Source: an optimization exercise on an open RTL-to-GDS flow (aim: small area, a short achievable clock period and few clock cycles). Production flows keep margins and buffers that such runs may drop. Where RTL was checked, it was by simulation tests only, not by an equivalence proof against the original. The series may have gaps, and a smaller design here may also do less where the tests do not look. The RTL of runs 6 to 8 was laid out without a check of its function.

run_1/met1.png
Scale: 1.5 px per um.
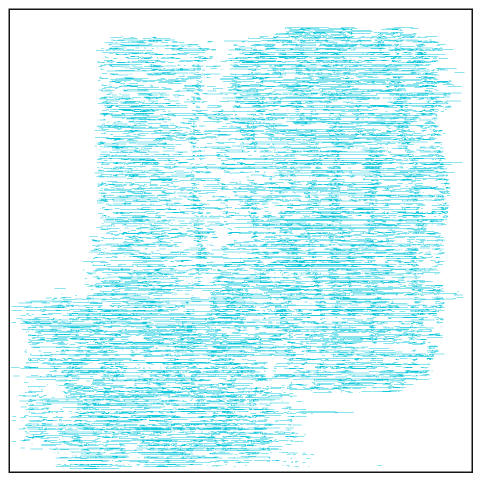
run_1/met2.png
Scale: 2 px per um.
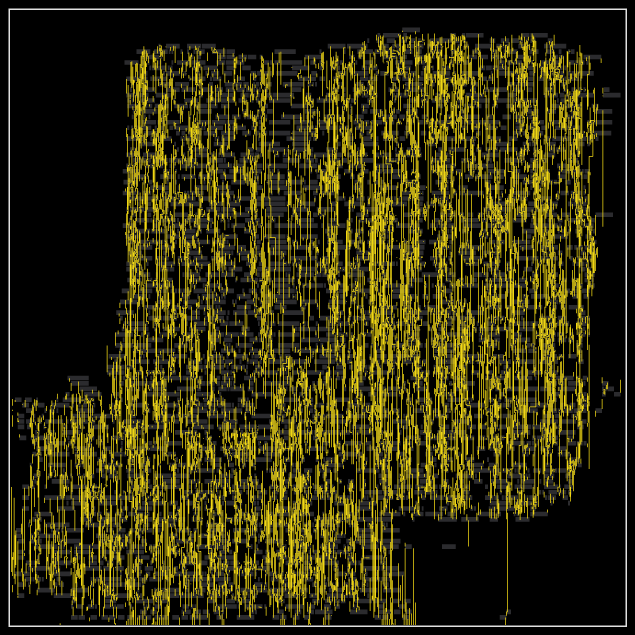
run_1/met3.png
Scale: 1 px per um.
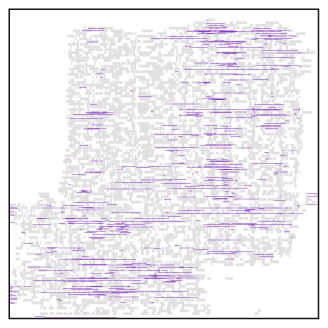
**design/flow/run.sh**
```bash
#!/bin/bash
# synth_recipe.tcl (not shown) runs the flow's synth.tcl, then flattens the netlist and writes it again
# the make line also repeats each setting of config.mk as NAME=value (left out here)
make -C /OpenROAD-flow-scripts/flow DESIGN_CONFIG=/design/flow/config.mk WORK_HOME=/design/flow/orfs CLKGATE_MAP_FILE= SYNTH_SCRIPT=/design/flow/synth_recipe.tcl finish
```
**design/flow/design.v**
```verilog
module ellipse_generator
#(
parameter  int  BITS_RES            = 12,             
parameter  int  BITS_RAD            = BITS_RES - 1,   
parameter  bit  USE_ALTERA_IP       = 0               
)
(
  input logic                        clk,               
  input logic                        reset,             
  input logic                        enable,            
  input logic                        run,               
  input logic         [1:0]          quadrant,          
  input logic                        ellipse_filled,    
  input logic  signed [BITS_RES-1:0] Xc,                
  input logic  signed [BITS_RES-1:0] Yc,                
  input logic  signed [BITS_RES-1:0] Xr,                
  input logic  signed [BITS_RES-1:0] Yr,                
  input logic                        ena_pause,         
  output logic                       busy,              
  output logic signed [BITS_RES:0]   X_coord,           
  output logic signed [BITS_RES:0]   Y_coord,           
  output logic                       pixel_data_rdy,    
  output logic                       ellipse_complete   
);
logic               draw_line ;
logic        [1:0]  quadrant_latch ;     
logic        [3:0]  sub_function ;     
logic               inv ;     
logic               draw_flat ;     
logic               filled ;     
logic signed   [BITS_RES-1:0]   x ;     
logic signed   [BITS_RES-1:0]   y ;     
logic signed   [BITS_RES-1:0]   xcr ;     
logic signed   [BITS_RES-1:0]   ycr ;     
logic signed   [BITS_RES-1:0]   xrr ;     
logic signed   [BITS_RES-1:0]   yrr ;     
logic signed   [BITS_RAD*3+1:0] p ;     
logic signed   [BITS_RAD*3+1:0] px ;     
logic signed   [BITS_RAD*3+1:0] py ;     
logic unsigned [BITS_RAD*2-1:0] rx2 ;     
logic unsigned [BITS_RAD*2-1:0] ry2 ;     
logic unsigned [BITS_RAD*1-1:0] alu_mult_a ;  
logic unsigned [BITS_RAD*2-1:0] alu_mult_b ;  
logic unsigned [BITS_RAD*3-1:0] alu_mult_y     ;  
logic               pixel_data_rdy_int ;     
logic               busy_int ;     
logic               ena_process ;     
logic               freeze ;     
     always_ff @(posedge clk) if (ena_process) alu_mult_y <= alu_mult_a * alu_mult_b ;
always_comb begin
   pixel_data_rdy = pixel_data_rdy_int && !ena_pause ;  
   busy           = busy_int || run ;                   
   ena_process    = enable && !(ena_pause && pixel_data_rdy_int);
end
always_ff @( posedge clk or posedge reset ) begin
   if ( reset ) begin
      draw_line          <= 1'b0  ;
      pixel_data_rdy_int <= 1'b0  ;
      busy_int           <= 1'b0  ;
      ellipse_complete   <= 1'b0  ;
      quadrant_latch     <= 2'b0  ;
      sub_function       <= 4'd0  ;  
      x                  <= 0 ;
      y                  <= 0 ;
      xcr                <= 0 ;
      ycr                <= 0 ;
      xrr                <= 0 ;
      yrr                <= 0 ;
      p                  <= 0 ;
      rx2                <= 0 ;
      ry2                <= 0 ;
      px                 <= 0 ;
      py                 <= 0 ;
      inv                <= 1'b0 ;       
      draw_flat          <= 1'b0 ;
      filled             <= 1'b0 ;
      freeze             <= 1'b0 ;
      X_coord            <= (BITS_RES)'(0);
      Y_coord            <= (BITS_RES)'(0);
      alu_mult_a         <= (BITS_RAD*1)'(0);
      alu_mult_b         <= (BITS_RAD*2)'(0);
   end
   else if ( ena_process  ) begin 
if (!freeze) begin
  if (inv==0) begin
    case ( quadrant_latch )
      4'd0 : begin
             X_coord    <=  xcr + x;
             Y_coord    <=  ycr + y;
             end
      4'd1 : begin
             X_coord    <=  xcr - x;
             Y_coord    <=  ycr + y;
             end
      4'd2 : begin
             X_coord    <=  xcr + x;
             Y_coord    <=  ycr - y;
             end
      4'd3 : begin
             X_coord    <=  xcr - x;
             Y_coord    <=  ycr - y;
             end
      endcase
  end else begin
  case ( quadrant_latch )
      4'd0 : begin
             Y_coord    <=  xcr + x;
             X_coord    <=  ycr + y;
             end
      4'd1 : begin
             Y_coord    <=  xcr + x;
             X_coord    <=  ycr - y;
             end
      4'd2 : begin
             Y_coord    <=  xcr - x;
             X_coord    <=  ycr + y;
             end
      4'd3 : begin
             Y_coord    <=  xcr - x;
             X_coord    <=  ycr - y;
             end
      endcase
  end
end else begin   
  if (((X_coord==xcr)&& !inv) || ((X_coord==ycr)&& inv) )  freeze     <= 1'b0;            
  if (((X_coord>xcr)&& !inv)  || ((X_coord>ycr)&& inv)  )  X_coord    <= X_coord - 1'b1;  
  if (((X_coord<xcr)&& !inv)  || ((X_coord<ycr)&& inv)  )  X_coord    <= X_coord + 1'b1;  
end
casez ( sub_function )
    4'd0 : begin  
      if ( run ) begin   
         quadrant_latch <= quadrant ;  
         if ( ( Xr == 0 ) && ( Yr == 0 ) ) begin  
            x                  <= 0    ;  
            y                  <= 0    ;  
            pixel_data_rdy_int <= 1'b0  ;  
            ellipse_complete   <= 1'b0  ;  
            sub_function       <= 4'd9  ;  
            draw_line          <= 1'b1  ;  
            busy_int           <= 1'b1  ;  
            xcr       <= Xc ;  
            ycr       <= Yc ;
            xrr       <= 0 ;
            yrr       <= 0 ;
            inv       <= 1'b0 ;
            draw_flat <= 1'b0 ;
            freeze    <= 1'b0 ;
         end
         else begin  
            sub_function       <= sub_function + 1'd1  ;  
            draw_line          <= 1'b1  ;  
            busy_int           <= 1'b1  ;  
            pixel_data_rdy_int <= 1'b0  ;  
            ellipse_complete   <= 1'b0  ;  
            xcr       <= Xc ;  
            ycr       <= Yc ;
            xrr       <= Xr ;
            yrr       <= Yr ;
            inv       <= 1'b0 ;
            draw_flat <= 1'b0 ;
            filled    <= ellipse_filled ;
            freeze    <= 1'b0 ;
         end  
      end  
    end  
    4'd1 : begin  
     alu_mult_a[BITS_RAD*1-1:0]          <= xrr[BITS_RAD-1:0] ;
     alu_mult_b[BITS_RAD*1-1:0]          <= xrr[BITS_RAD-1:0] ;
     alu_mult_b[BITS_RAD*2-1:BITS_RAD*1] <= 0     ;
     x                                   <= 0     ;
     y                                   <= yrr   ;
     draw_flat                           <= 1'b0  ;
     p                                   <= 0     ;
     sub_function                        <= sub_function + 1'd1  ;  
    end
    4'd2 : begin  
     alu_mult_a[BITS_RAD*1-1:0]          <= yrr[BITS_RAD-1:0] ;
     alu_mult_b[BITS_RAD*1-1:0]          <= yrr[BITS_RAD-1:0] ;
     alu_mult_b[BITS_RAD*2-1:BITS_RAD*1] <= 0     ;
     sub_function                        <= sub_function + 1'd1  ;  
    end
    4'd3 : begin  
     rx2[BITS_RAD*2-1:0]                <= alu_mult_y[BITS_RAD*2-1:0] ;  
     alu_mult_a[BITS_RAD*1-1:0]          <= yrr[BITS_RAD-1:0] ;
     alu_mult_b[BITS_RAD*2-1:0]          <= alu_mult_y[BITS_RAD*2-1:0] ;
     ry2                                 <= (BITS_RAD*2)'((alu_mult_y[BITS_RAD*2-1:0] + 2) >> 2) ;  
     px                                  <= 0     ;                                  
     sub_function                        <= sub_function + 1'd1  ;                   
    end
    4'd4 : begin  
     px                                 <= px + ry2 ;  
     ry2[BITS_RAD*2-1:0]                <= alu_mult_y[BITS_RAD*2-1:0] ;  
     sub_function                       <= sub_function + 1'd1  ;  
    end
    4'd5 : begin  
     px                                 <= px + ry2 - alu_mult_y[BITS_RAD*3-1:0] ;  
     py                                 <= (alu_mult_y[((BITS_RAD)*3-1):0]) << 1 ;  
     sub_function                       <= sub_function + 1'd1  ;  
    end
    4'd6 : begin  
     p                                  <= px  ;  
     px                                 <= 0;
              if (xrr<2) sub_function   <= sub_function + 2'd2  ;  
              else       sub_function   <= sub_function + 1'd1  ;  
    end
    4'd7 : begin  
  if (!freeze) begin
       if (px <= py) begin   
                     pixel_data_rdy_int <= 1'b1  ;  
		             x                  <= x + 1'd1 ;
		             px                 <= px + (ry2<<1);
                     if (inv && filled) freeze <= 1'b1;    
		             if (p <= 0) begin
	                             p  <= p + ry2 + (px + (ry2<<1)) ;
		                         end else begin
		                         if (!inv && filled)  freeze <= 1'b1;      
                                 y  <= y - 1'd1;
                                 py <= py - (rx2<<1);
                                 p  <= p + ry2 + (px + (ry2<<1)) - (py - (rx2<<1)) ;
                                 end
       end else begin  
          pixel_data_rdy_int <= 1'b0  ;                 
          sub_function       <= sub_function + 1'd1  ;  
       end
   end  
    end  
    4'd8 : begin  
if (!freeze) begin
if (((y<2) || draw_flat) && x <= xrr ) begin  
    draw_flat          <= 1'b1 ;       
    y                  <= 0        ;   
              if (draw_flat) begin               
              pixel_data_rdy_int <= 1'b1  ;      
              x                  <= x + 1'd1 ;   
              end
    end else begin
          if (inv) begin
                   pixel_data_rdy_int <= 1'b0  ;  
                   sub_function       <= 4'd0  ;  
                   inv                <= 1'b0  ;  
                   draw_line          <= 1'b0  ;  
                   ellipse_complete   <= 1'b1  ;
                   busy_int           <= 1'b0  ;  
          end else begin
                   pixel_data_rdy_int <= 1'b0  ;  
                   sub_function       <= 4'd1  ;  
                   inv                <= 1'b1  ;  
                   xcr                <= ycr   ;  
                   ycr                <= xcr   ;
                   xrr                <= yrr   ;  
                   yrr                <= xrr   ;
          end
     end  
    end  
    end  
    4'd9 : begin  
            pixel_data_rdy_int <= 1'b1                 ;  
            sub_function       <= sub_function + 1'd1  ;  
    end
    default : begin                 
    sub_function       <= 4'd0  ;   
    draw_line          <= 1'b0  ;   
    pixel_data_rdy_int <= 1'b0  ;  
    sub_function       <= 4'd0  ;  
    ellipse_complete   <= 1'b1  ;
    busy_int           <= 1'b0  ;  
    end
  endcase  
      if (!draw_line && !run ) begin
         pixel_data_rdy_int <= 1'b0 ;  
         ellipse_complete   <= 1'b0 ;  
         busy_int           <= 1'b0 ;  
      end
   end  
end
endmodule
```
**design/flow/config.mk**
```make
export PLATFORM = sky130hd
export DESIGN_NAME = ellipse_generator
export DESIGN_NICKNAME = ellipse_generator
export VERILOG_FILES = /design/flow/design.v
export SDC_FILE = /design/flow/constraint.sdc
export NUM_CORES = 4
export LEC_CHECK = 0
export CAP_MARGIN = 20
export CORE_MARGIN = 2
export CORE_UTILIZATION = 40
export SLEW_MARGIN = 20
```
**design/flow/constraint.sdc**
```tcl
create_clock -name core_clock -period 7.5 [get_ports {clk}]
set_input_delay 1.5000 -clock core_clock [delete_from_list [all_inputs] [get_ports {clk}]]
set_output_delay 1.5000 -clock core_clock [all_outputs]
set_load 0.01 [all_outputs]
```
==> flow_metrics.env, run 1 <==
export IMPL_synthTopCellsByCount="nand2_1, inv_1, ha_1"
export IMPL_clk_path_buf_depth=3
export IMPL_n_all_inverters=415
export IMPL_hp_class="register to register"
export IMPL_critPathMaxStageDelay_ns=0.48
export IMPL_synth_yosys_seq_area_share_pct=22.55
export IMPL_syn_to_final_growth_pct=9.666
export IMPL_r2r_end="p[31]"
export IMPL_buf_share_pct=3.141
export IMPL_wl_met2_um=48150
export IMPL_setup_viol_count_final=0
export IMPL_multi_input_area_mm2=0.02633
export IMPL_ys_async_sr_fraction_pct=89.88
export IMPL_netlist_area_mm2=0.03690
export IMPL_cp_end_kind="register"
export IMPL_grt_antenna_before_repair=0
export IMPL_grt_busiest_layer="met2"
export IMPL_cts_hold_buf=0
export IMPL_worstHoldEndpoint="Y_coord[7]"
export IMPL_outcome="complete, no violations"
export IMPL_place_area_mm2=0.03885
export IMPL_yosys_top_cells_area="dfrtp_1, ha_1, fa_1"
export IMPL_final_area_mm2=0.04047
export IMPL_drv_cap=0
export IMPL_cp_max_fo=6
export IMPL_cts_resized=0
export IMPL_layout_clock_cell_area_share_pct=3.710
export IMPL_dp_cells=5572
export IMPL_multi_input_area_share_pct=65.05
export IMPL_vias=31864
export IMPL_synth_top_family_by_area="adder cells"
export IMPL_insertion_delay_ns=0.64
export IMPL_synthAdderAreaFrac_pct=24.60
export IMPL_clk_pin_slew_worst_paths_ns=0.06
export IMPL_routabilityCongestion=0.9317
export IMPL_drtIter0Drc=2501
export IMPL_layout_drive_gt1_share_pct=5.236
export IMPL_top_regs="p: 35 flops, px: 35 flops, py: 34 flops"
export IMPL_grt_pass1_vias=30787
export IMPL_worstPathRequired_ns=7.99
export IMPL_period_share_pct=95.54
export IMPL_startpoint_type="register"
export IMPL_synth_area_leader_cell="dfrtp_1"
Testbench counts for the RTL of run 1, summed over its fixed seeds: cycles 332,522.
Notes on met1.png above:
main direction: horizontal
longest straight run: 101 um
share of all routed wire: 49%
nets with wire on the layer: 4740

Notes on met2.png above:
share of all routed wire: 43%
wire length on this layer: 48.2 mm
main direction: vertical

Notes on met3.png above:
longest straight run: 126 um
nets with wire on the layer: 334

--- run 2 (changed files replaced; the others as in run 1) ---
==> design/flow/design.v <==
module ellipse_generator
#(
parameter  int  BITS_RES            = 12,
parameter  int  BITS_RAD            = BITS_RES - 1,
parameter  bit  USE_ALTERA_IP       = 0
)
(
  input logic                        clk,
  input logic                        reset,
  input logic                        enable,
  input logic                        run,
  input logic         [1:0]          quadrant,
  input logic                        ellipse_filled,
  input logic  signed [BITS_RES-1:0] Xc,
  input logic  signed [BITS_RES-1:0] Yc,
  input logic  signed [BITS_RES-1:0] Xr,
  input logic  signed [BITS_RES-1:0] Yr,
  input logic                        ena_pause,
  output logic                       busy,
  output logic signed [BITS_RES:0]   X_coord,
  output logic signed [BITS_RES:0]   Y_coord,
  output logic                       pixel_data_rdy,
  output logic                       ellipse_complete
);
localparam logic [2:0] S_IDLE  = 3'd0,
                       S_SQ    = 3'd1,    
                       S_L1    = 3'd2,    
                       S_L2    = 3'd3,    
                       S_MUL   = 3'd4,    
                       S_INIT  = 3'd5,    
                       S_ARC   = 3'd6,    
                       S_FLAT  = 3'd7;    
logic [2:0]         st;
logic               inv, filled, fill, point;
logic [1:0]         q;
logic [3:0]         cnt;
logic signed [11:0] x, y, w;
logic signed [11:0] xc, yc;
logic [10:0]        a, b;
logic [32:0]        qx;
logic signed [33:0] d;
logic signed [34:0] pm;
logic [21:0]        ry2;
logic [22:0]        s2;
logic step, arc_go, arc_end, flat_ok, flat_last, half_end, last_pix, rdy_int, ena, accept;
logic do_step, fill_start, fill_end, start_cmd, start_half2;
assign step      = !pm[34];                    
assign arc_go    = !d[33];                     
logic signed [11:0] a_s, b_s;
assign a_s = {1'b0, a};
assign b_s = {1'b0, b};
assign flat_ok   = (y < 2) && (a_s >= x);
assign flat_last = (x[10:0] == a);
assign arc_end   = (st == S_ARC && !fill && !arc_go) || (st == S_INIT && a < 2);
assign half_end  = (arc_end && !flat_ok) || (st == S_FLAT && flat_last);
assign rdy_int = point || (st == S_ARC && (fill || arc_go)) || (st == S_FLAT);
assign pixel_data_rdy = rdy_int && !ena_pause;
assign ena = enable && !(ena_pause && rdy_int);
assign last_pix = point || (st == S_FLAT && inv && flat_last);
assign ellipse_complete = (last_pix && enable && !ena_pause) ||
                          (arc_end && inv && !flat_ok);
assign accept = (st == S_IDLE && !point) || ellipse_complete;
assign busy   = !accept || run;
assign start_cmd   = accept && run;
assign start_half2 = half_end && !inv;
assign do_step     = st == S_ARC && !fill && arc_go;
assign fill_start  = do_step && filled && (inv || step);
assign fill_end    = st == S_ARC && fill && w[11];
logic signed [11:0] dx, dy;
always_comb begin
  dx = fill ? (w[11] ? 12'sd0 : w) : (inv ? y : x);
  dy = inv ? x : y;
  X_coord = 13'(xc) + 13'(q[0] ? ~dx : dx) + 13'(q[0]);
  Y_coord = 13'(yc) + 13'(q[1] ? ~dy : dy) + 13'(q[1]);
end
logic ak, bk;
assign ak = a[cnt];
assign bk = b[cnt];
logic [32:0] qx_a, qx_b, qx_n;
always_comb begin
  qx_a = 33'd0; qx_b = 33'd0;
  case (st)
    S_SQ:  begin qx_a = {qx[31:0], 1'b0}; qx_b = ak ? 33'(a) : 33'd0; end
    S_MUL, S_L1, S_L2: qx_a = qx;
    S_ARC: begin qx_a = qx; qx_b = do_step ? 33'(ry2) : 33'd0; end
    default: ;
  endcase
  qx_n = qx_a + qx_b;
end
logic [33:0] d_a, d_b, d_n;
logic        d_c;
always_comb begin
  d_a = 34'd0; d_b = 34'd0; d_c = 1'b0;
  case (st)
    S_SQ:  begin d_a = {d[32:0], 1'b0}; d_b = bk ? 34'(b) : 34'd0; end
    S_L1:  begin d_a = d; d_b = 34'(qx); end
    S_MUL: begin d_a = {d[32:0], 1'b0}; d_b = bk ? 34'(qx) : 34'd0; end
    S_INIT: d_a = d;
    S_ARC: begin
      d_a = d;
      if (do_step) begin d_b = ~(34'(step ? s2 : {1'b0, ry2})); d_c = 1'b1; end
    end
    default: ;
  endcase
  d_n = d_a + d_b + 34'(d_c);
end
logic [34:0] p_a, p_b, p_c, p_d, p_n;
logic        p_cin;
always_comb begin
  p_a = pm; p_b = 35'd0; p_c = 35'd0; p_d = 35'd0; p_cin = 1'b0;
  case (st)
    S_MUL: begin
      p_a = {pm[33:0], 1'b1};
      p_b = bk ? ~(35'(qx)) : ~(35'd0);
      p_cin = 1'b1;
    end
    S_INIT: begin
      p_b = 35'(ry2);
      p_c = 35'(qx[32:2]);
      p_cin = qx[1];
    end
    S_ARC: if (do_step) begin
      p_b = 35'(ry2);
      p_c = 35'({(step ? s2 : {1'b0, ry2}), 1'b0});
      p_d = step ? {~d, 1'b1} : 35'({qx, 1'b0});
      p_cin = step;
    end
    default: ;
  endcase
  p_n = p_a + p_b + p_c + p_d + 35'(p_cin);
end
logic signed [11:0] x_n, y_n, w_n;
logic x_inc, y_dec;
assign x_inc = (do_step && !(fill_start && inv)) || (fill_end && inv) ||
               (st == S_FLAT);
assign y_dec = (do_step && step && !(fill_start && !inv)) || (fill_end && !inv);
assign x_n = x + 12'(x_inc);
assign y_n = y - 12'(y_dec);
assign w_n = (fill ? w : (inv ? y : x)) - 1'd1;
always_ff @(posedge clk or posedge reset) begin
  if (reset) begin
    st    <= S_IDLE;
    point <= 1'b0;
    fill  <= 1'b0;
  end else if (ena) begin
    if (accept) begin
      point <= 1'b0;
      st    <= S_IDLE;
      fill  <= 1'b0;
      if (run) begin
        if (Xr == 0 && Yr == 0) point <= 1'b1;
        else                    st    <= S_SQ;
      end
    end else begin
      case (st)
        S_SQ:   if (cnt == 0) st <= S_L1;
        S_L1:   st <= S_L2;
        S_L2:   st <= S_MUL;
        S_MUL:  if (cnt == 0) st <= S_INIT;
        S_INIT: if (a >= 2) st <= S_ARC;
        default: ;
      endcase
      if (fill_start) fill <= 1'b1;
      if (fill_end)   fill <= 1'b0;
      if (arc_end && flat_ok) st <= S_FLAT;
      if (half_end) st <= inv ? S_IDLE : S_SQ;
    end
  end
end
always_ff @(posedge clk) begin
  if (ena) begin
    if (start_cmd) begin
      xc     <= Xc;
      yc     <= Yc;
      q      <= quadrant;
      a      <= Xr[10:0];
      b      <= Yr[10:0];
      filled <= ellipse_filled;
    end
    if (start_half2) begin
      a <= b;
      b <= a;
    end
    if (start_cmd || start_half2)
      inv <= start_half2;
    if (start_cmd || start_half2 || st == S_L2) cnt <= 4'd10;
    else if (st == S_SQ || st == S_MUL)         cnt <= cnt - 1'd1;
    if (start_cmd || start_half2 || st == S_INIT) qx <= 0;
    else                                          qx <= qx_n;
    if (start_cmd || start_half2 || st == S_L2) d <= 0;
    else                                        d <= d_n;
    if (st == S_L2) pm <= -35'sd1;
    else            pm <= p_n;
    if (st == S_L1) ry2 <= d[21:0];
    if (st == S_L2) s2  <= d[22:0];
    if (start_cmd || st == S_L2) x <= 0;
    else                         x <= x_n;
    if (start_cmd)                            y <= 0;
    else if (st == S_L2)                      y <= b_s;
    else if (arc_end && flat_ok)              y <= 0;
    else                                      y <= y_n;
    if (fill_start || fill) w <= w_n;
  end
end
endmodule
run_2/met2.png
Scale: 2 px per um.
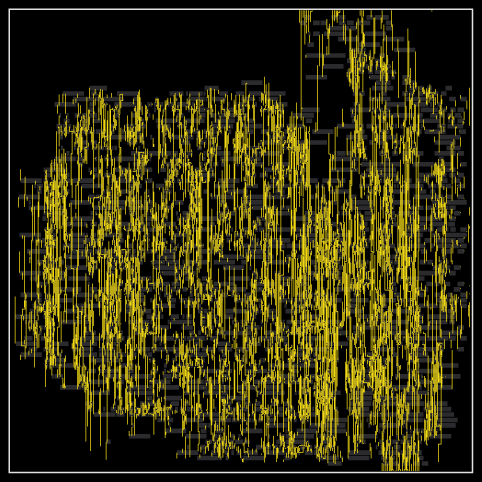
vias: 17.28k
Total Wirelength: 61190 um
GR Util met2: 37.57%

run_2/met4.png
Scale: 3 px per um.
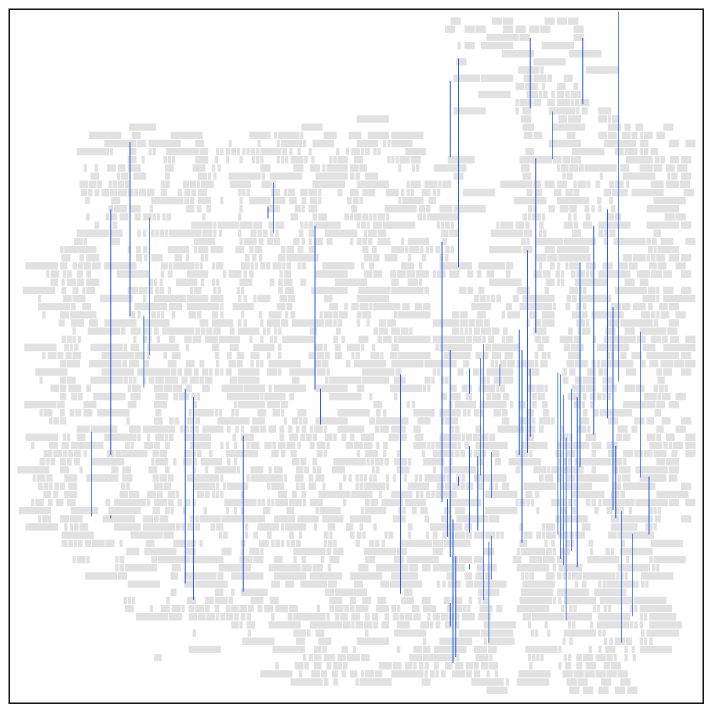
longest straight run: 123 um
wire length on this layer: 2400 um

run_2/final_all.png
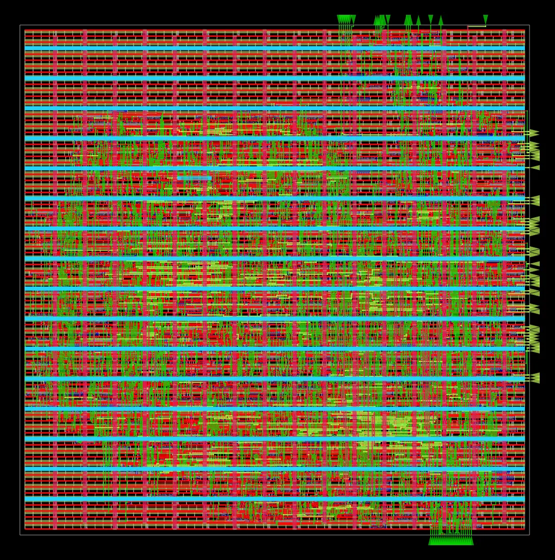
Die Area: 0.05328 mm^2
Top-Level Pins: 85
Die X: 230.8 um

==> run 2 against run 1 <==
Synthesized area shrank 44%. Critical endpoint is now X_coord[12]. Hold slack improved by 0.048 ns. Final area fell by 43%.
==> flow_metrics.env, run 2 <==
export IMPL_multi_input_area_share_pct=53.64
export IMPL_holdWs_ns=0.5293
export IMPL_synth_cell_types=75
export IMPL_yosysMostFrequentCell="nand2_1"
export IMPL_layout_clock_cell_area_share_pct=4.748
export IMPL_drv_cap=0
export IMPL_start_util_pct=40.28
export IMPL_synth_area_leader_cell="edfxtp_1"
export IMPL_muxShareOfSynthArea_pct=3.314
export IMPL_dominantRegCellSynth="edfxtp_1"
export IMPL_setup_viol_count_final=0
export IMPL_synth_compound_area_share_pct=18.93
export IMPL_synthAdderAreaFrac_pct=14.82
export IMPL_cp_top_family="compound AO/OA/AOI/OAI gates"
export IMPL_seq_cells=242
export IMPL_cts_made_buffers=31
export IMPL_hold_start="d[22]"
export IMPL_synth_top_cell_area_share_pct=34.58
export IMPL_grt_pass1_vias=17109
export IMPL_grt_max_degree=60
export IMPL_core_mm2=0.05109
export IMPL_cts_tree="built"
export IMPL_hp_class="register to register"
export IMPL_cts_resized=0
export IMPL_endpoint="X_coord[12]"
export IMPL_drt_pass1_iter_count=7
export IMPL_ys_async_sr_fraction_pct=2.066
export IMPL_port_buffers=84
export IMPL_clk_pin_slew_worst_paths_ns=0.07
export IMPL_synthXorXnorAreaFrac_pct=6.554
export IMPL_largest_class="multi-input gates"
export IMPL_critPathMaxStageDelay_ns=0.65
export IMPL_post_cts_buffers=0
export IMPL_final_cells=3000
export IMPL_hold_viol=0
export IMPL_finish_utilization_pct=45.44
export IMPL_worstHoldEndpoint="s2[22]"
export IMPL_dp_cells=2941
export IMPL_insertion_delay_ns=0.61
export IMPL_drtIter0Drc=1552
export IMPL_worstPathRequired_ns=6.00
export IMPL_row_count=83
export IMPL_buffers=112
export IMPL_rr_startpoint="st[0]"
export IMPL_holdPathStages=0
export IMPL_synthTopCellsByCount="nand2_1, edfxtp_1, nor2_1"
export IMPL_cp_max_fo=16
export IMPL_cts_hold_buf=0
export IMPL_multi_input_cells=1772
export IMPL_clk_path_buf_depth=3
export IMPL_max_freq_mhz=152.1
export IMPL_fin_crit_ns=6.575
export IMPL_period_share_pct=87.66
export IMPL_layout_drive_gt1_share_pct=5.216
export IMPL_grt_pass1_wl_um=96320
export IMPL_largest_register="pm"
export IMPL_grt_antenna_before_repair=2
export IMPL_fillers=4903
export IMPL_yosys_top_cells_area="edfxtp_1, ha_1, fa_1"
export IMPL_buf_share_pct=4.543
export IMPL_routabilityCongestion=0.9211
export IMPL_startpoint_type="register"
export IMPL_top_regs="pm: 35 flops, d: 34 flops, qx: 33 flops"
export IMPL_wl_per_cell_um=20.40
export IMPL_dp_hpwl_um=44750
export IMPL_wl_met2_um=28190
export IMPL_seq_share_pct=31.19
export IMPL_slowest_stage="dfrtp_1"
export IMPL_synth_edf_count=237
export IMPL_netlist_area_mm2=0.02058
export IMPL_crit_start="fill"
export IMPL_final_setup_tns_ns=0
export IMPL_r2r_end="pm[31]"
export IMPL_n_all_inverters=136
export IMPL_cp_end_kind="output port"
export IMPL_slew_viol_final=0
export IMPL_yosysWarningCount=1
export IMPL_place_area_mm2=0.02210
export IMPL_final_area_mm2=0.02322
export IMPL_grt_busiest_layer="met2"
export IMPL_synth_yosys_seq_area_share_pct=35.19
export IMPL_fin_ws_ns=0.9254
export IMPL_multi_input_area_mm2=0.01245
export IMPL_drc=0
export IMPL_outcome="complete, no violations"
export IMPL_worstPathArrival_ns=5.07
export IMPL_layout_commonest_cell="nand2_1"
export IMPL_syn_to_final_growth_pct=12.82
export IMPL_synth_top_family_by_area="compound AO/OA/AOI/OAI gates"
Testbench counts for the RTL of run 2, summed over its fixed seeds: cycles 341,438.
--- run 3 (diff from run 2) ---
--- a/design/flow/design.v
+++ b/design/flow/design.v
@@ -81,7 +81,8 @@
   qx_a = 33'd0; qx_b = 33'd0;
   case (st)
     S_SQ:  begin qx_a = {qx[31:0], 1'b0}; qx_b = ak ? 33'(a) : 33'd0; end
-    S_MUL, S_L1, S_L2: qx_a = qx;
+    S_L1:  if (inv) qx_b = 33'(ry2); else qx_a = qx;
+    S_MUL, S_L2: qx_a = qx;
     S_ARC: begin qx_a = qx; qx_b = do_step ? 33'(ry2) : 33'd0; end
     default: ;
   endcase
@@ -93,7 +94,8 @@
   d_a = 34'd0; d_b = 34'd0; d_c = 1'b0;
   case (st)
     S_SQ:  begin d_a = {d[32:0], 1'b0}; d_b = bk ? 34'(b) : 34'd0; end
-    S_L1:  begin d_a = d; d_b = 34'(qx); end
+    S_L1:  if (inv) begin d_a = 34'(s2); d_b = ~(34'(ry2)); d_c = 1'b1; end
+           else     begin d_a = d; d_b = 34'(qx); end
     S_MUL: begin d_a = {d[32:0], 1'b0}; d_b = bk ? 34'(qx) : 34'd0; end
     S_INIT: d_a = d;
     S_ARC: begin
@@ -109,14 +111,11 @@
 always_comb begin
   p_a = pm; p_b = 35'd0; p_c = 35'd0; p_d = 35'd0; p_cin = 1'b0;
   case (st)
-    S_MUL: begin
-      p_a = {pm[33:0], 1'b1};
-      p_b = bk ? ~(35'(qx)) : ~(35'd0);
-      p_cin = 1'b1;
-    end
     S_INIT: begin
+      p_a = 35'd0;
       p_b = 35'(ry2);
       p_c = 35'(qx[32:2]);
+      p_d = ~(35'(d));
       p_cin = qx[1];
     end
     S_ARC: if (do_step) begin
@@ -163,7 +162,7 @@
       if (fill_start) fill <= 1'b1;
       if (fill_end)   fill <= 1'b0;
       if (arc_end && flat_ok) st <= S_FLAT;
-      if (half_end) st <= inv ? S_IDLE : S_SQ;
+      if (half_end) st <= inv ? S_IDLE : S_L1;
     end
   end
 end
@@ -183,16 +182,15 @@
     end
     if (start_cmd || start_half2)
       inv <= start_half2;
-    if (start_cmd || start_half2 || st == S_L2) cnt <= 4'd10;
+    if (start_cmd || st == S_L2) cnt <= 4'd10;
     else if (st == S_SQ || st == S_MUL)         cnt <= cnt - 1'd1;
-    if (start_cmd || start_half2 || st == S_INIT) qx <= 0;
+    if (start_cmd || st == S_INIT) qx <= 0;
     else                                          qx <= qx_n;
-    if (start_cmd || start_half2 || st == S_L2) d <= 0;
+    if (start_cmd || st == S_L2) d <= 0;
     else                                        d <= d_n;
-    if (st == S_L2) pm <= -35'sd1;
-    else            pm <= p_n;
-    if (st == S_L1) ry2 <= d[21:0];
-    if (st == S_L2) s2  <= d[22:0];
+    pm <= p_n;
+    if ((st == S_L1 && !inv) || (st == S_L2 && inv)) ry2 <= d[21:0];
+    if (st == S_L2 && !inv)                          s2  <= d[22:0];
     if (start_cmd || st == S_L2) x <= 0;
     else                         x <= x_n;
     if (start_cmd)                            y <= 0;
--- a/design/flow/config.mk
+++ b/design/flow/config.mk
@@ -5,7 +5,9 @@
 export SDC_FILE = /design/flow/constraint.sdc
 export NUM_CORES = 4
 export LEC_CHECK = 0
+export ABC_CLOCK_PERIOD_IN_PS = 4500
 export CAP_MARGIN = 20
 export CORE_MARGIN = 2
 export CORE_UTILIZATION = 40
+export SETUP_SLACK_MARGIN = 2.5
 export SLEW_MARGIN = 20
run_3/met1.png
Scale: 2 px per um.
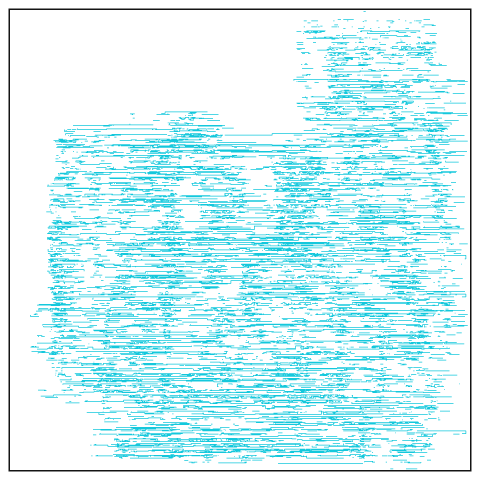
M1 GR Usage: 30.54%
Total Wirelength: 62680 um
vias: 17.52k

run_3/final_all.png
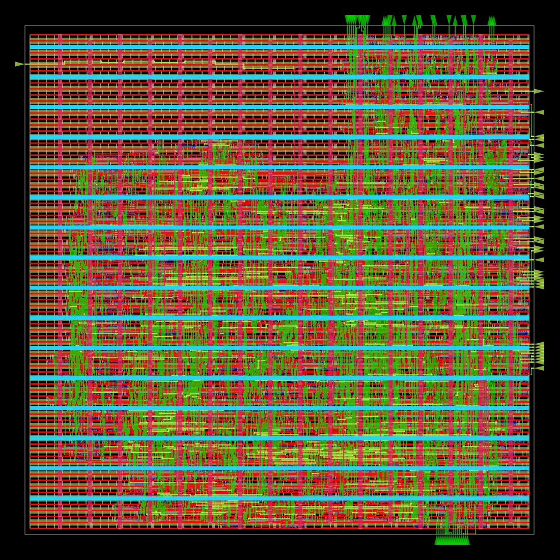
# rows: 82
Die X: 230.0 um
fin cells: 3000

run_3/met2.png
Scale: 2 px per um.
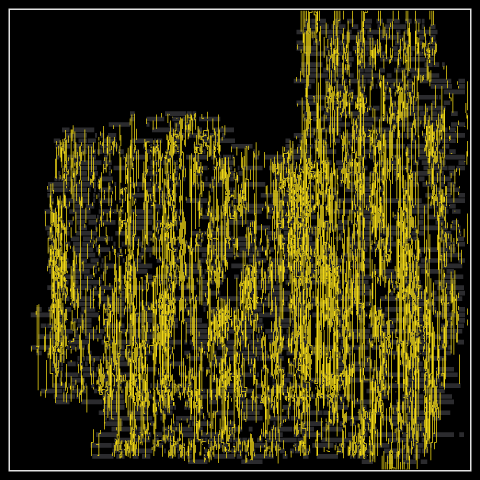
share of all routed wire: 47%
longest straight run: 79.2 um

==> run 3 against run 2 <==
Sequential share of layout area decreased by 1.9 points. Synthesized cell count decreased by 4.0%. Routed wire length increased by 2.4%. Cell count unchanged. Largest cell class unchanged.
==> flow_metrics.env, run 3 <==
export IMPL_routabilityCongestion=0.8675
export IMPL_r2r_end="pm[32]"
export IMPL_drt_pass1_iter_count=7
export IMPL_slew_viol_final=0
export IMPL_cp_top_family="compound AO/OA/AOI/OAI gates"
export IMPL_layout_clock_cell_area_share_pct=4.080
export IMPL_synthXorXnorAreaFrac_pct=6.390
export IMPL_grt_max_degree=131
export IMPL_fin_ws_ns=2.245
export IMPL_setup_viol_count_final=0
export IMPL_synth_top_cell_area_share_pct=34.85
export IMPL_dp_cells=2846
export IMPL_yosysMostFrequentCell="edfxtp_1"
export IMPL_grt_pass1_wl_um=96290
export IMPL_synth_cell_types=94
export IMPL_wl_met2_um=29700
export IMPL_cts_made_buffers=31
export IMPL_grt_antenna_before_repair=0
export IMPL_drv_cap=0
export IMPL_place_area_mm2=0.02202
export IMPL_yosys_top_cells_area="edfxtp_1, ha_1, fa_1"
export IMPL_worstPathRequired_ns=6.00
export IMPL_final_setup_tns_ns=0
export IMPL_slowest_stage="edfxtp_1"
export IMPL_cp_end_kind="output port"
export IMPL_worstHoldEndpoint="point"
export IMPL_muxShareOfSynthArea_pct=4.172
export IMPL_max_freq_mhz=190.3
export IMPL_layout_drive_gt1_share_pct=16.58
export IMPL_crit_start="inv"
export IMPL_multi_input_cells=1663
export IMPL_hold_start="point"
export IMPL_layout_commonest_cell="edfxtp_1"
export IMPL_syn_to_final_growth_pct=21.02
export IMPL_largest_class="multi-input gates"
export IMPL_rr_startpoint="st[0]"
export IMPL_fin_crit_ns=5.255
export IMPL_synthAdderAreaFrac_pct=14.48
export IMPL_yosysWarningCount=1
export IMPL_ioPinCount=85
export IMPL_cts_hold_buf=0
export IMPL_cts_resized=121
export IMPL_synth_top_family_by_area="compound AO/OA/AOI/OAI gates"
export IMPL_final_area_mm2=0.02472
export IMPL_nWellTaps=672
export IMPL_via_per_inst=5.839
export IMPL_drc=0
export IMPL_top_regs="pm: 35 flops, d: 34 flops, qx: 33 flops"
export IMPL_ys_async_sr_fraction_pct=2.066
export IMPL_hp_class="register to register"
export IMPL_dieArea_mm2=0.05288
export IMPL_largest_register="pm"
export IMPL_buf_share_pct=7.973
export IMPL_worstPathArrival_ns=3.76
export IMPL_multi_input_area_mm2=0.01304
export IMPL_grt_use_met2_pct=38.66
export IMPL_synth_yosys_seq_area_share_pct=35.46
export IMPL_clk_pin_slew_worst_paths_ns=0.06
export IMPL_seq_share_pct=29.34
export IMPL_period_share_pct=70.07
export IMPL_startpoint_type="register"
export IMPL_fillers=4598
export IMPL_wl_per_cell_um=20.89
export IMPL_grt_pass1_vias=17110
export IMPL_netlist_area_mm2=0.02042
export IMPL_dominantRegCellSynth="edfxtp_1"
export IMPL_multi_input_area_share_pct=52.77
export IMPL_drtIter0Drc=1766
export IMPL_n_all_inverters=157
export IMPL_insertion_delay_ns=0.61
export IMPL_holdWs_ns=0.5430
export IMPL_outcome="complete, no violations"
export IMPL_seq_cells=242
export IMPL_holdPathStages=1
export IMPL_start_util_pct=40.62
export IMPL_synth_edf_count=237
export IMPL_clk_path_buf_depth=3
Testbench counts for the RTL of run 3, summed over its fixed seeds: cycles 338,622.
--- run 4 (diff from run 3) ---
--- a/design/flow/config.mk
+++ b/design/flow/config.mk
@@ -5,9 +5,8 @@
 export SDC_FILE = /design/flow/constraint.sdc
 export NUM_CORES = 4
 export LEC_CHECK = 0
-export ABC_CLOCK_PERIOD_IN_PS = 4500
 export CAP_MARGIN = 20
 export CORE_MARGIN = 2
 export CORE_UTILIZATION = 40
-export SETUP_SLACK_MARGIN = 2.5
+export SETUP_SLACK_MARGIN = 3.5
 export SLEW_MARGIN = 20
run_4/met4.png
Scale: 3 px per um.
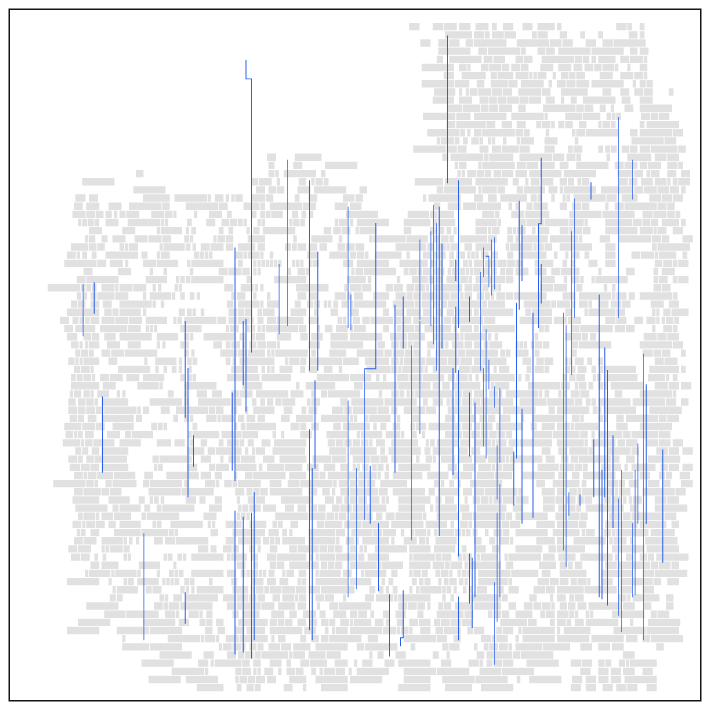
wire length on this layer: 3790 um
nets with wire on the layer: 77

run_4/final_all.png
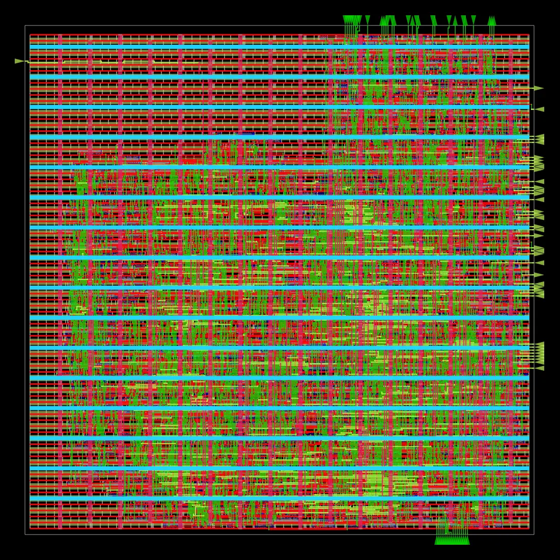
fin cells: 3171
cell area after layout: 0.02794 mm^2
Die Ht: 230.0 um

run_4/met2.png
Scale: 2 px per um.
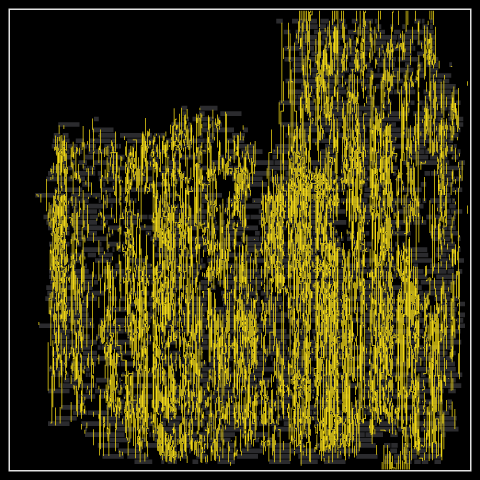
wire length on this layer: 33.3 mm
nets with wire on the layer: 2366
main direction: vertical
longest straight run: 66.0 um
share of all routed wire: 47%

==> run 4 against run 3 <==
Register-to-register slack gained 0.08 ns. Die area unchanged. Routed wire length rose by 13%. Hold slack got worse by 0.0070 ns. Critical endpoint is now X_coord[10]. Highest routed layer unchanged.
==> flow_metrics.env, run 4 <==
export IMPL_slowest_stage="edfxtp_1"
export IMPL_max_freq_mhz=192.5
export IMPL_layout_commonest_cell="edfxtp_1"
export IMPL_n_all_inverters=157
export IMPL_grt_util_met1_pct=33.26
export IMPL_dominantRegCellSynth="edfxtp_1"
export IMPL_layout_drive_gt1_share_pct=31.73
export IMPL_post_cts_buffers=195
export IMPL_layout_clock_cell_area_share_pct=3.363
export IMPL_yosys_top_cells_area="edfxtp_1, ha_1, fa_1"
export IMPL_cts_made_buffers=31
export IMPL_fin_crit_ns=5.195
export IMPL_largest_class="multi-input gates"
export IMPL_r2r_end="pm[34]"
export IMPL_hold_viol=0
export IMPL_synthXorXnorAreaFrac_pct=6.390
export IMPL_worstPathArrival_ns=3.69
export IMPL_buf_share_pct=12.50
export IMPL_synth_cell_types=94
export IMPL_grt_pass1_vias=18969
export IMPL_fillers=4180
export IMPL_hold_start="point"
export IMPL_dieArea_mm2=0.05288
export IMPL_synth_edf_count=237
export IMPL_hp_class="register to register"
export IMPL_row_count=82
export IMPL_cts_tree="built"
export IMPL_setup_viol_count_final=0
export IMPL_multi_input_area_share_pct=53.00
export IMPL_start_util_pct=40.62
export IMPL_endpoint="X_coord[10]"
export IMPL_rr_startpoint="st[0]"
export IMPL_grt_busiest_layer="met2"
export IMPL_outcome="complete, no violations"
export IMPL_buffers=377
export IMPL_synth_yosys_seq_area_share_pct=35.46
export IMPL_muxShareOfSynthArea_pct=4.172
export IMPL_syn_to_final_growth_pct=36.83
export IMPL_clk_path_buf_depth=3
export IMPL_grt_use_met2_pct=42.35
export IMPL_seq_share_pct=25.94
export IMPL_cts_resized=520
export IMPL_grt_max_degree=101
export IMPL_synth_top_family_by_area="compound AO/OA/AOI/OAI gates"
export IMPL_multi_input_area_mm2=0.01481
export IMPL_die_w_um=230.0
export IMPL_grt_pass1_wl_um=107700
export IMPL_cp_top_family="compound AO/OA/AOI/OAI gates"
export IMPL_ioPinCount=85
export IMPL_critPathMaxStageDelay_ns=0.46
export IMPL_drtIter0Drc=1726
export IMPL_holdWs_ns=0.5361
export IMPL_synth_area_leader_cell="edfxtp_1"
export IMPL_seq_cells=242
export IMPL_crit_start="inv"
export IMPL_yosysMostFrequentCell="edfxtp_1"
export IMPL_slew_viol_final=0
export IMPL_wl_met2_um=33300
export IMPL_fin_ws_ns=2.305
export IMPL_top_regs="pm: 35 flops, d: 34 flops, qx: 33 flops"
export IMPL_yosysWarningCount=1
export IMPL_via_per_inst=5.878
export IMPL_synth_compound_area_share_pct=19.20
export IMPL_holdPathStages=1
export IMPL_final_setup_tns_ns=0
export IMPL_finish_utilization_pct=55.58
export IMPL_period_share_pct=69.27
export IMPL_synthAdderAreaFrac_pct=14.48
--- run 5 (diff from run 4) ---
--- a/design/flow/config.mk
+++ b/design/flow/config.mk
@@ -8,5 +8,4 @@
 export CAP_MARGIN = 20
 export CORE_MARGIN = 2
 export CORE_UTILIZATION = 40
-export SETUP_SLACK_MARGIN = 3.5
 export SLEW_MARGIN = 20
run_5/final_all.png
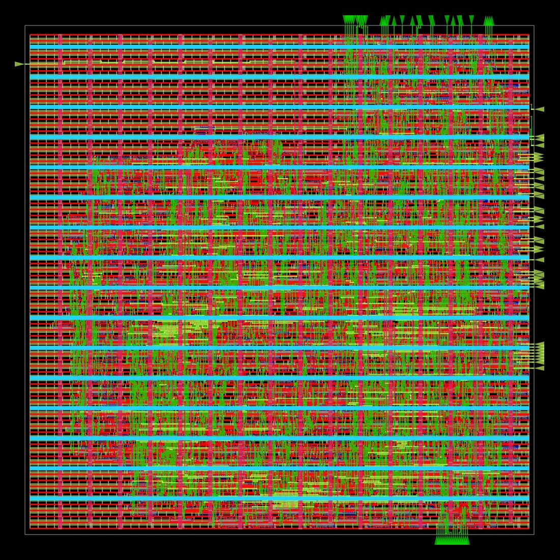
fin cells: 2901
post-layout util: 45.72%
Total Wirelength: 58910 um
cell area after layout: 0.02298 mm^2
Die Area: 0.05288 mm^2

run_5/met1.png
Scale: 2 px per um.
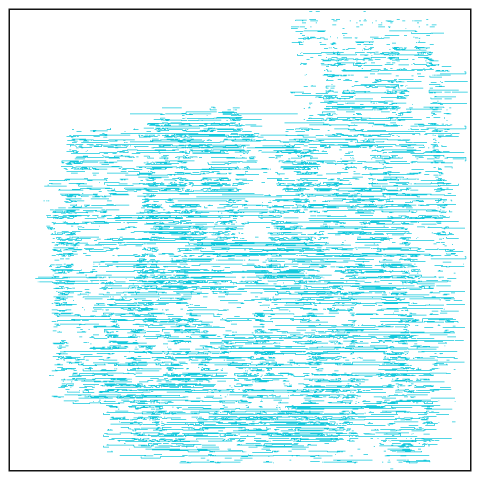
share of all routed wire: 45%
main direction: horizontal
longest straight run: 73.1 um

run_5/met4.png
Scale: 3 px per um.
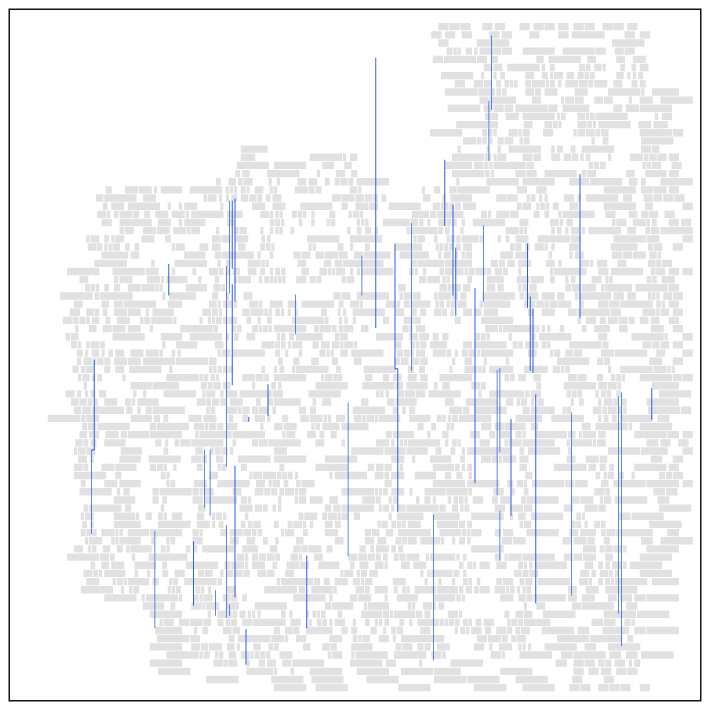
main direction: vertical
wire length on this layer: 1570 um
longest straight run: 89.8 um

==> run 5 against run 4 <==
Die area stayed put. Sequential share of layout area is 5.6 points higher. Cell count is 8.5% lower. Flip-flop and latch count stayed put. Setup slack worse by 1.4 ns. Count of clock-buffer cells in the layout is 2 higher. Routed wire length is 17% lower. Utilization is 9.9 points lower. Critical path type unchanged. Critical endpoint unchanged. Highest routed layer unchanged.
==> flow_metrics.env, run 5 <==
export IMPL_hp_class="register to register"
export IMPL_clk_pin_slew_worst_paths_ns=0.06
export IMPL_syn_to_final_growth_pct=12.54
export IMPL_nWellTaps=672
export IMPL_slowest_stage="dfrtp_1"
export IMPL_grt_util_met1_pct=30.11
export IMPL_muxShareOfSynthArea_pct=4.172
export IMPL_port_buffers=84
export IMPL_worstPathRequired_ns=6.00
export IMPL_vias=16636
export IMPL_layout_drive_gt1_share_pct=6.508
export IMPL_fillers=4821
export IMPL_cts_resized=0
export IMPL_final_setup_tns_ns=0
export IMPL_n_all_inverters=157
export IMPL_insertion_delay_ns=0.61
export IMPL_synthTopCellsByCount="edfxtp_1, nor2_1, nand2_1"
export IMPL_multi_input_area_mm2=0.01226
export IMPL_synthXorXnorAreaFrac_pct=6.390
export IMPL_drtIter0Drc=1444
export IMPL_buf_share_pct=4.660
export IMPL_layout_clock_cell_area_share_pct=4.262
export IMPL_synth_edf_count=237
export IMPL_layout_commonest_cell="edfxtp_1"
export IMPL_grt_pass1_wl_um=92760
export IMPL_grt_max_degree=108
export IMPL_fin_crit_ns=6.602
export IMPL_drc=0
export IMPL_holdWs_ns=0.5461
export IMPL_fin_ws_ns=0.8977
export IMPL_multi_input_cells=1663
export IMPL_grt_use_met2_pct=35.88
export IMPL_seq_share_pct=31.51
export IMPL_synth_top_cell_area_share_pct=34.85
export IMPL_yosys_top_cells_area="edfxtp_1, ha_1, fa_1"
export IMPL_max_freq_mhz=151.5
export IMPL_holdPathStages=1
export IMPL_grt_busiest_layer="met2"
export IMPL_startpoint_type="register"
export IMPL_worstHoldEndpoint="point"
export IMPL_place_area_mm2=0.02199
export IMPL_die_h_um=230.0
export IMPL_multi_input_area_share_pct=53.33
export IMPL_synth_cell_types=94
export IMPL_hold_viol=0
export IMPL_critPathMaxStageDelay_ns=0.76
export IMPL_cp_top_family="compound AO/OA/AOI/OAI gates"
export IMPL_ioPinCount=85
export IMPL_rr_startpoint="st[1]"
export IMPL_outcome="complete, no violations"
export IMPL_period_share_pct=88.03
export IMPL_cp_end_kind="output port"
## Run 6: files that changed since run 5, shown whole
==> design/flow/design.v <==
module ellipse_generator
#(
parameter  int  BITS_RES            = 12,
parameter  int  BITS_RAD            = BITS_RES - 1,
parameter  bit  USE_ALTERA_IP       = 0
)
(
  input logic                        clk,
  input logic                        reset,
  input logic                        enable,
  input logic                        run,
  input logic         [1:0]          quadrant,
  input logic                        ellipse_filled,
  input logic  signed [BITS_RES-1:0] Xc,
  input logic  signed [BITS_RES-1:0] Yc,
  input logic  signed [BITS_RES-1:0] Xr,
  input logic  signed [BITS_RES-1:0] Yr,
  input logic                        ena_pause,
  output logic                       busy,
  output logic signed [BITS_RES:0]   X_coord,
  output logic signed [BITS_RES:0]   Y_coord,
  output logic                       pixel_data_rdy,
  output logic                       ellipse_complete
);
localparam logic [3:0] S_IDLE  = 4'd0,
                       S_SQ    = 4'd1,    
                       S_S1    = 4'd2,    
                       S_S2    = 4'd3,    
                       S_MUL   = 4'd4,    
                       S_T1    = 4'd5,    
                       S_T2    = 4'd6,    
                       S_T3    = 4'd7,    
                       S_ARC   = 4'd8,    
                       S_FLAT  = 4'd9,    
                       S_POINT = 4'd10,   
                       S_END   = 4'd11;   
logic [3:0]         st;
logic               inv, filled, freeze, rdy, busy_int;
logic [1:0]         q;
logic [3:0]         cnt;
logic signed [11:0] x, y;
logic signed [11:0] xc, yc;
logic [10:0]        a, b;
logic [34:0]        A;
logic [34:0]        C;
logic [34:0]        pm;
logic [21:0]        ry2;
logic [22:0]        s2;
logic ena, step, go, ak, bk;
assign pixel_data_rdy = rdy && !ena_pause;
assign busy           = busy_int || run;
assign ena            = enable && !(ena_pause && rdy);
assign step = !pm[34];                  
assign ak   = a[cnt];
assign bk   = b[cnt];
logic [35:0] g1, g2, g3, gs;
always_comb begin
  g1 = {13'd0, ry2};
  g2 = {12'd0, s2, 1'b0};
  g3 = ~{C[34], C};
  gs = (g1 ^ g2 ^ g3) + {((g1 & g2) | (g1 & g3) | (g2 & g3)), 1'b1};
end
assign go = !gs[35];
logic signed [11:0] a_s;
assign a_s = {1'b0, a};
logic flat_ok, flat_last, arc_exit, half_end, draw;
assign draw      = (st == S_ARC) && !freeze;
assign flat_ok   = (y < 2) && (a_s >= x);
assign flat_last = (x[10:0] == a);
assign arc_exit  = (draw && !go) || (st == S_T3 && a < 2);
assign half_end  = (arc_exit && !flat_ok) || (st == S_FLAT && flat_last);
logic do_step, emit;
assign do_step = draw && go;
assign emit    = do_step || (st == S_FLAT);
logic [34:0] a_in, a_op, a_n;
logic        a_c;
always_comb begin
  a_in = A; a_op = 35'd0; a_c = 1'b0;
  case (st)
    S_SQ:  begin a_in = {A[33:0], 1'b0}; a_op = ak ? 35'(a) : 35'd0; end
    S_T1:  begin a_in = {2'b00, A[34:2]}; a_op = 35'(ry2); a_c = A[1]; end
    S_T2:  begin a_in = 35'd0; a_op = 35'(ry2); end
    S_T3:  a_op = {12'd0, ry2, 1'b0};
    S_ARC: if (do_step) a_op = {12'd0, ry2, 1'b0};
    default: ;
  endcase
  a_n = a_in + a_op + 35'(a_c);
end
logic [34:0] c_in, c_op, c_n;
logic        c_c;
always_comb begin
  c_in = C; c_op = 35'd0; c_c = 1'b0;
  case (st)
    S_SQ:  begin c_in = {C[33:0], 1'b0}; c_op = bk ? 35'(b) : 35'd0; end
    S_S1:  c_op = A;
    S_MUL: begin c_in = {C[33:0], 1'b1}; c_op = bk ? ~A : 35'd0; c_c = bk; end
    S_T1:  begin c_in = {C[33:0], 1'b1}; c_op = {11'd0, s2, 1'b0}; end
    S_T2:  begin c_op = 35'(ry2); c_c = 1'b1; end
    S_ARC: if (do_step) c_op = step ? {11'd0, s2, 1'b0} : {12'd0, ry2, 1'b0};
    default: ;
  endcase
  c_n = c_in + c_op + 35'(c_c);
end
logic [34:0] p_in, p_op, p_n;
always_comb begin
  p_in = pm; p_op = 35'd0;
  case (st)
    S_T1:  begin p_in = 35'd0; p_op = C; end
    S_T2:  p_op = A;
    S_ARC: if (do_step) p_op = step ? C : A;
    default: ;
  endcase
  p_n = p_in + p_op;
end
logic signed [11:0] dx, dy;
logic signed [12:0] xc13, mx, my;
always_comb begin
  dx = inv ? y : x;
  dy = inv ? x : y;
  mx = 13'(xc) + 13'(q[0] ? ~dx : dx) + 13'(q[0]);
  my = 13'(yc) + 13'(q[1] ? ~dy : dy) + 13'(q[1]);
  xc13 = 13'(xc);
end
always_ff @(posedge clk or posedge reset) begin
  if (reset) begin
    st               <= S_IDLE;
    rdy              <= 1'b0;
    busy_int         <= 1'b0;
    ellipse_complete <= 1'b0;
    freeze           <= 1'b0;
  end else if (ena) begin
    case (st)
      S_IDLE: begin
        ellipse_complete <= 1'b0;
        busy_int         <= run;
        if (run) st <= (Xr == 0 && Yr == 0) ? S_POINT : S_SQ;
      end
      S_SQ:    if (cnt == 0) st <= S_S1;
      S_S1:    st <= S_S2;
      S_S2:    st <= S_MUL;
      S_MUL:   if (cnt == 0) st <= S_T1;
      S_T1:    st <= S_T2;
      S_T2:    st <= S_T3;
      S_T3:    if (a >= 2) st <= S_ARC;
      S_POINT: st <= S_END;
      S_END: begin
        ellipse_complete <= 1'b1;
        busy_int         <= 1'b0;
        st               <= S_IDLE;
      end
      default: ;
    endcase
    if (st == S_ARC) begin
      if (freeze) begin
        if (X_coord == xc13) freeze <= 1'b0;
      end else if (go) begin
        if (filled && (inv || step)) freeze <= 1'b1;
      end
    end
    rdy <= emit || (st == S_POINT) || (st == S_ARC && freeze);
    if (arc_exit && flat_ok) st <= S_FLAT;
    if (half_end) begin
      if (!inv) st <= S_SQ;
      else begin
        ellipse_complete <= !(st == S_FLAT);
        st               <= (st == S_FLAT) ? S_END : S_IDLE;
        busy_int         <= (st == S_FLAT);
      end
    end
  end
end
always_ff @(posedge clk) begin
  if (ena) begin
    if (st == S_IDLE && run) begin
      xc     <= Xc;
      yc     <= Yc;
      q      <= quadrant;
      a      <= Xr[10:0];
      b      <= Yr[10:0];
      filled <= ellipse_filled;
      inv    <= 1'b0;
    end
    if (half_end && !inv) begin
      inv <= 1'b1;
      a   <= b;
      b   <= a;
    end
    if ((st == S_IDLE) || (half_end && !inv) || st == S_S2) cnt <= 4'd10;
    else if (st == S_SQ || st == S_MUL)                     cnt <= cnt - 1'd1;
    if ((st == S_IDLE) || (half_end && !inv)) A <= 35'd0;
    else                                      A <= a_n;
    if ((st == S_IDLE) || (half_end && !inv)) C <= 35'd0;
    else if (st == S_S2)                      C <= '1;
    else                                      C <= c_n;
    pm <= p_n;
    if (st == S_S1) ry2 <= C[21:0];
    if (st == S_S2) s2  <= C[22:0];
    if (st == S_S2) begin
      x <= 0;
      y <= {1'b0, b};
    end else begin
      if (do_step || st == S_FLAT) x <= x + 1'd1;
      if (do_step && step)         y <= y - 1'd1;
      if (arc_exit && flat_ok)     y <= 0;
    end
    if (st == S_POINT) begin
      X_coord <= xc13;
      Y_coord <= 13'(yc);
    end else if (st == S_ARC && freeze) begin
      if (X_coord > xc13) X_coord <= X_coord - 1'd1;
      if (X_coord < xc13) X_coord <= X_coord + 1'd1;
    end else if (emit) begin
      X_coord <= mx;
      Y_coord <= my;
    end
  end
end
endmodule
==> design/flow/config.mk <==
export PLATFORM = sky130hd
export DESIGN_NAME = ellipse_generator
export DESIGN_NICKNAME = ellipse_generator
export VERILOG_FILES = /design/flow/design.v
export SDC_FILE = /design/flow/constraint.sdc
export NUM_CORES = 4
export LEC_CHECK = 0
export CAP_MARGIN = 20
export CORE_MARGIN = 2
export CORE_UTILIZATION = 40
export SETUP_SLACK_MARGIN = 3.5
export SLEW_MARGIN = 20
run_6/met3.png
Scale: 1.5 px per um.
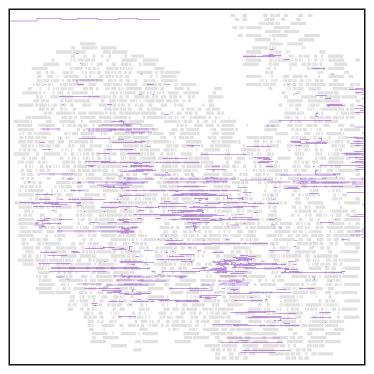
longest straight run: 75.4 um
wire length on this layer: 4710 um
main direction: horizontal
share of all routed wire: 6.4%
nets with wire on the layer: 293

run_6/met1.png
Scale: 2 px per um.
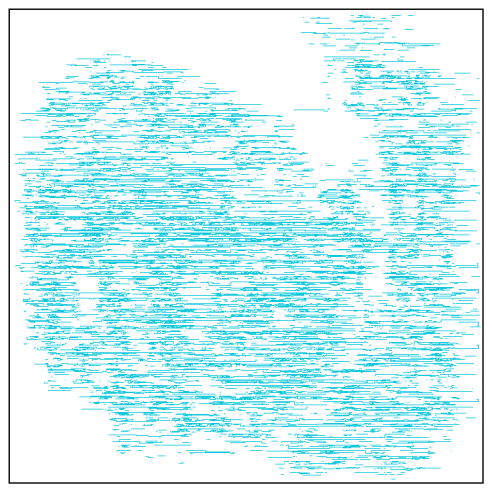
share of all routed wire: 40%
longest straight run: 63.5 um
main direction: horizontal
nets with wire on the layer: 2632
wire length on this layer: 29.2 mm

run_6/met2.png
Scale: 2 px per um.
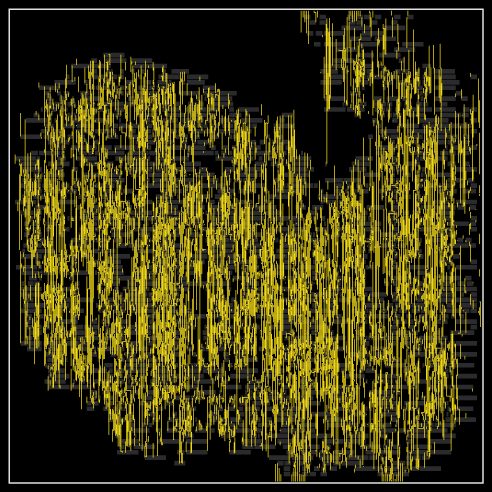
Total Wirelength: 73690 um
GR Util met2: 42.67%
vias: 19.43k

==> run 6 against run 5 <==
Non-clock buffer count is 159 higher. Hold slack worse by 0.030 ns. Still clean on timing, DRC and antenna. Synthesized cell count is 5.2% higher. Via count is 17% higher. Utilization is 6.1 points higher. Routed wire length is 25% higher. Cell count is 11% higher. Fmax is 14% higher.
==> flow_metrics.env, run 6 <==
export IMPL_final_setup_tns_ns=0
export IMPL_fin_crit_ns=5.785
export IMPL_final_area_mm2=0.02774
export IMPL_hold_start="ellipse_complete"
export IMPL_crit_start="C[14]"
export IMPL_start_util_pct=40.27
export IMPL_die_w_um=236.1
export IMPL_layout_commonest_cell="edfxtp_1"
export IMPL_worstPathArrival_ns=6.10
export IMPL_cts_tree="built"
export IMPL_synthAdderAreaFrac_pct=12.92
export IMPL_synth_edf_count=254
export IMPL_wl_met2_um=35300
export IMPL_place_area_mm2=0.02361
export IMPL_core_mm2=0.05350
export IMPL_slowest_stage="fa_1"
export IMPL_via_per_inst=6.037
export IMPL_muxShareOfSynthArea_pct=5.477
export IMPL_nWellTaps=696
export IMPL_cts_hold_buf=0
export IMPL_holdPathStages=2
export IMPL_routabilityCongestion=0.9198
export IMPL_synth_yosys_seq_area_share_pct=36.33
export IMPL_synth_compound_area_share_pct=21.28
export IMPL_grt_antenna_before_repair=1
export IMPL_synth_area_leader_cell="edfxtp_1"
export IMPL_grt_pass1_vias=18981
export IMPL_layout_drive_gt1_share_pct=23.23
export IMPL_multi_input_area_share_pct=53.00
export IMPL_max_freq_mhz=172.9
export IMPL_port_buffers=84
export IMPL_yosys_top_cells_area="edfxtp_1, ha_1, a21oi_1"
export IMPL_multi_input_cells=1762
export IMPL_drc=0
export IMPL_insertion_delay_ns=0.59
export IMPL_ioPinCount=85
export IMPL_endpoint="C[31]"
export IMPL_wl_per_cell_um=22.89
export IMPL_cp_max_fo=11
export IMPL_startpoint_type="register"
export IMPL_r2r_end="C[31]"
export IMPL_clk_pin_slew_worst_paths_ns=0.06
export IMPL_ys_async_sr_fraction_pct=3.053
export IMPL_seq_cells=262
export IMPL_hp_class="register to register"
export IMPL_outcome="complete, no violations"
export IMPL_cts_resized=190
export IMPL_buffers=272
export IMPL_grt_pass1_wl_um=110100
export IMPL_layout_clock_cell_area_share_pct=4.253
export IMPL_row_count=85
export IMPL_dp_hpwl_um=49670
export IMPL_synth_cell_types=75
export IMPL_dieArea_mm2=0.05573
export IMPL_fin_ws_ns=1.715
export IMPL_n_all_inverters=163
--- run 7 (diff from run 6) ---
--- a/design/flow/design.v
+++ b/design/flow/design.v
@@ -69,8 +69,9 @@
 assign flat_last = (x[10:0] == a);
 assign arc_exit  = (draw && !go) || (st == S_T3 && a < 2);
 assign half_end  = (arc_exit && !flat_ok) || (st == S_FLAT && flat_last);
-logic do_step, emit;
-assign do_step = draw && go;
+logic do_step, emit, arc_hold;
+assign do_step  = draw && go;
+assign arc_hold = (st == S_ARC) && (freeze || !go);
 assign emit    = do_step || (st == S_FLAT);
 logic [34:0] a_in, a_op, a_n;
 logic        a_c;
@@ -81,7 +82,7 @@
     S_T1:  begin a_in = {2'b00, A[34:2]}; a_op = 35'(ry2); a_c = A[1]; end
     S_T2:  begin a_in = 35'd0; a_op = 35'(ry2); end
     S_T3:  a_op = {12'd0, ry2, 1'b0};
-    S_ARC: if (do_step) a_op = {12'd0, ry2, 1'b0};
+    S_ARC: a_op = {12'd0, ry2, 1'b0};
     default: ;
   endcase
   a_n = a_in + a_op + 35'(a_c);
@@ -96,7 +97,7 @@
     S_MUL: begin c_in = {C[33:0], 1'b1}; c_op = bk ? ~A : 35'd0; c_c = bk; end
     S_T1:  begin c_in = {C[33:0], 1'b1}; c_op = {11'd0, s2, 1'b0}; end
     S_T2:  begin c_op = 35'(ry2); c_c = 1'b1; end
-    S_ARC: if (do_step) c_op = step ? {11'd0, s2, 1'b0} : {12'd0, ry2, 1'b0};
+    S_ARC: c_op = step ? {11'd0, s2, 1'b0} : {12'd0, ry2, 1'b0};
     default: ;
   endcase
   c_n = c_in + c_op + 35'(c_c);
@@ -107,7 +108,7 @@
   case (st)
     S_T1:  begin p_in = 35'd0; p_op = C; end
     S_T2:  p_op = A;
-    S_ARC: if (do_step) p_op = step ? C : A;
+    S_ARC: p_op = step ? C : A;
     default: ;
   endcase
   p_n = p_in + p_op;
@@ -188,11 +189,11 @@
     if ((st == S_IDLE) || (half_end && !inv) || st == S_S2) cnt <= 4'd10;
     else if (st == S_SQ || st == S_MUL)                     cnt <= cnt - 1'd1;
     if ((st == S_IDLE) || (half_end && !inv)) A <= 35'd0;
-    else                                      A <= a_n;
+    else if (!arc_hold)                       A <= a_n;
     if ((st == S_IDLE) || (half_end && !inv)) C <= 35'd0;
     else if (st == S_S2)                      C <= '1;
-    else                                      C <= c_n;
-    pm <= p_n;
+    else if (!arc_hold)                       C <= c_n;
+    if (!arc_hold) pm <= p_n;
     if (st == S_S1) ry2 <= C[21:0];
     if (st == S_S2) s2  <= C[22:0];
     if (st == S_S2) begin
--- a/design/flow/config.mk
+++ b/design/flow/config.mk
@@ -8,5 +8,5 @@
 export CAP_MARGIN = 20
 export CORE_MARGIN = 2
 export CORE_UTILIZATION = 40
-export SETUP_SLACK_MARGIN = 3.5
+export SETUP_SLACK_MARGIN = 2.5
 export SLEW_MARGIN = 20
run_7/met1.png
Scale: 2 px per um.
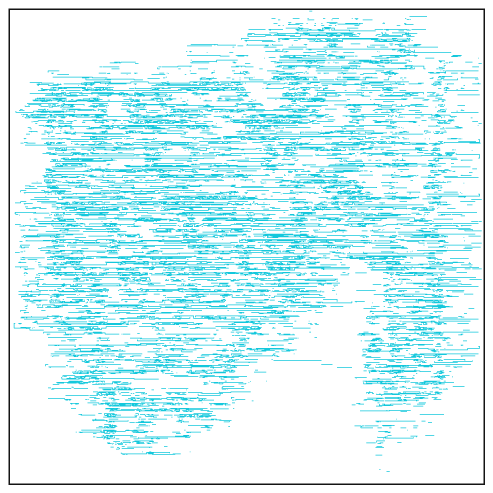
wire length on this layer: 27.3 mm
share of all routed wire: 41%
main direction: horizontal

run_7/met2.png
Scale: 2 px per um.
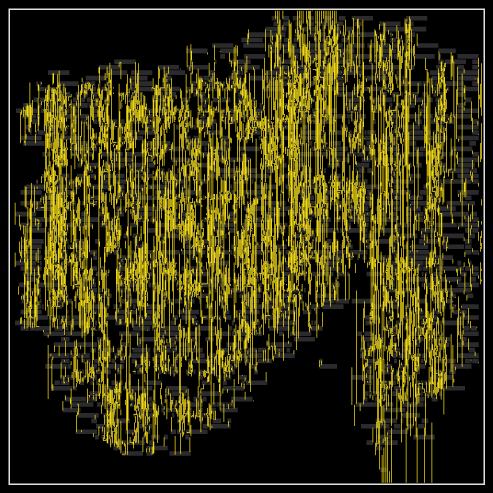
longest straight run: 100 um
main direction: vertical
nets with wire on the layer: 2232

run_7/met4.png
Scale: 3 px per um.
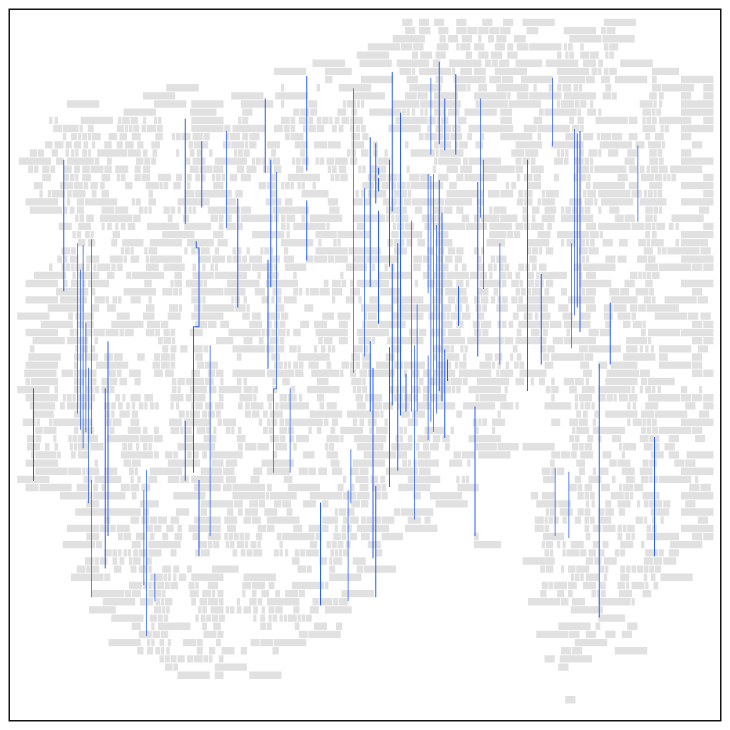
share of all routed wire: 5.4%
longest straight run: 101 um
wire length on this layer: 3610 um
nets with wire on the layer: 64
main direction: vertical

==> run 7 against run 6 <==
Clock skew shrank 0.027 ns. Highest routed layer unchanged. Via count shrank 4.8%. Synthesized area grew 0.53%. First-iteration DRC count grew 2.5%.
==> flow_metrics.env, run 7 <==
export IMPL_multi_input_area_mm2=0.01320
export IMPL_worstPathArrival_ns=5.22
export IMPL_cts_tree="built"
export IMPL_multi_input_cells=1764
export IMPL_final_area_mm2=0.02483
export IMPL_slowest_stage="mux4_2"
export IMPL_n_all_inverters=150
export IMPL_synth_yosys_seq_area_share_pct=36.14
export IMPL_setup_viol_count_final=0
export IMPL_start_util_pct=40.33
export IMPL_fin_ws_ns=2.577
export IMPL_synthXorXnorAreaFrac_pct=5.661
export IMPL_insertion_delay_ns=0.56
export IMPL_grt_busiest_layer="met2"
export IMPL_routabilityCongestion=0.8923
export IMPL_yosysMostFrequentCell="edfxtp_1"
export IMPL_port_buffers=84
export IMPL_hold_start="C[22]"
export IMPL_layout_clock_cell_area_share_pct=4.370
export IMPL_grt_max_degree=64
export IMPL_final_setup_tns_ns=0
export IMPL_dp_cells=2977
export IMPL_cts_resized=24
export IMPL_cp_end_kind="register"
export IMPL_final_cells=3070
export IMPL_synth_edf_count=254
export IMPL_finish_utilization_pct=46.22
export IMPL_slew_viol_final=0
export IMPL_grt_use_met2_pct=38.64
export IMPL_holdPathStages=0
export IMPL_netlist_area_mm2=0.02166
export IMPL_ioPinCount=85
export IMPL_grt_pass1_vias=17954
export IMPL_fillers=4965
export IMPL_die_w_um=236.7
export IMPL_buf_share_pct=5.106
export IMPL_drv_cap=0
export IMPL_worstHoldEndpoint="s2[22]"
export IMPL_cts_made_buffers=35
export IMPL_drt_pass1_iter_count=8
export IMPL_dp_hpwl_um=47300
export IMPL_synth_cell_types=93
export IMPL_syn_to_final_growth_pct=14.62
export IMPL_rr_startpoint="cnt[0]"
export IMPL_startpoint_type="register"
export IMPL_outcome="complete, no violations"
export IMPL_buffers=136
export IMPL_seq_cells=262
export IMPL_period_share_pct=65.64
export IMPL_synth_area_leader_cell="edfxtp_1"
export IMPL_grt_antenna_before_repair=0
export IMPL_cp_max_fo=11
--- run 8 (diff from run 7) ---
--- a/design/flow/config.mk
+++ b/design/flow/config.mk
@@ -8,5 +8,5 @@
 export CAP_MARGIN = 20
 export CORE_MARGIN = 2
 export CORE_UTILIZATION = 40
-export SETUP_SLACK_MARGIN = 2.5
+export SETUP_SLACK_MARGIN = 3.0
 export SLEW_MARGIN = 20
run_8/met3.png
Scale: 1.5 px per um.
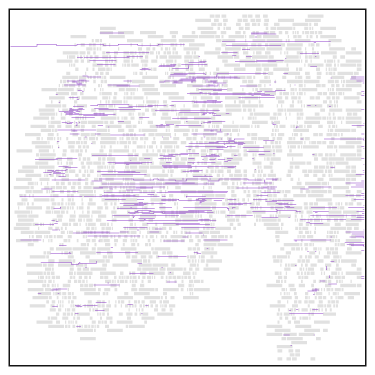
Total Wirelength: 69280 um
M3 GR Usage: 3.078%
vias: 18.83k

run_8/met2.png
Scale: 2 px per um.
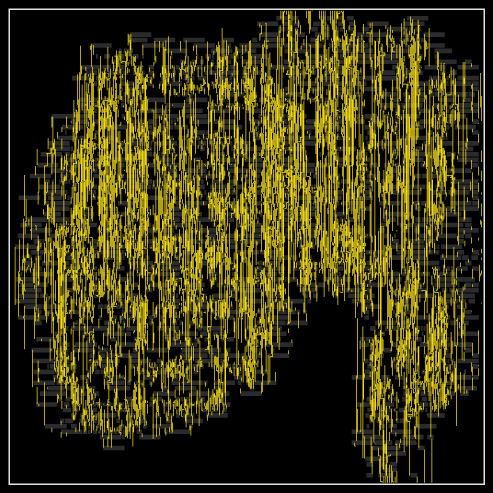
main direction: vertical
share of all routed wire: 48%
longest straight run: 104 um
wire length on this layer: 33.0 mm

run_8/met4.png
Scale: 3 px per um.
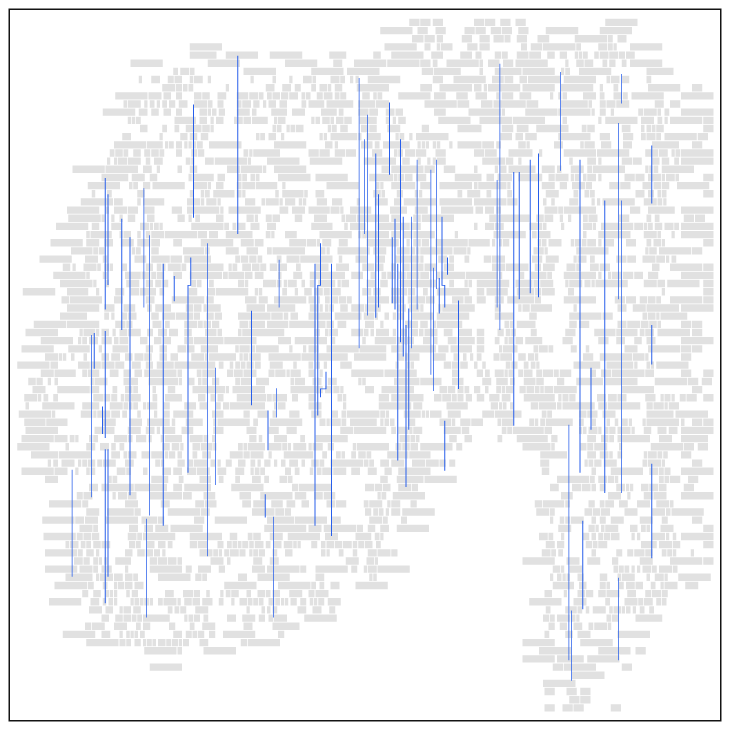
nets with wire on the layer: 57
longest straight run: 104 um
main direction: vertical
share of all routed wire: 4.8%
wire length on this layer: 3320 um

==> run 8 against run 7 <==
Utilization grew 2.2 points. Critical path depth is 2 higher. Synthesized cell count unchanged. Global-route usage increased by 0.86 points. Via count up 1.7%. Count of clock-buffer cells in the layout down 7. Register-to-register slack gained 0.24 ns. Cell count up 1.8%. Setup slack gained 0.24 ns. Sequential share of layout area decreased by 1.5 points. Critical path type unchanged. Critical endpoint is now C[34].
==> flow_metrics.env, run 8 <==
export IMPL_ioPinCount=85
export IMPL_synthXorXnorAreaFrac_pct=5.661
export IMPL_synth_top_family_by_area="compound AO/OA/AOI/OAI gates"
export IMPL_syn_to_final_growth_pct=20.17
export IMPL_drt_pass1_iter_count=10
export IMPL_cts_resized=110
export IMPL_grt_busiest_layer="met2"
export IMPL_fin_crit_ns=4.681
export IMPL_synthTopCellsByCount="edfxtp_1, nand2_1, ha_1"
export IMPL_holdPathStages=0
export IMPL_fin_ws_ns=2.819
export IMPL_r2r_end="C[34]"
export IMPL_layout_commonest_cell="edfxtp_1"
export IMPL_ys_async_sr_fraction_pct=3.053
export IMPL_post_cts_buffers=46
export IMPL_wl_per_cell_um=22.18
export IMPL_routabilityCongestion=0.8788
export IMPL_outcome="complete, no violations"
export IMPL_yosysWarningCount=1
export IMPL_synth_edf_count=254
export IMPL_grt_use_met2_pct=40.66
export IMPL_finish_utilization_pct=48.46
export IMPL_cts_hold_buf=0
export IMPL_buf_share_pct=6.980
export IMPL_cts_made_buffers=36
export IMPL_crit_start="cnt[0]"
export IMPL_multi_input_area_mm2=0.01368
export IMPL_grt_util_met1_pct=30.10
export IMPL_grt_antenna_before_repair=0
export IMPL_die_h_um=236.7
export IMPL_hold_viol=0
export IMPL_synthAdderAreaFrac_pct=12.85
export IMPL_dp_hpwl_um=47340
export IMPL_layout_drive_gt1_share_pct=15.20
export IMPL_cp_top_family="compound AO/OA/AOI/OAI gates"
export IMPL_synth_compound_area_share_pct=21.81
export IMPL_hold_start="C[22]"
export IMPL_slew_viol_final=0
export IMPL_clk_pin_slew_worst_paths_ns=0.06
export IMPL_netlist_area_mm2=0.02166
export IMPL_drv_cap=0
export IMPL_row_count=85
export IMPL_via_per_inst=6.027
export IMPL_final_area_mm2=0.02603
--- run 9 (diff from run 8) ---
--- a/design/flow/design.v
+++ b/design/flow/design.v
@@ -46,13 +46,12 @@
 logic [34:0]        pm;
 logic [21:0]        ry2;
 logic [22:0]        s2;
-logic ena, step, go, ak, bk;
+logic ena, step, go;
+logic ak, bk;
 assign pixel_data_rdy = rdy && !ena_pause;
 assign busy           = busy_int || run;
 assign ena            = enable && !(ena_pause && rdy);
 assign step = !pm[34];                  
-assign ak   = a[cnt];
-assign bk   = b[cnt];
 logic [35:0] g1, g2, g3, gs;
 always_comb begin
   g1 = {13'd0, ry2};
@@ -188,6 +187,18 @@
     end
     if ((st == S_IDLE) || (half_end && !inv) || st == S_S2) cnt <= 4'd10;
     else if (st == S_SQ || st == S_MUL)                     cnt <= cnt - 1'd1;
+    if (st == S_IDLE) begin
+      ak <= Xr[10];
+      bk <= Yr[10];
+    end else if (half_end && !inv) begin
+      ak <= b[10];
+      bk <= a[10];
+    end else if (st == S_S2) begin
+      bk <= b[10];
+    end else if ((st == S_SQ || st == S_MUL) && cnt != 0) begin
+      ak <= a[cnt - 1'd1];
+      bk <= b[cnt - 1'd1];
+    end
     if ((st == S_IDLE) || (half_end && !inv)) A <= 35'd0;
     else if (!arc_hold)                       A <= a_n;
     if ((st == S_IDLE) || (half_end && !inv)) C <= 35'd0;
--- a/design/flow/config.mk
+++ b/design/flow/config.mk
@@ -7,6 +7,6 @@
 export LEC_CHECK = 0
 export CAP_MARGIN = 20
 export CORE_MARGIN = 2
-export CORE_UTILIZATION = 40
+export CORE_UTILIZATION = 55
 export SETUP_SLACK_MARGIN = 3.0
 export SLEW_MARGIN = 20
run_9/met2.png
Scale: 3 px per um.
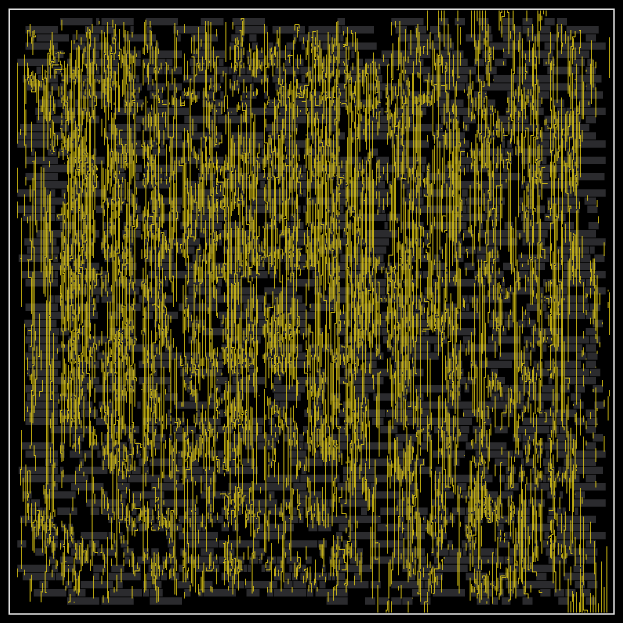
GR Util met2: 51.74%
vias: 18.29k
Total Wirelength: 65280 um

run_9/met3.png
Scale: 2 px per um.
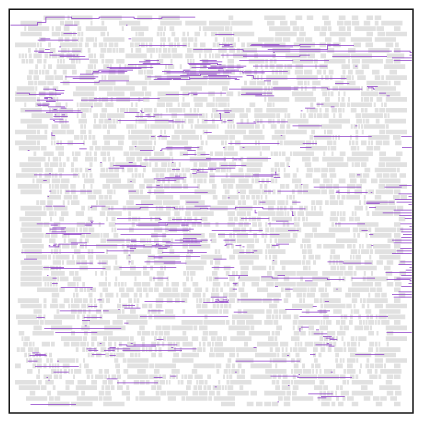
nets with wire on the layer: 290
longest straight run: 74.1 um
wire length on this layer: 4560 um
main direction: horizontal
share of all routed wire: 7.0%

run_9/met4.png
Scale: 3 px per um.
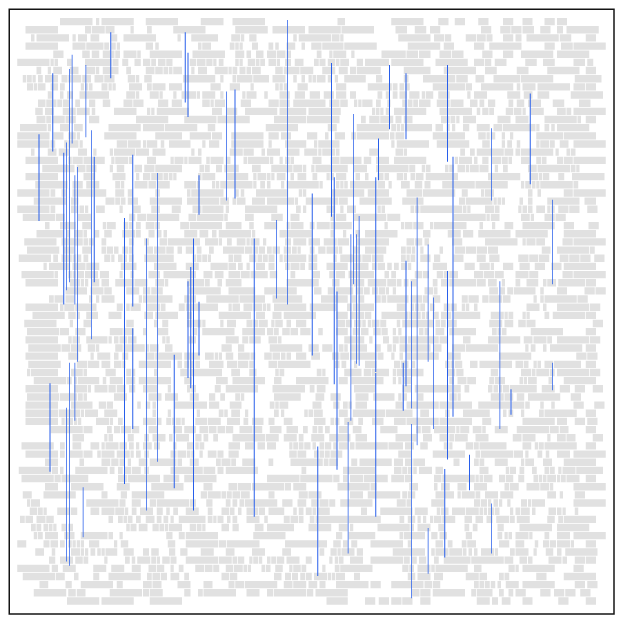
wire length on this layer: 3040 um
share of all routed wire: 4.7%
longest straight run: 95.9 um

==> run 9 against run 8 <==
Final area down 4.8%. Clock skew down 0.0039 ns. Register-to-register slack better by 0.30 ns. Critical path depth down 17. Global-route usage up 7.4 points. Sequential share of layout area up 1.8 points. Flip-flop and latch count up 2. Cell count down 8.8%. Count of clock-buffer cells in the layout up 9. Critical path type is now input port to output port.
==> flow_metrics.env, run 9 <==
export IMPL_setup_viol_count_final=0
export IMPL_core_mm2=0.03847
export IMPL_endpoint="busy"
export IMPL_outcome="complete, no violations"
export IMPL_clk_path_buf_depth=3
export IMPL_slowest_stage="clkdlybuf4s50_1"
export IMPL_cts_resized=55
export IMPL_worstHoldEndpoint="busy_int"
export IMPL_final_cells=2850
export IMPL_slew_viol_final=0
export IMPL_multi_input_cells=1699
export IMPL_multi_input_area_share_pct=52.33
export IMPL_grt_pass1_wl_um=99090
export IMPL_grt_busiest_layer="met2"
export IMPL_insertion_delay_ns=0.55
export IMPL_netlist_area_mm2=0.02136
export IMPL_yosysMostFrequentCell="edfxtp_1"
export IMPL_grt_antenna_before_repair=0
export IMPL_final_area_mm2=0.02477
export IMPL_drc=0
export IMPL_fillers=3210
export IMPL_place_area_mm2=0.02277
export IMPL_synth_cell_types=82
export IMPL_syn_to_final_growth_pct=15.98
export IMPL_use_met3_pct=4.156
export IMPL_cts_hold_buf=0
export IMPL_yosys_top_cells_area="edfxtp_1, ha_1, xnor2_1"
export IMPL_post_cts_buffers=5
export IMPL_drv_cap=0
export IMPL_seq_share_pct=31.89
export IMPL_synth_yosys_seq_area_share_pct=36.93
export IMPL_ys_async_sr_fraction_pct=3.030
export IMPL_worstPathRequired_ns=6.00
export IMPL_final_setup_tns_ns=0
export IMPL_hp_class="register to register"
export IMPL_port_buffers=84
export IMPL_critPathMaxStageDelay_ns=0.55
export IMPL_routabilityCongestion=0.9200
export IMPL_synth_edf_count=256
export IMPL_layout_commonest_cell="edfxtp_1"
export IMPL_die_h_um=201.1
export IMPL_layout_clock_cell_area_share_pct=4.627
export IMPL_ioPinCount=85
export IMPL_grt_util_met1_pct=40.62
export IMPL_fin_crit_ns=4.420
export IMPL_synthTopCellsByCount="edfxtp_1, ha_1, a21oi_1"
export IMPL_grt_pass1_vias=17569
export IMPL_synth_compound_area_share_pct=20.52
export IMPL_largest_class="multi-input gates"
export IMPL_start_util_pct=55.53
export IMPL_nWellTaps=518
export IMPL_worstPathArrival_ns=2.92
export IMPL_finish_utilization_pct=64.40
export IMPL_drt_pass1_iter_count=8
export IMPL_drtIter0Drc=1728
export IMPL_wl_per_cell_um=22.91
export IMPL_wl_met2_um=30740
export IMPL_max_freq_mhz=226.3
export IMPL_dp_hpwl_um=45780
export IMPL_buf_share_pct=6.127
export IMPL_yosysWarningCount=1
export IMPL_cts_made_buffers=35
export IMPL_holdPathStages=2
export IMPL_cts_tree="built"
export IMPL_crit_start="run"
export IMPL_dp_cells=2747
export IMPL_row_count=72
export IMPL_grt_max_degree=66
Testbench counts for the RTL of run 9, summed over its fixed seeds: cycles 342,742.
--- run 10 (diff from run 9) ---
--- a/design/flow/config.mk
+++ b/design/flow/config.mk
@@ -7,6 +7,6 @@
 export LEC_CHECK = 0
 export CAP_MARGIN = 20
 export CORE_MARGIN = 2
-export CORE_UTILIZATION = 55
+export CORE_UTILIZATION = 40
 export SETUP_SLACK_MARGIN = 3.0
 export SLEW_MARGIN = 20
run_10/met2.png
Scale: 2 px per um.
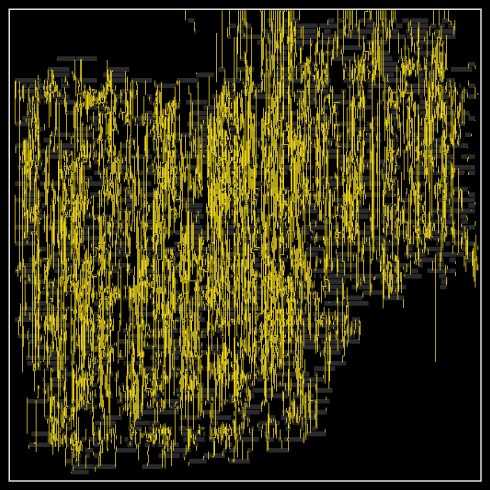
nets with wire on the layer: 2217
wire length on this layer: 31.9 mm
longest straight run: 105 um
main direction: vertical
share of all routed wire: 47%

run_10/met4.png
Scale: 3 px per um.
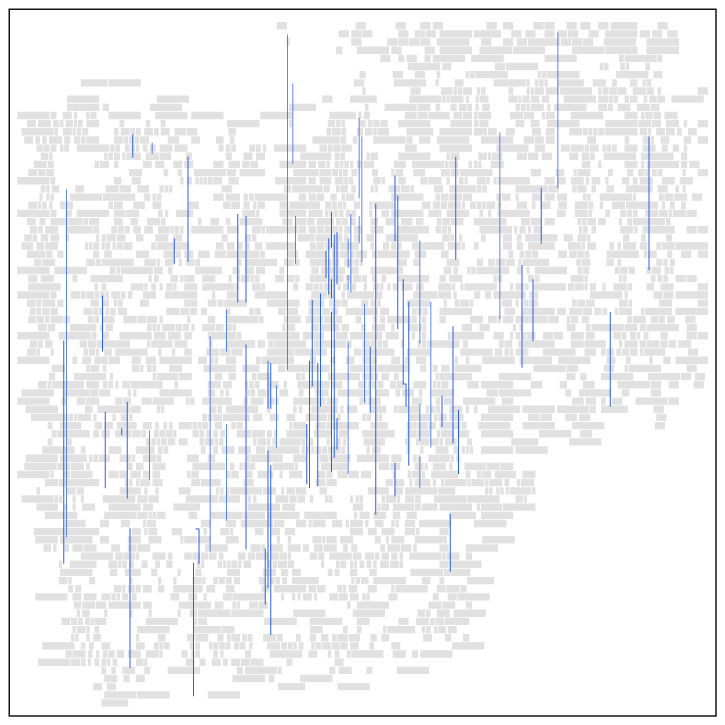
main direction: vertical
wire length on this layer: 2360 um
longest straight run: 116 um
share of all routed wire: 3.5%

run_10/final_all.png
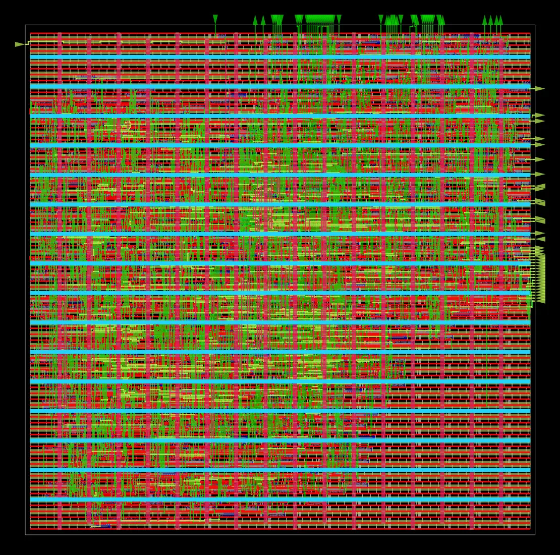
Total Wirelength: 67450 um
# rows: 84
Die X: 235.1 um

==> run 10 against run 9 <==
Count of clock-buffer cells in the layout down 7. Routed wire length increased by 3.3%. Hold slack worse by 0.034 ns. Fmax decreased by 1.1%. Register-to-register slack worse by 0.09 ns. Flip-flop and latch count unchanged. Sequential share of layout area shrank 0.32 points. Non-clock buffer count up 18. Critical path depth is 14 higher. First-iteration DRC count rose by 24%. Die area grew 37%.
==> flow_metrics.env, run 10 <==
export IMPL_grt_pass1_vias=17755
export IMPL_grt_use_met2_pct=39.22
export IMPL_synth_top_family_by_area="compound AO/OA/AOI/OAI gates"
export IMPL_wl_per_cell_um=22.20
export IMPL_startpoint_type="register"
export IMPL_synth_area_leader_cell="edfxtp_1"
export IMPL_hold_viol=0
export IMPL_grt_antenna_before_repair=0
export IMPL_period_share_pct=59.58
export IMPL_synth_top_cell_area_share_pct=35.99
export IMPL_yosysMostFrequentCell="edfxtp_1"
export IMPL_fin_ws_ns=3.031
export IMPL_fillers=4850
export IMPL_setup_viol_count_final=0
export IMPL_grt_busiest_layer="met2"
export IMPL_clk_pin_slew_worst_paths_ns=0.06
export IMPL_multi_input_cells=1699
export IMPL_synth_edf_count=256
export IMPL_port_buffers=84
export IMPL_drt_pass1_iter_count=8
export IMPL_dp_hpwl_um=46940
export IMPL_layout_clock_cell_area_share_pct=4.433
export IMPL_use_met3_pct=3.701
export IMPL_final_cells=3039
export IMPL_ioPinCount=85
export IMPL_layout_commonest_cell="edfxtp_1"
export IMPL_cts_tree="built"
export IMPL_holdWs_ns=0.5023
export IMPL_multi_input_area_mm2=0.01302
export IMPL_final_area_mm2=0.02504
export IMPL_r2r_end="C[24]"
export IMPL_routabilityCongestion=0.9021
export IMPL_endpoint="C[24]"
export IMPL_n_all_inverters=159
export IMPL_buf_share_pct=6.182
export IMPL_vias=18392
export IMPL_finish_utilization_pct=47.55
export IMPL_outcome="complete, no violations"
export IMPL_core_mm2=0.05266
export IMPL_fin_crit_ns=4.469
export IMPL_ys_async_sr_fraction_pct=3.030

==> gallery <==
Signal wires on met4.
panel A
Scale: 3 px per um.
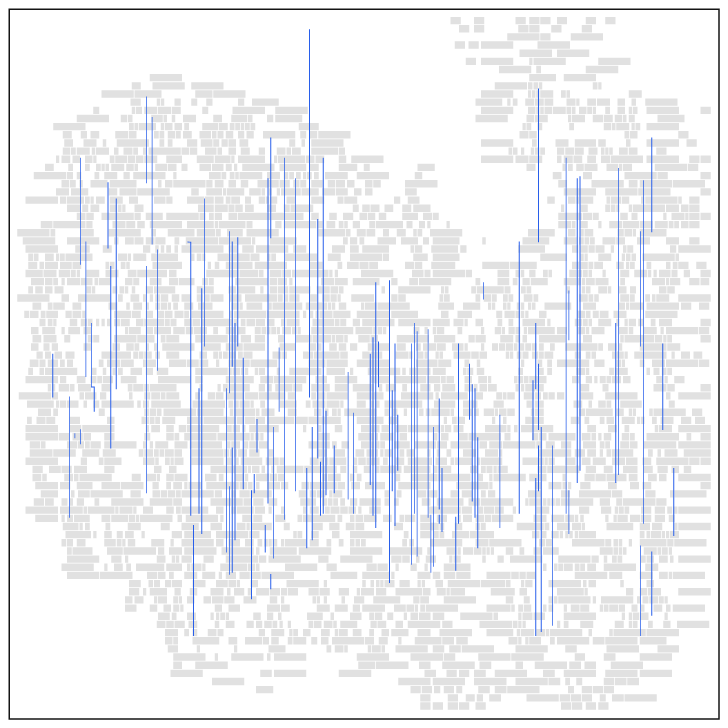
panel B
Scale: 3 px per um.
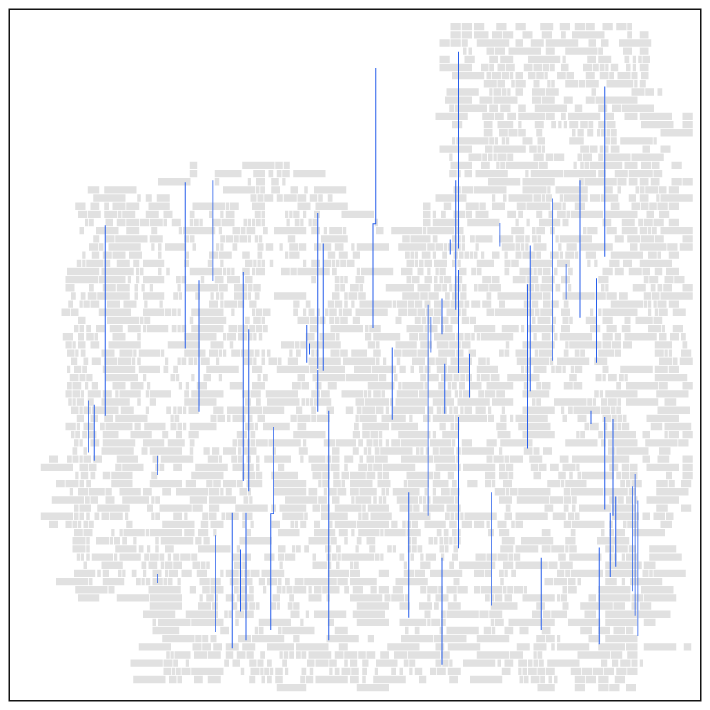
panel C
Scale: 2 px per um.
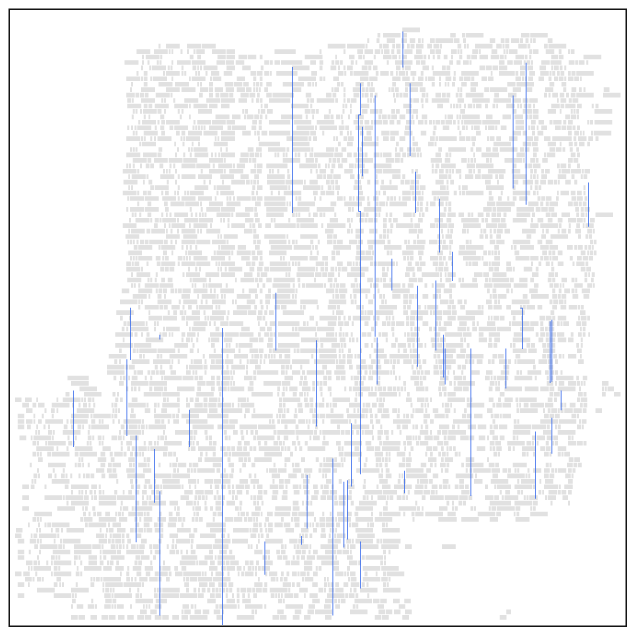
- run 1 = panel C
- run 3 = panel B
- run 6 = panel A


==> layout pictures side by side <==
The whole layout, all layers.
picture 1
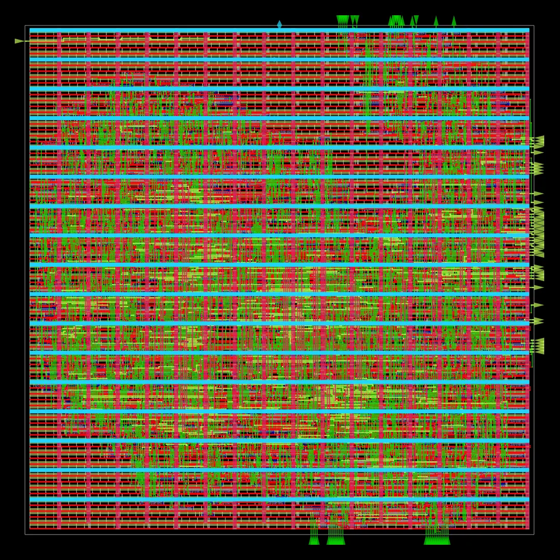
picture 2
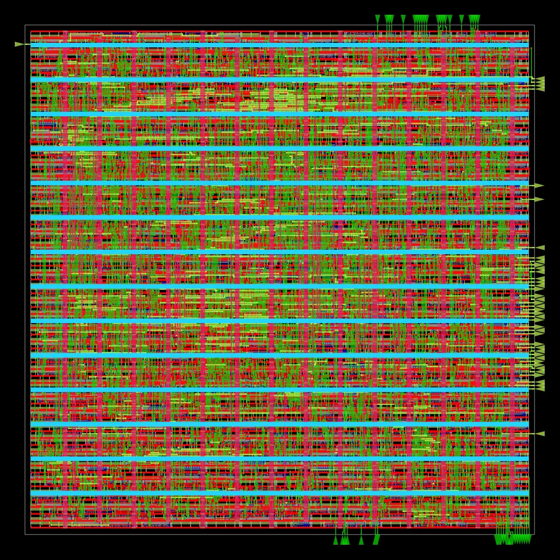
picture 3
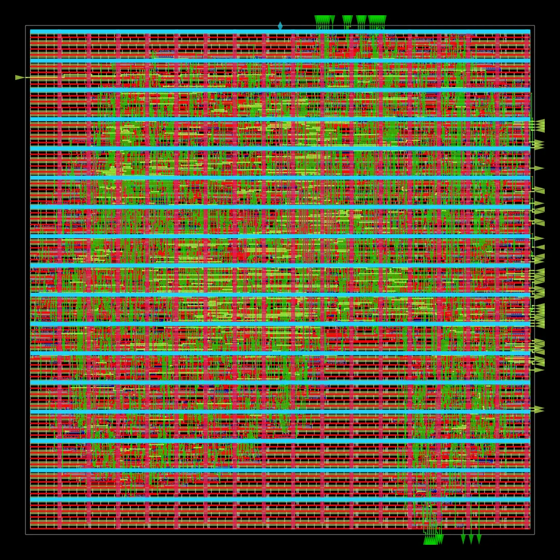
picture 4
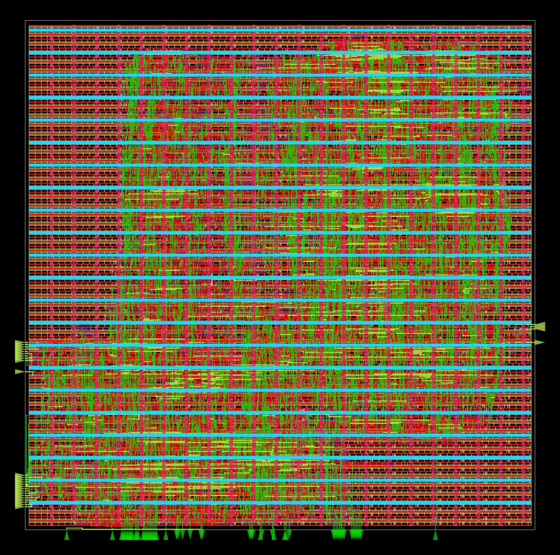
- picture 3 = run 8
- picture 2 = run 9
- picture 1 = run 6
- picture 4 = run 1

==> afterwards: timing with drivers on the ports <==
The flow's constraints put no driver on any port. The routed layouts listed below were extracted and timed again, unchanged, in two steps.
Step 1 assumes that a clkbuf_16 drives the clock port and a buf_2 every other input.
Step 2 adds t to the input delays and takes it off the output delays; t is the mean of the earliest and latest rising clock arrival at the registers after step 1. Input paths then give back, and output paths get back, about the clock's delay inside the block.
Slacks: ideal / step 1 / step 2; pairs: ideal / step 1.
run	t (ns)	setup WS [ns]	hold WS [ns]
run 1	0.679	0.335 / 0.335 / 0.335	0.481 / 0.481 / 0.481
run 2	0.651	0.925 / 0.865 / 1.151	0.529 / 0.529 / 0.529
run 3	0.641	2.245 / 2.193 / 2.524	0.543 / 0.543 / 0.543
run 4	0.654	2.305 / 2.251 / 2.597	0.536 / 0.536 / 0.536
run 5	0.633	0.898 / 0.846 / 1.264	0.546 / 0.546 / 0.546
run 6	0.625	1.715 / 1.715 / 1.715	0.516 / 0.516 / 0.516
run 7	0.609	2.577 / 2.577 / 2.577	0.530 / 0.530 / 0.530
run 8	0.624	2.819 / 2.819 / 2.819	0.529 / 0.529 / 0.529
run 9	0.599	3.080 / 3.058 / 3.058	0.536 / 0.536 / 0.536
run 10	0.601	3.031 / 3.031 / 3.031	0.502 / 0.502 / 0.502
After both steps setup and hold are still met in every run listed. For run 9, which loses most, drivers alone change the setup slack by -0.022 ns; drivers and shift together by -0.022 ns.
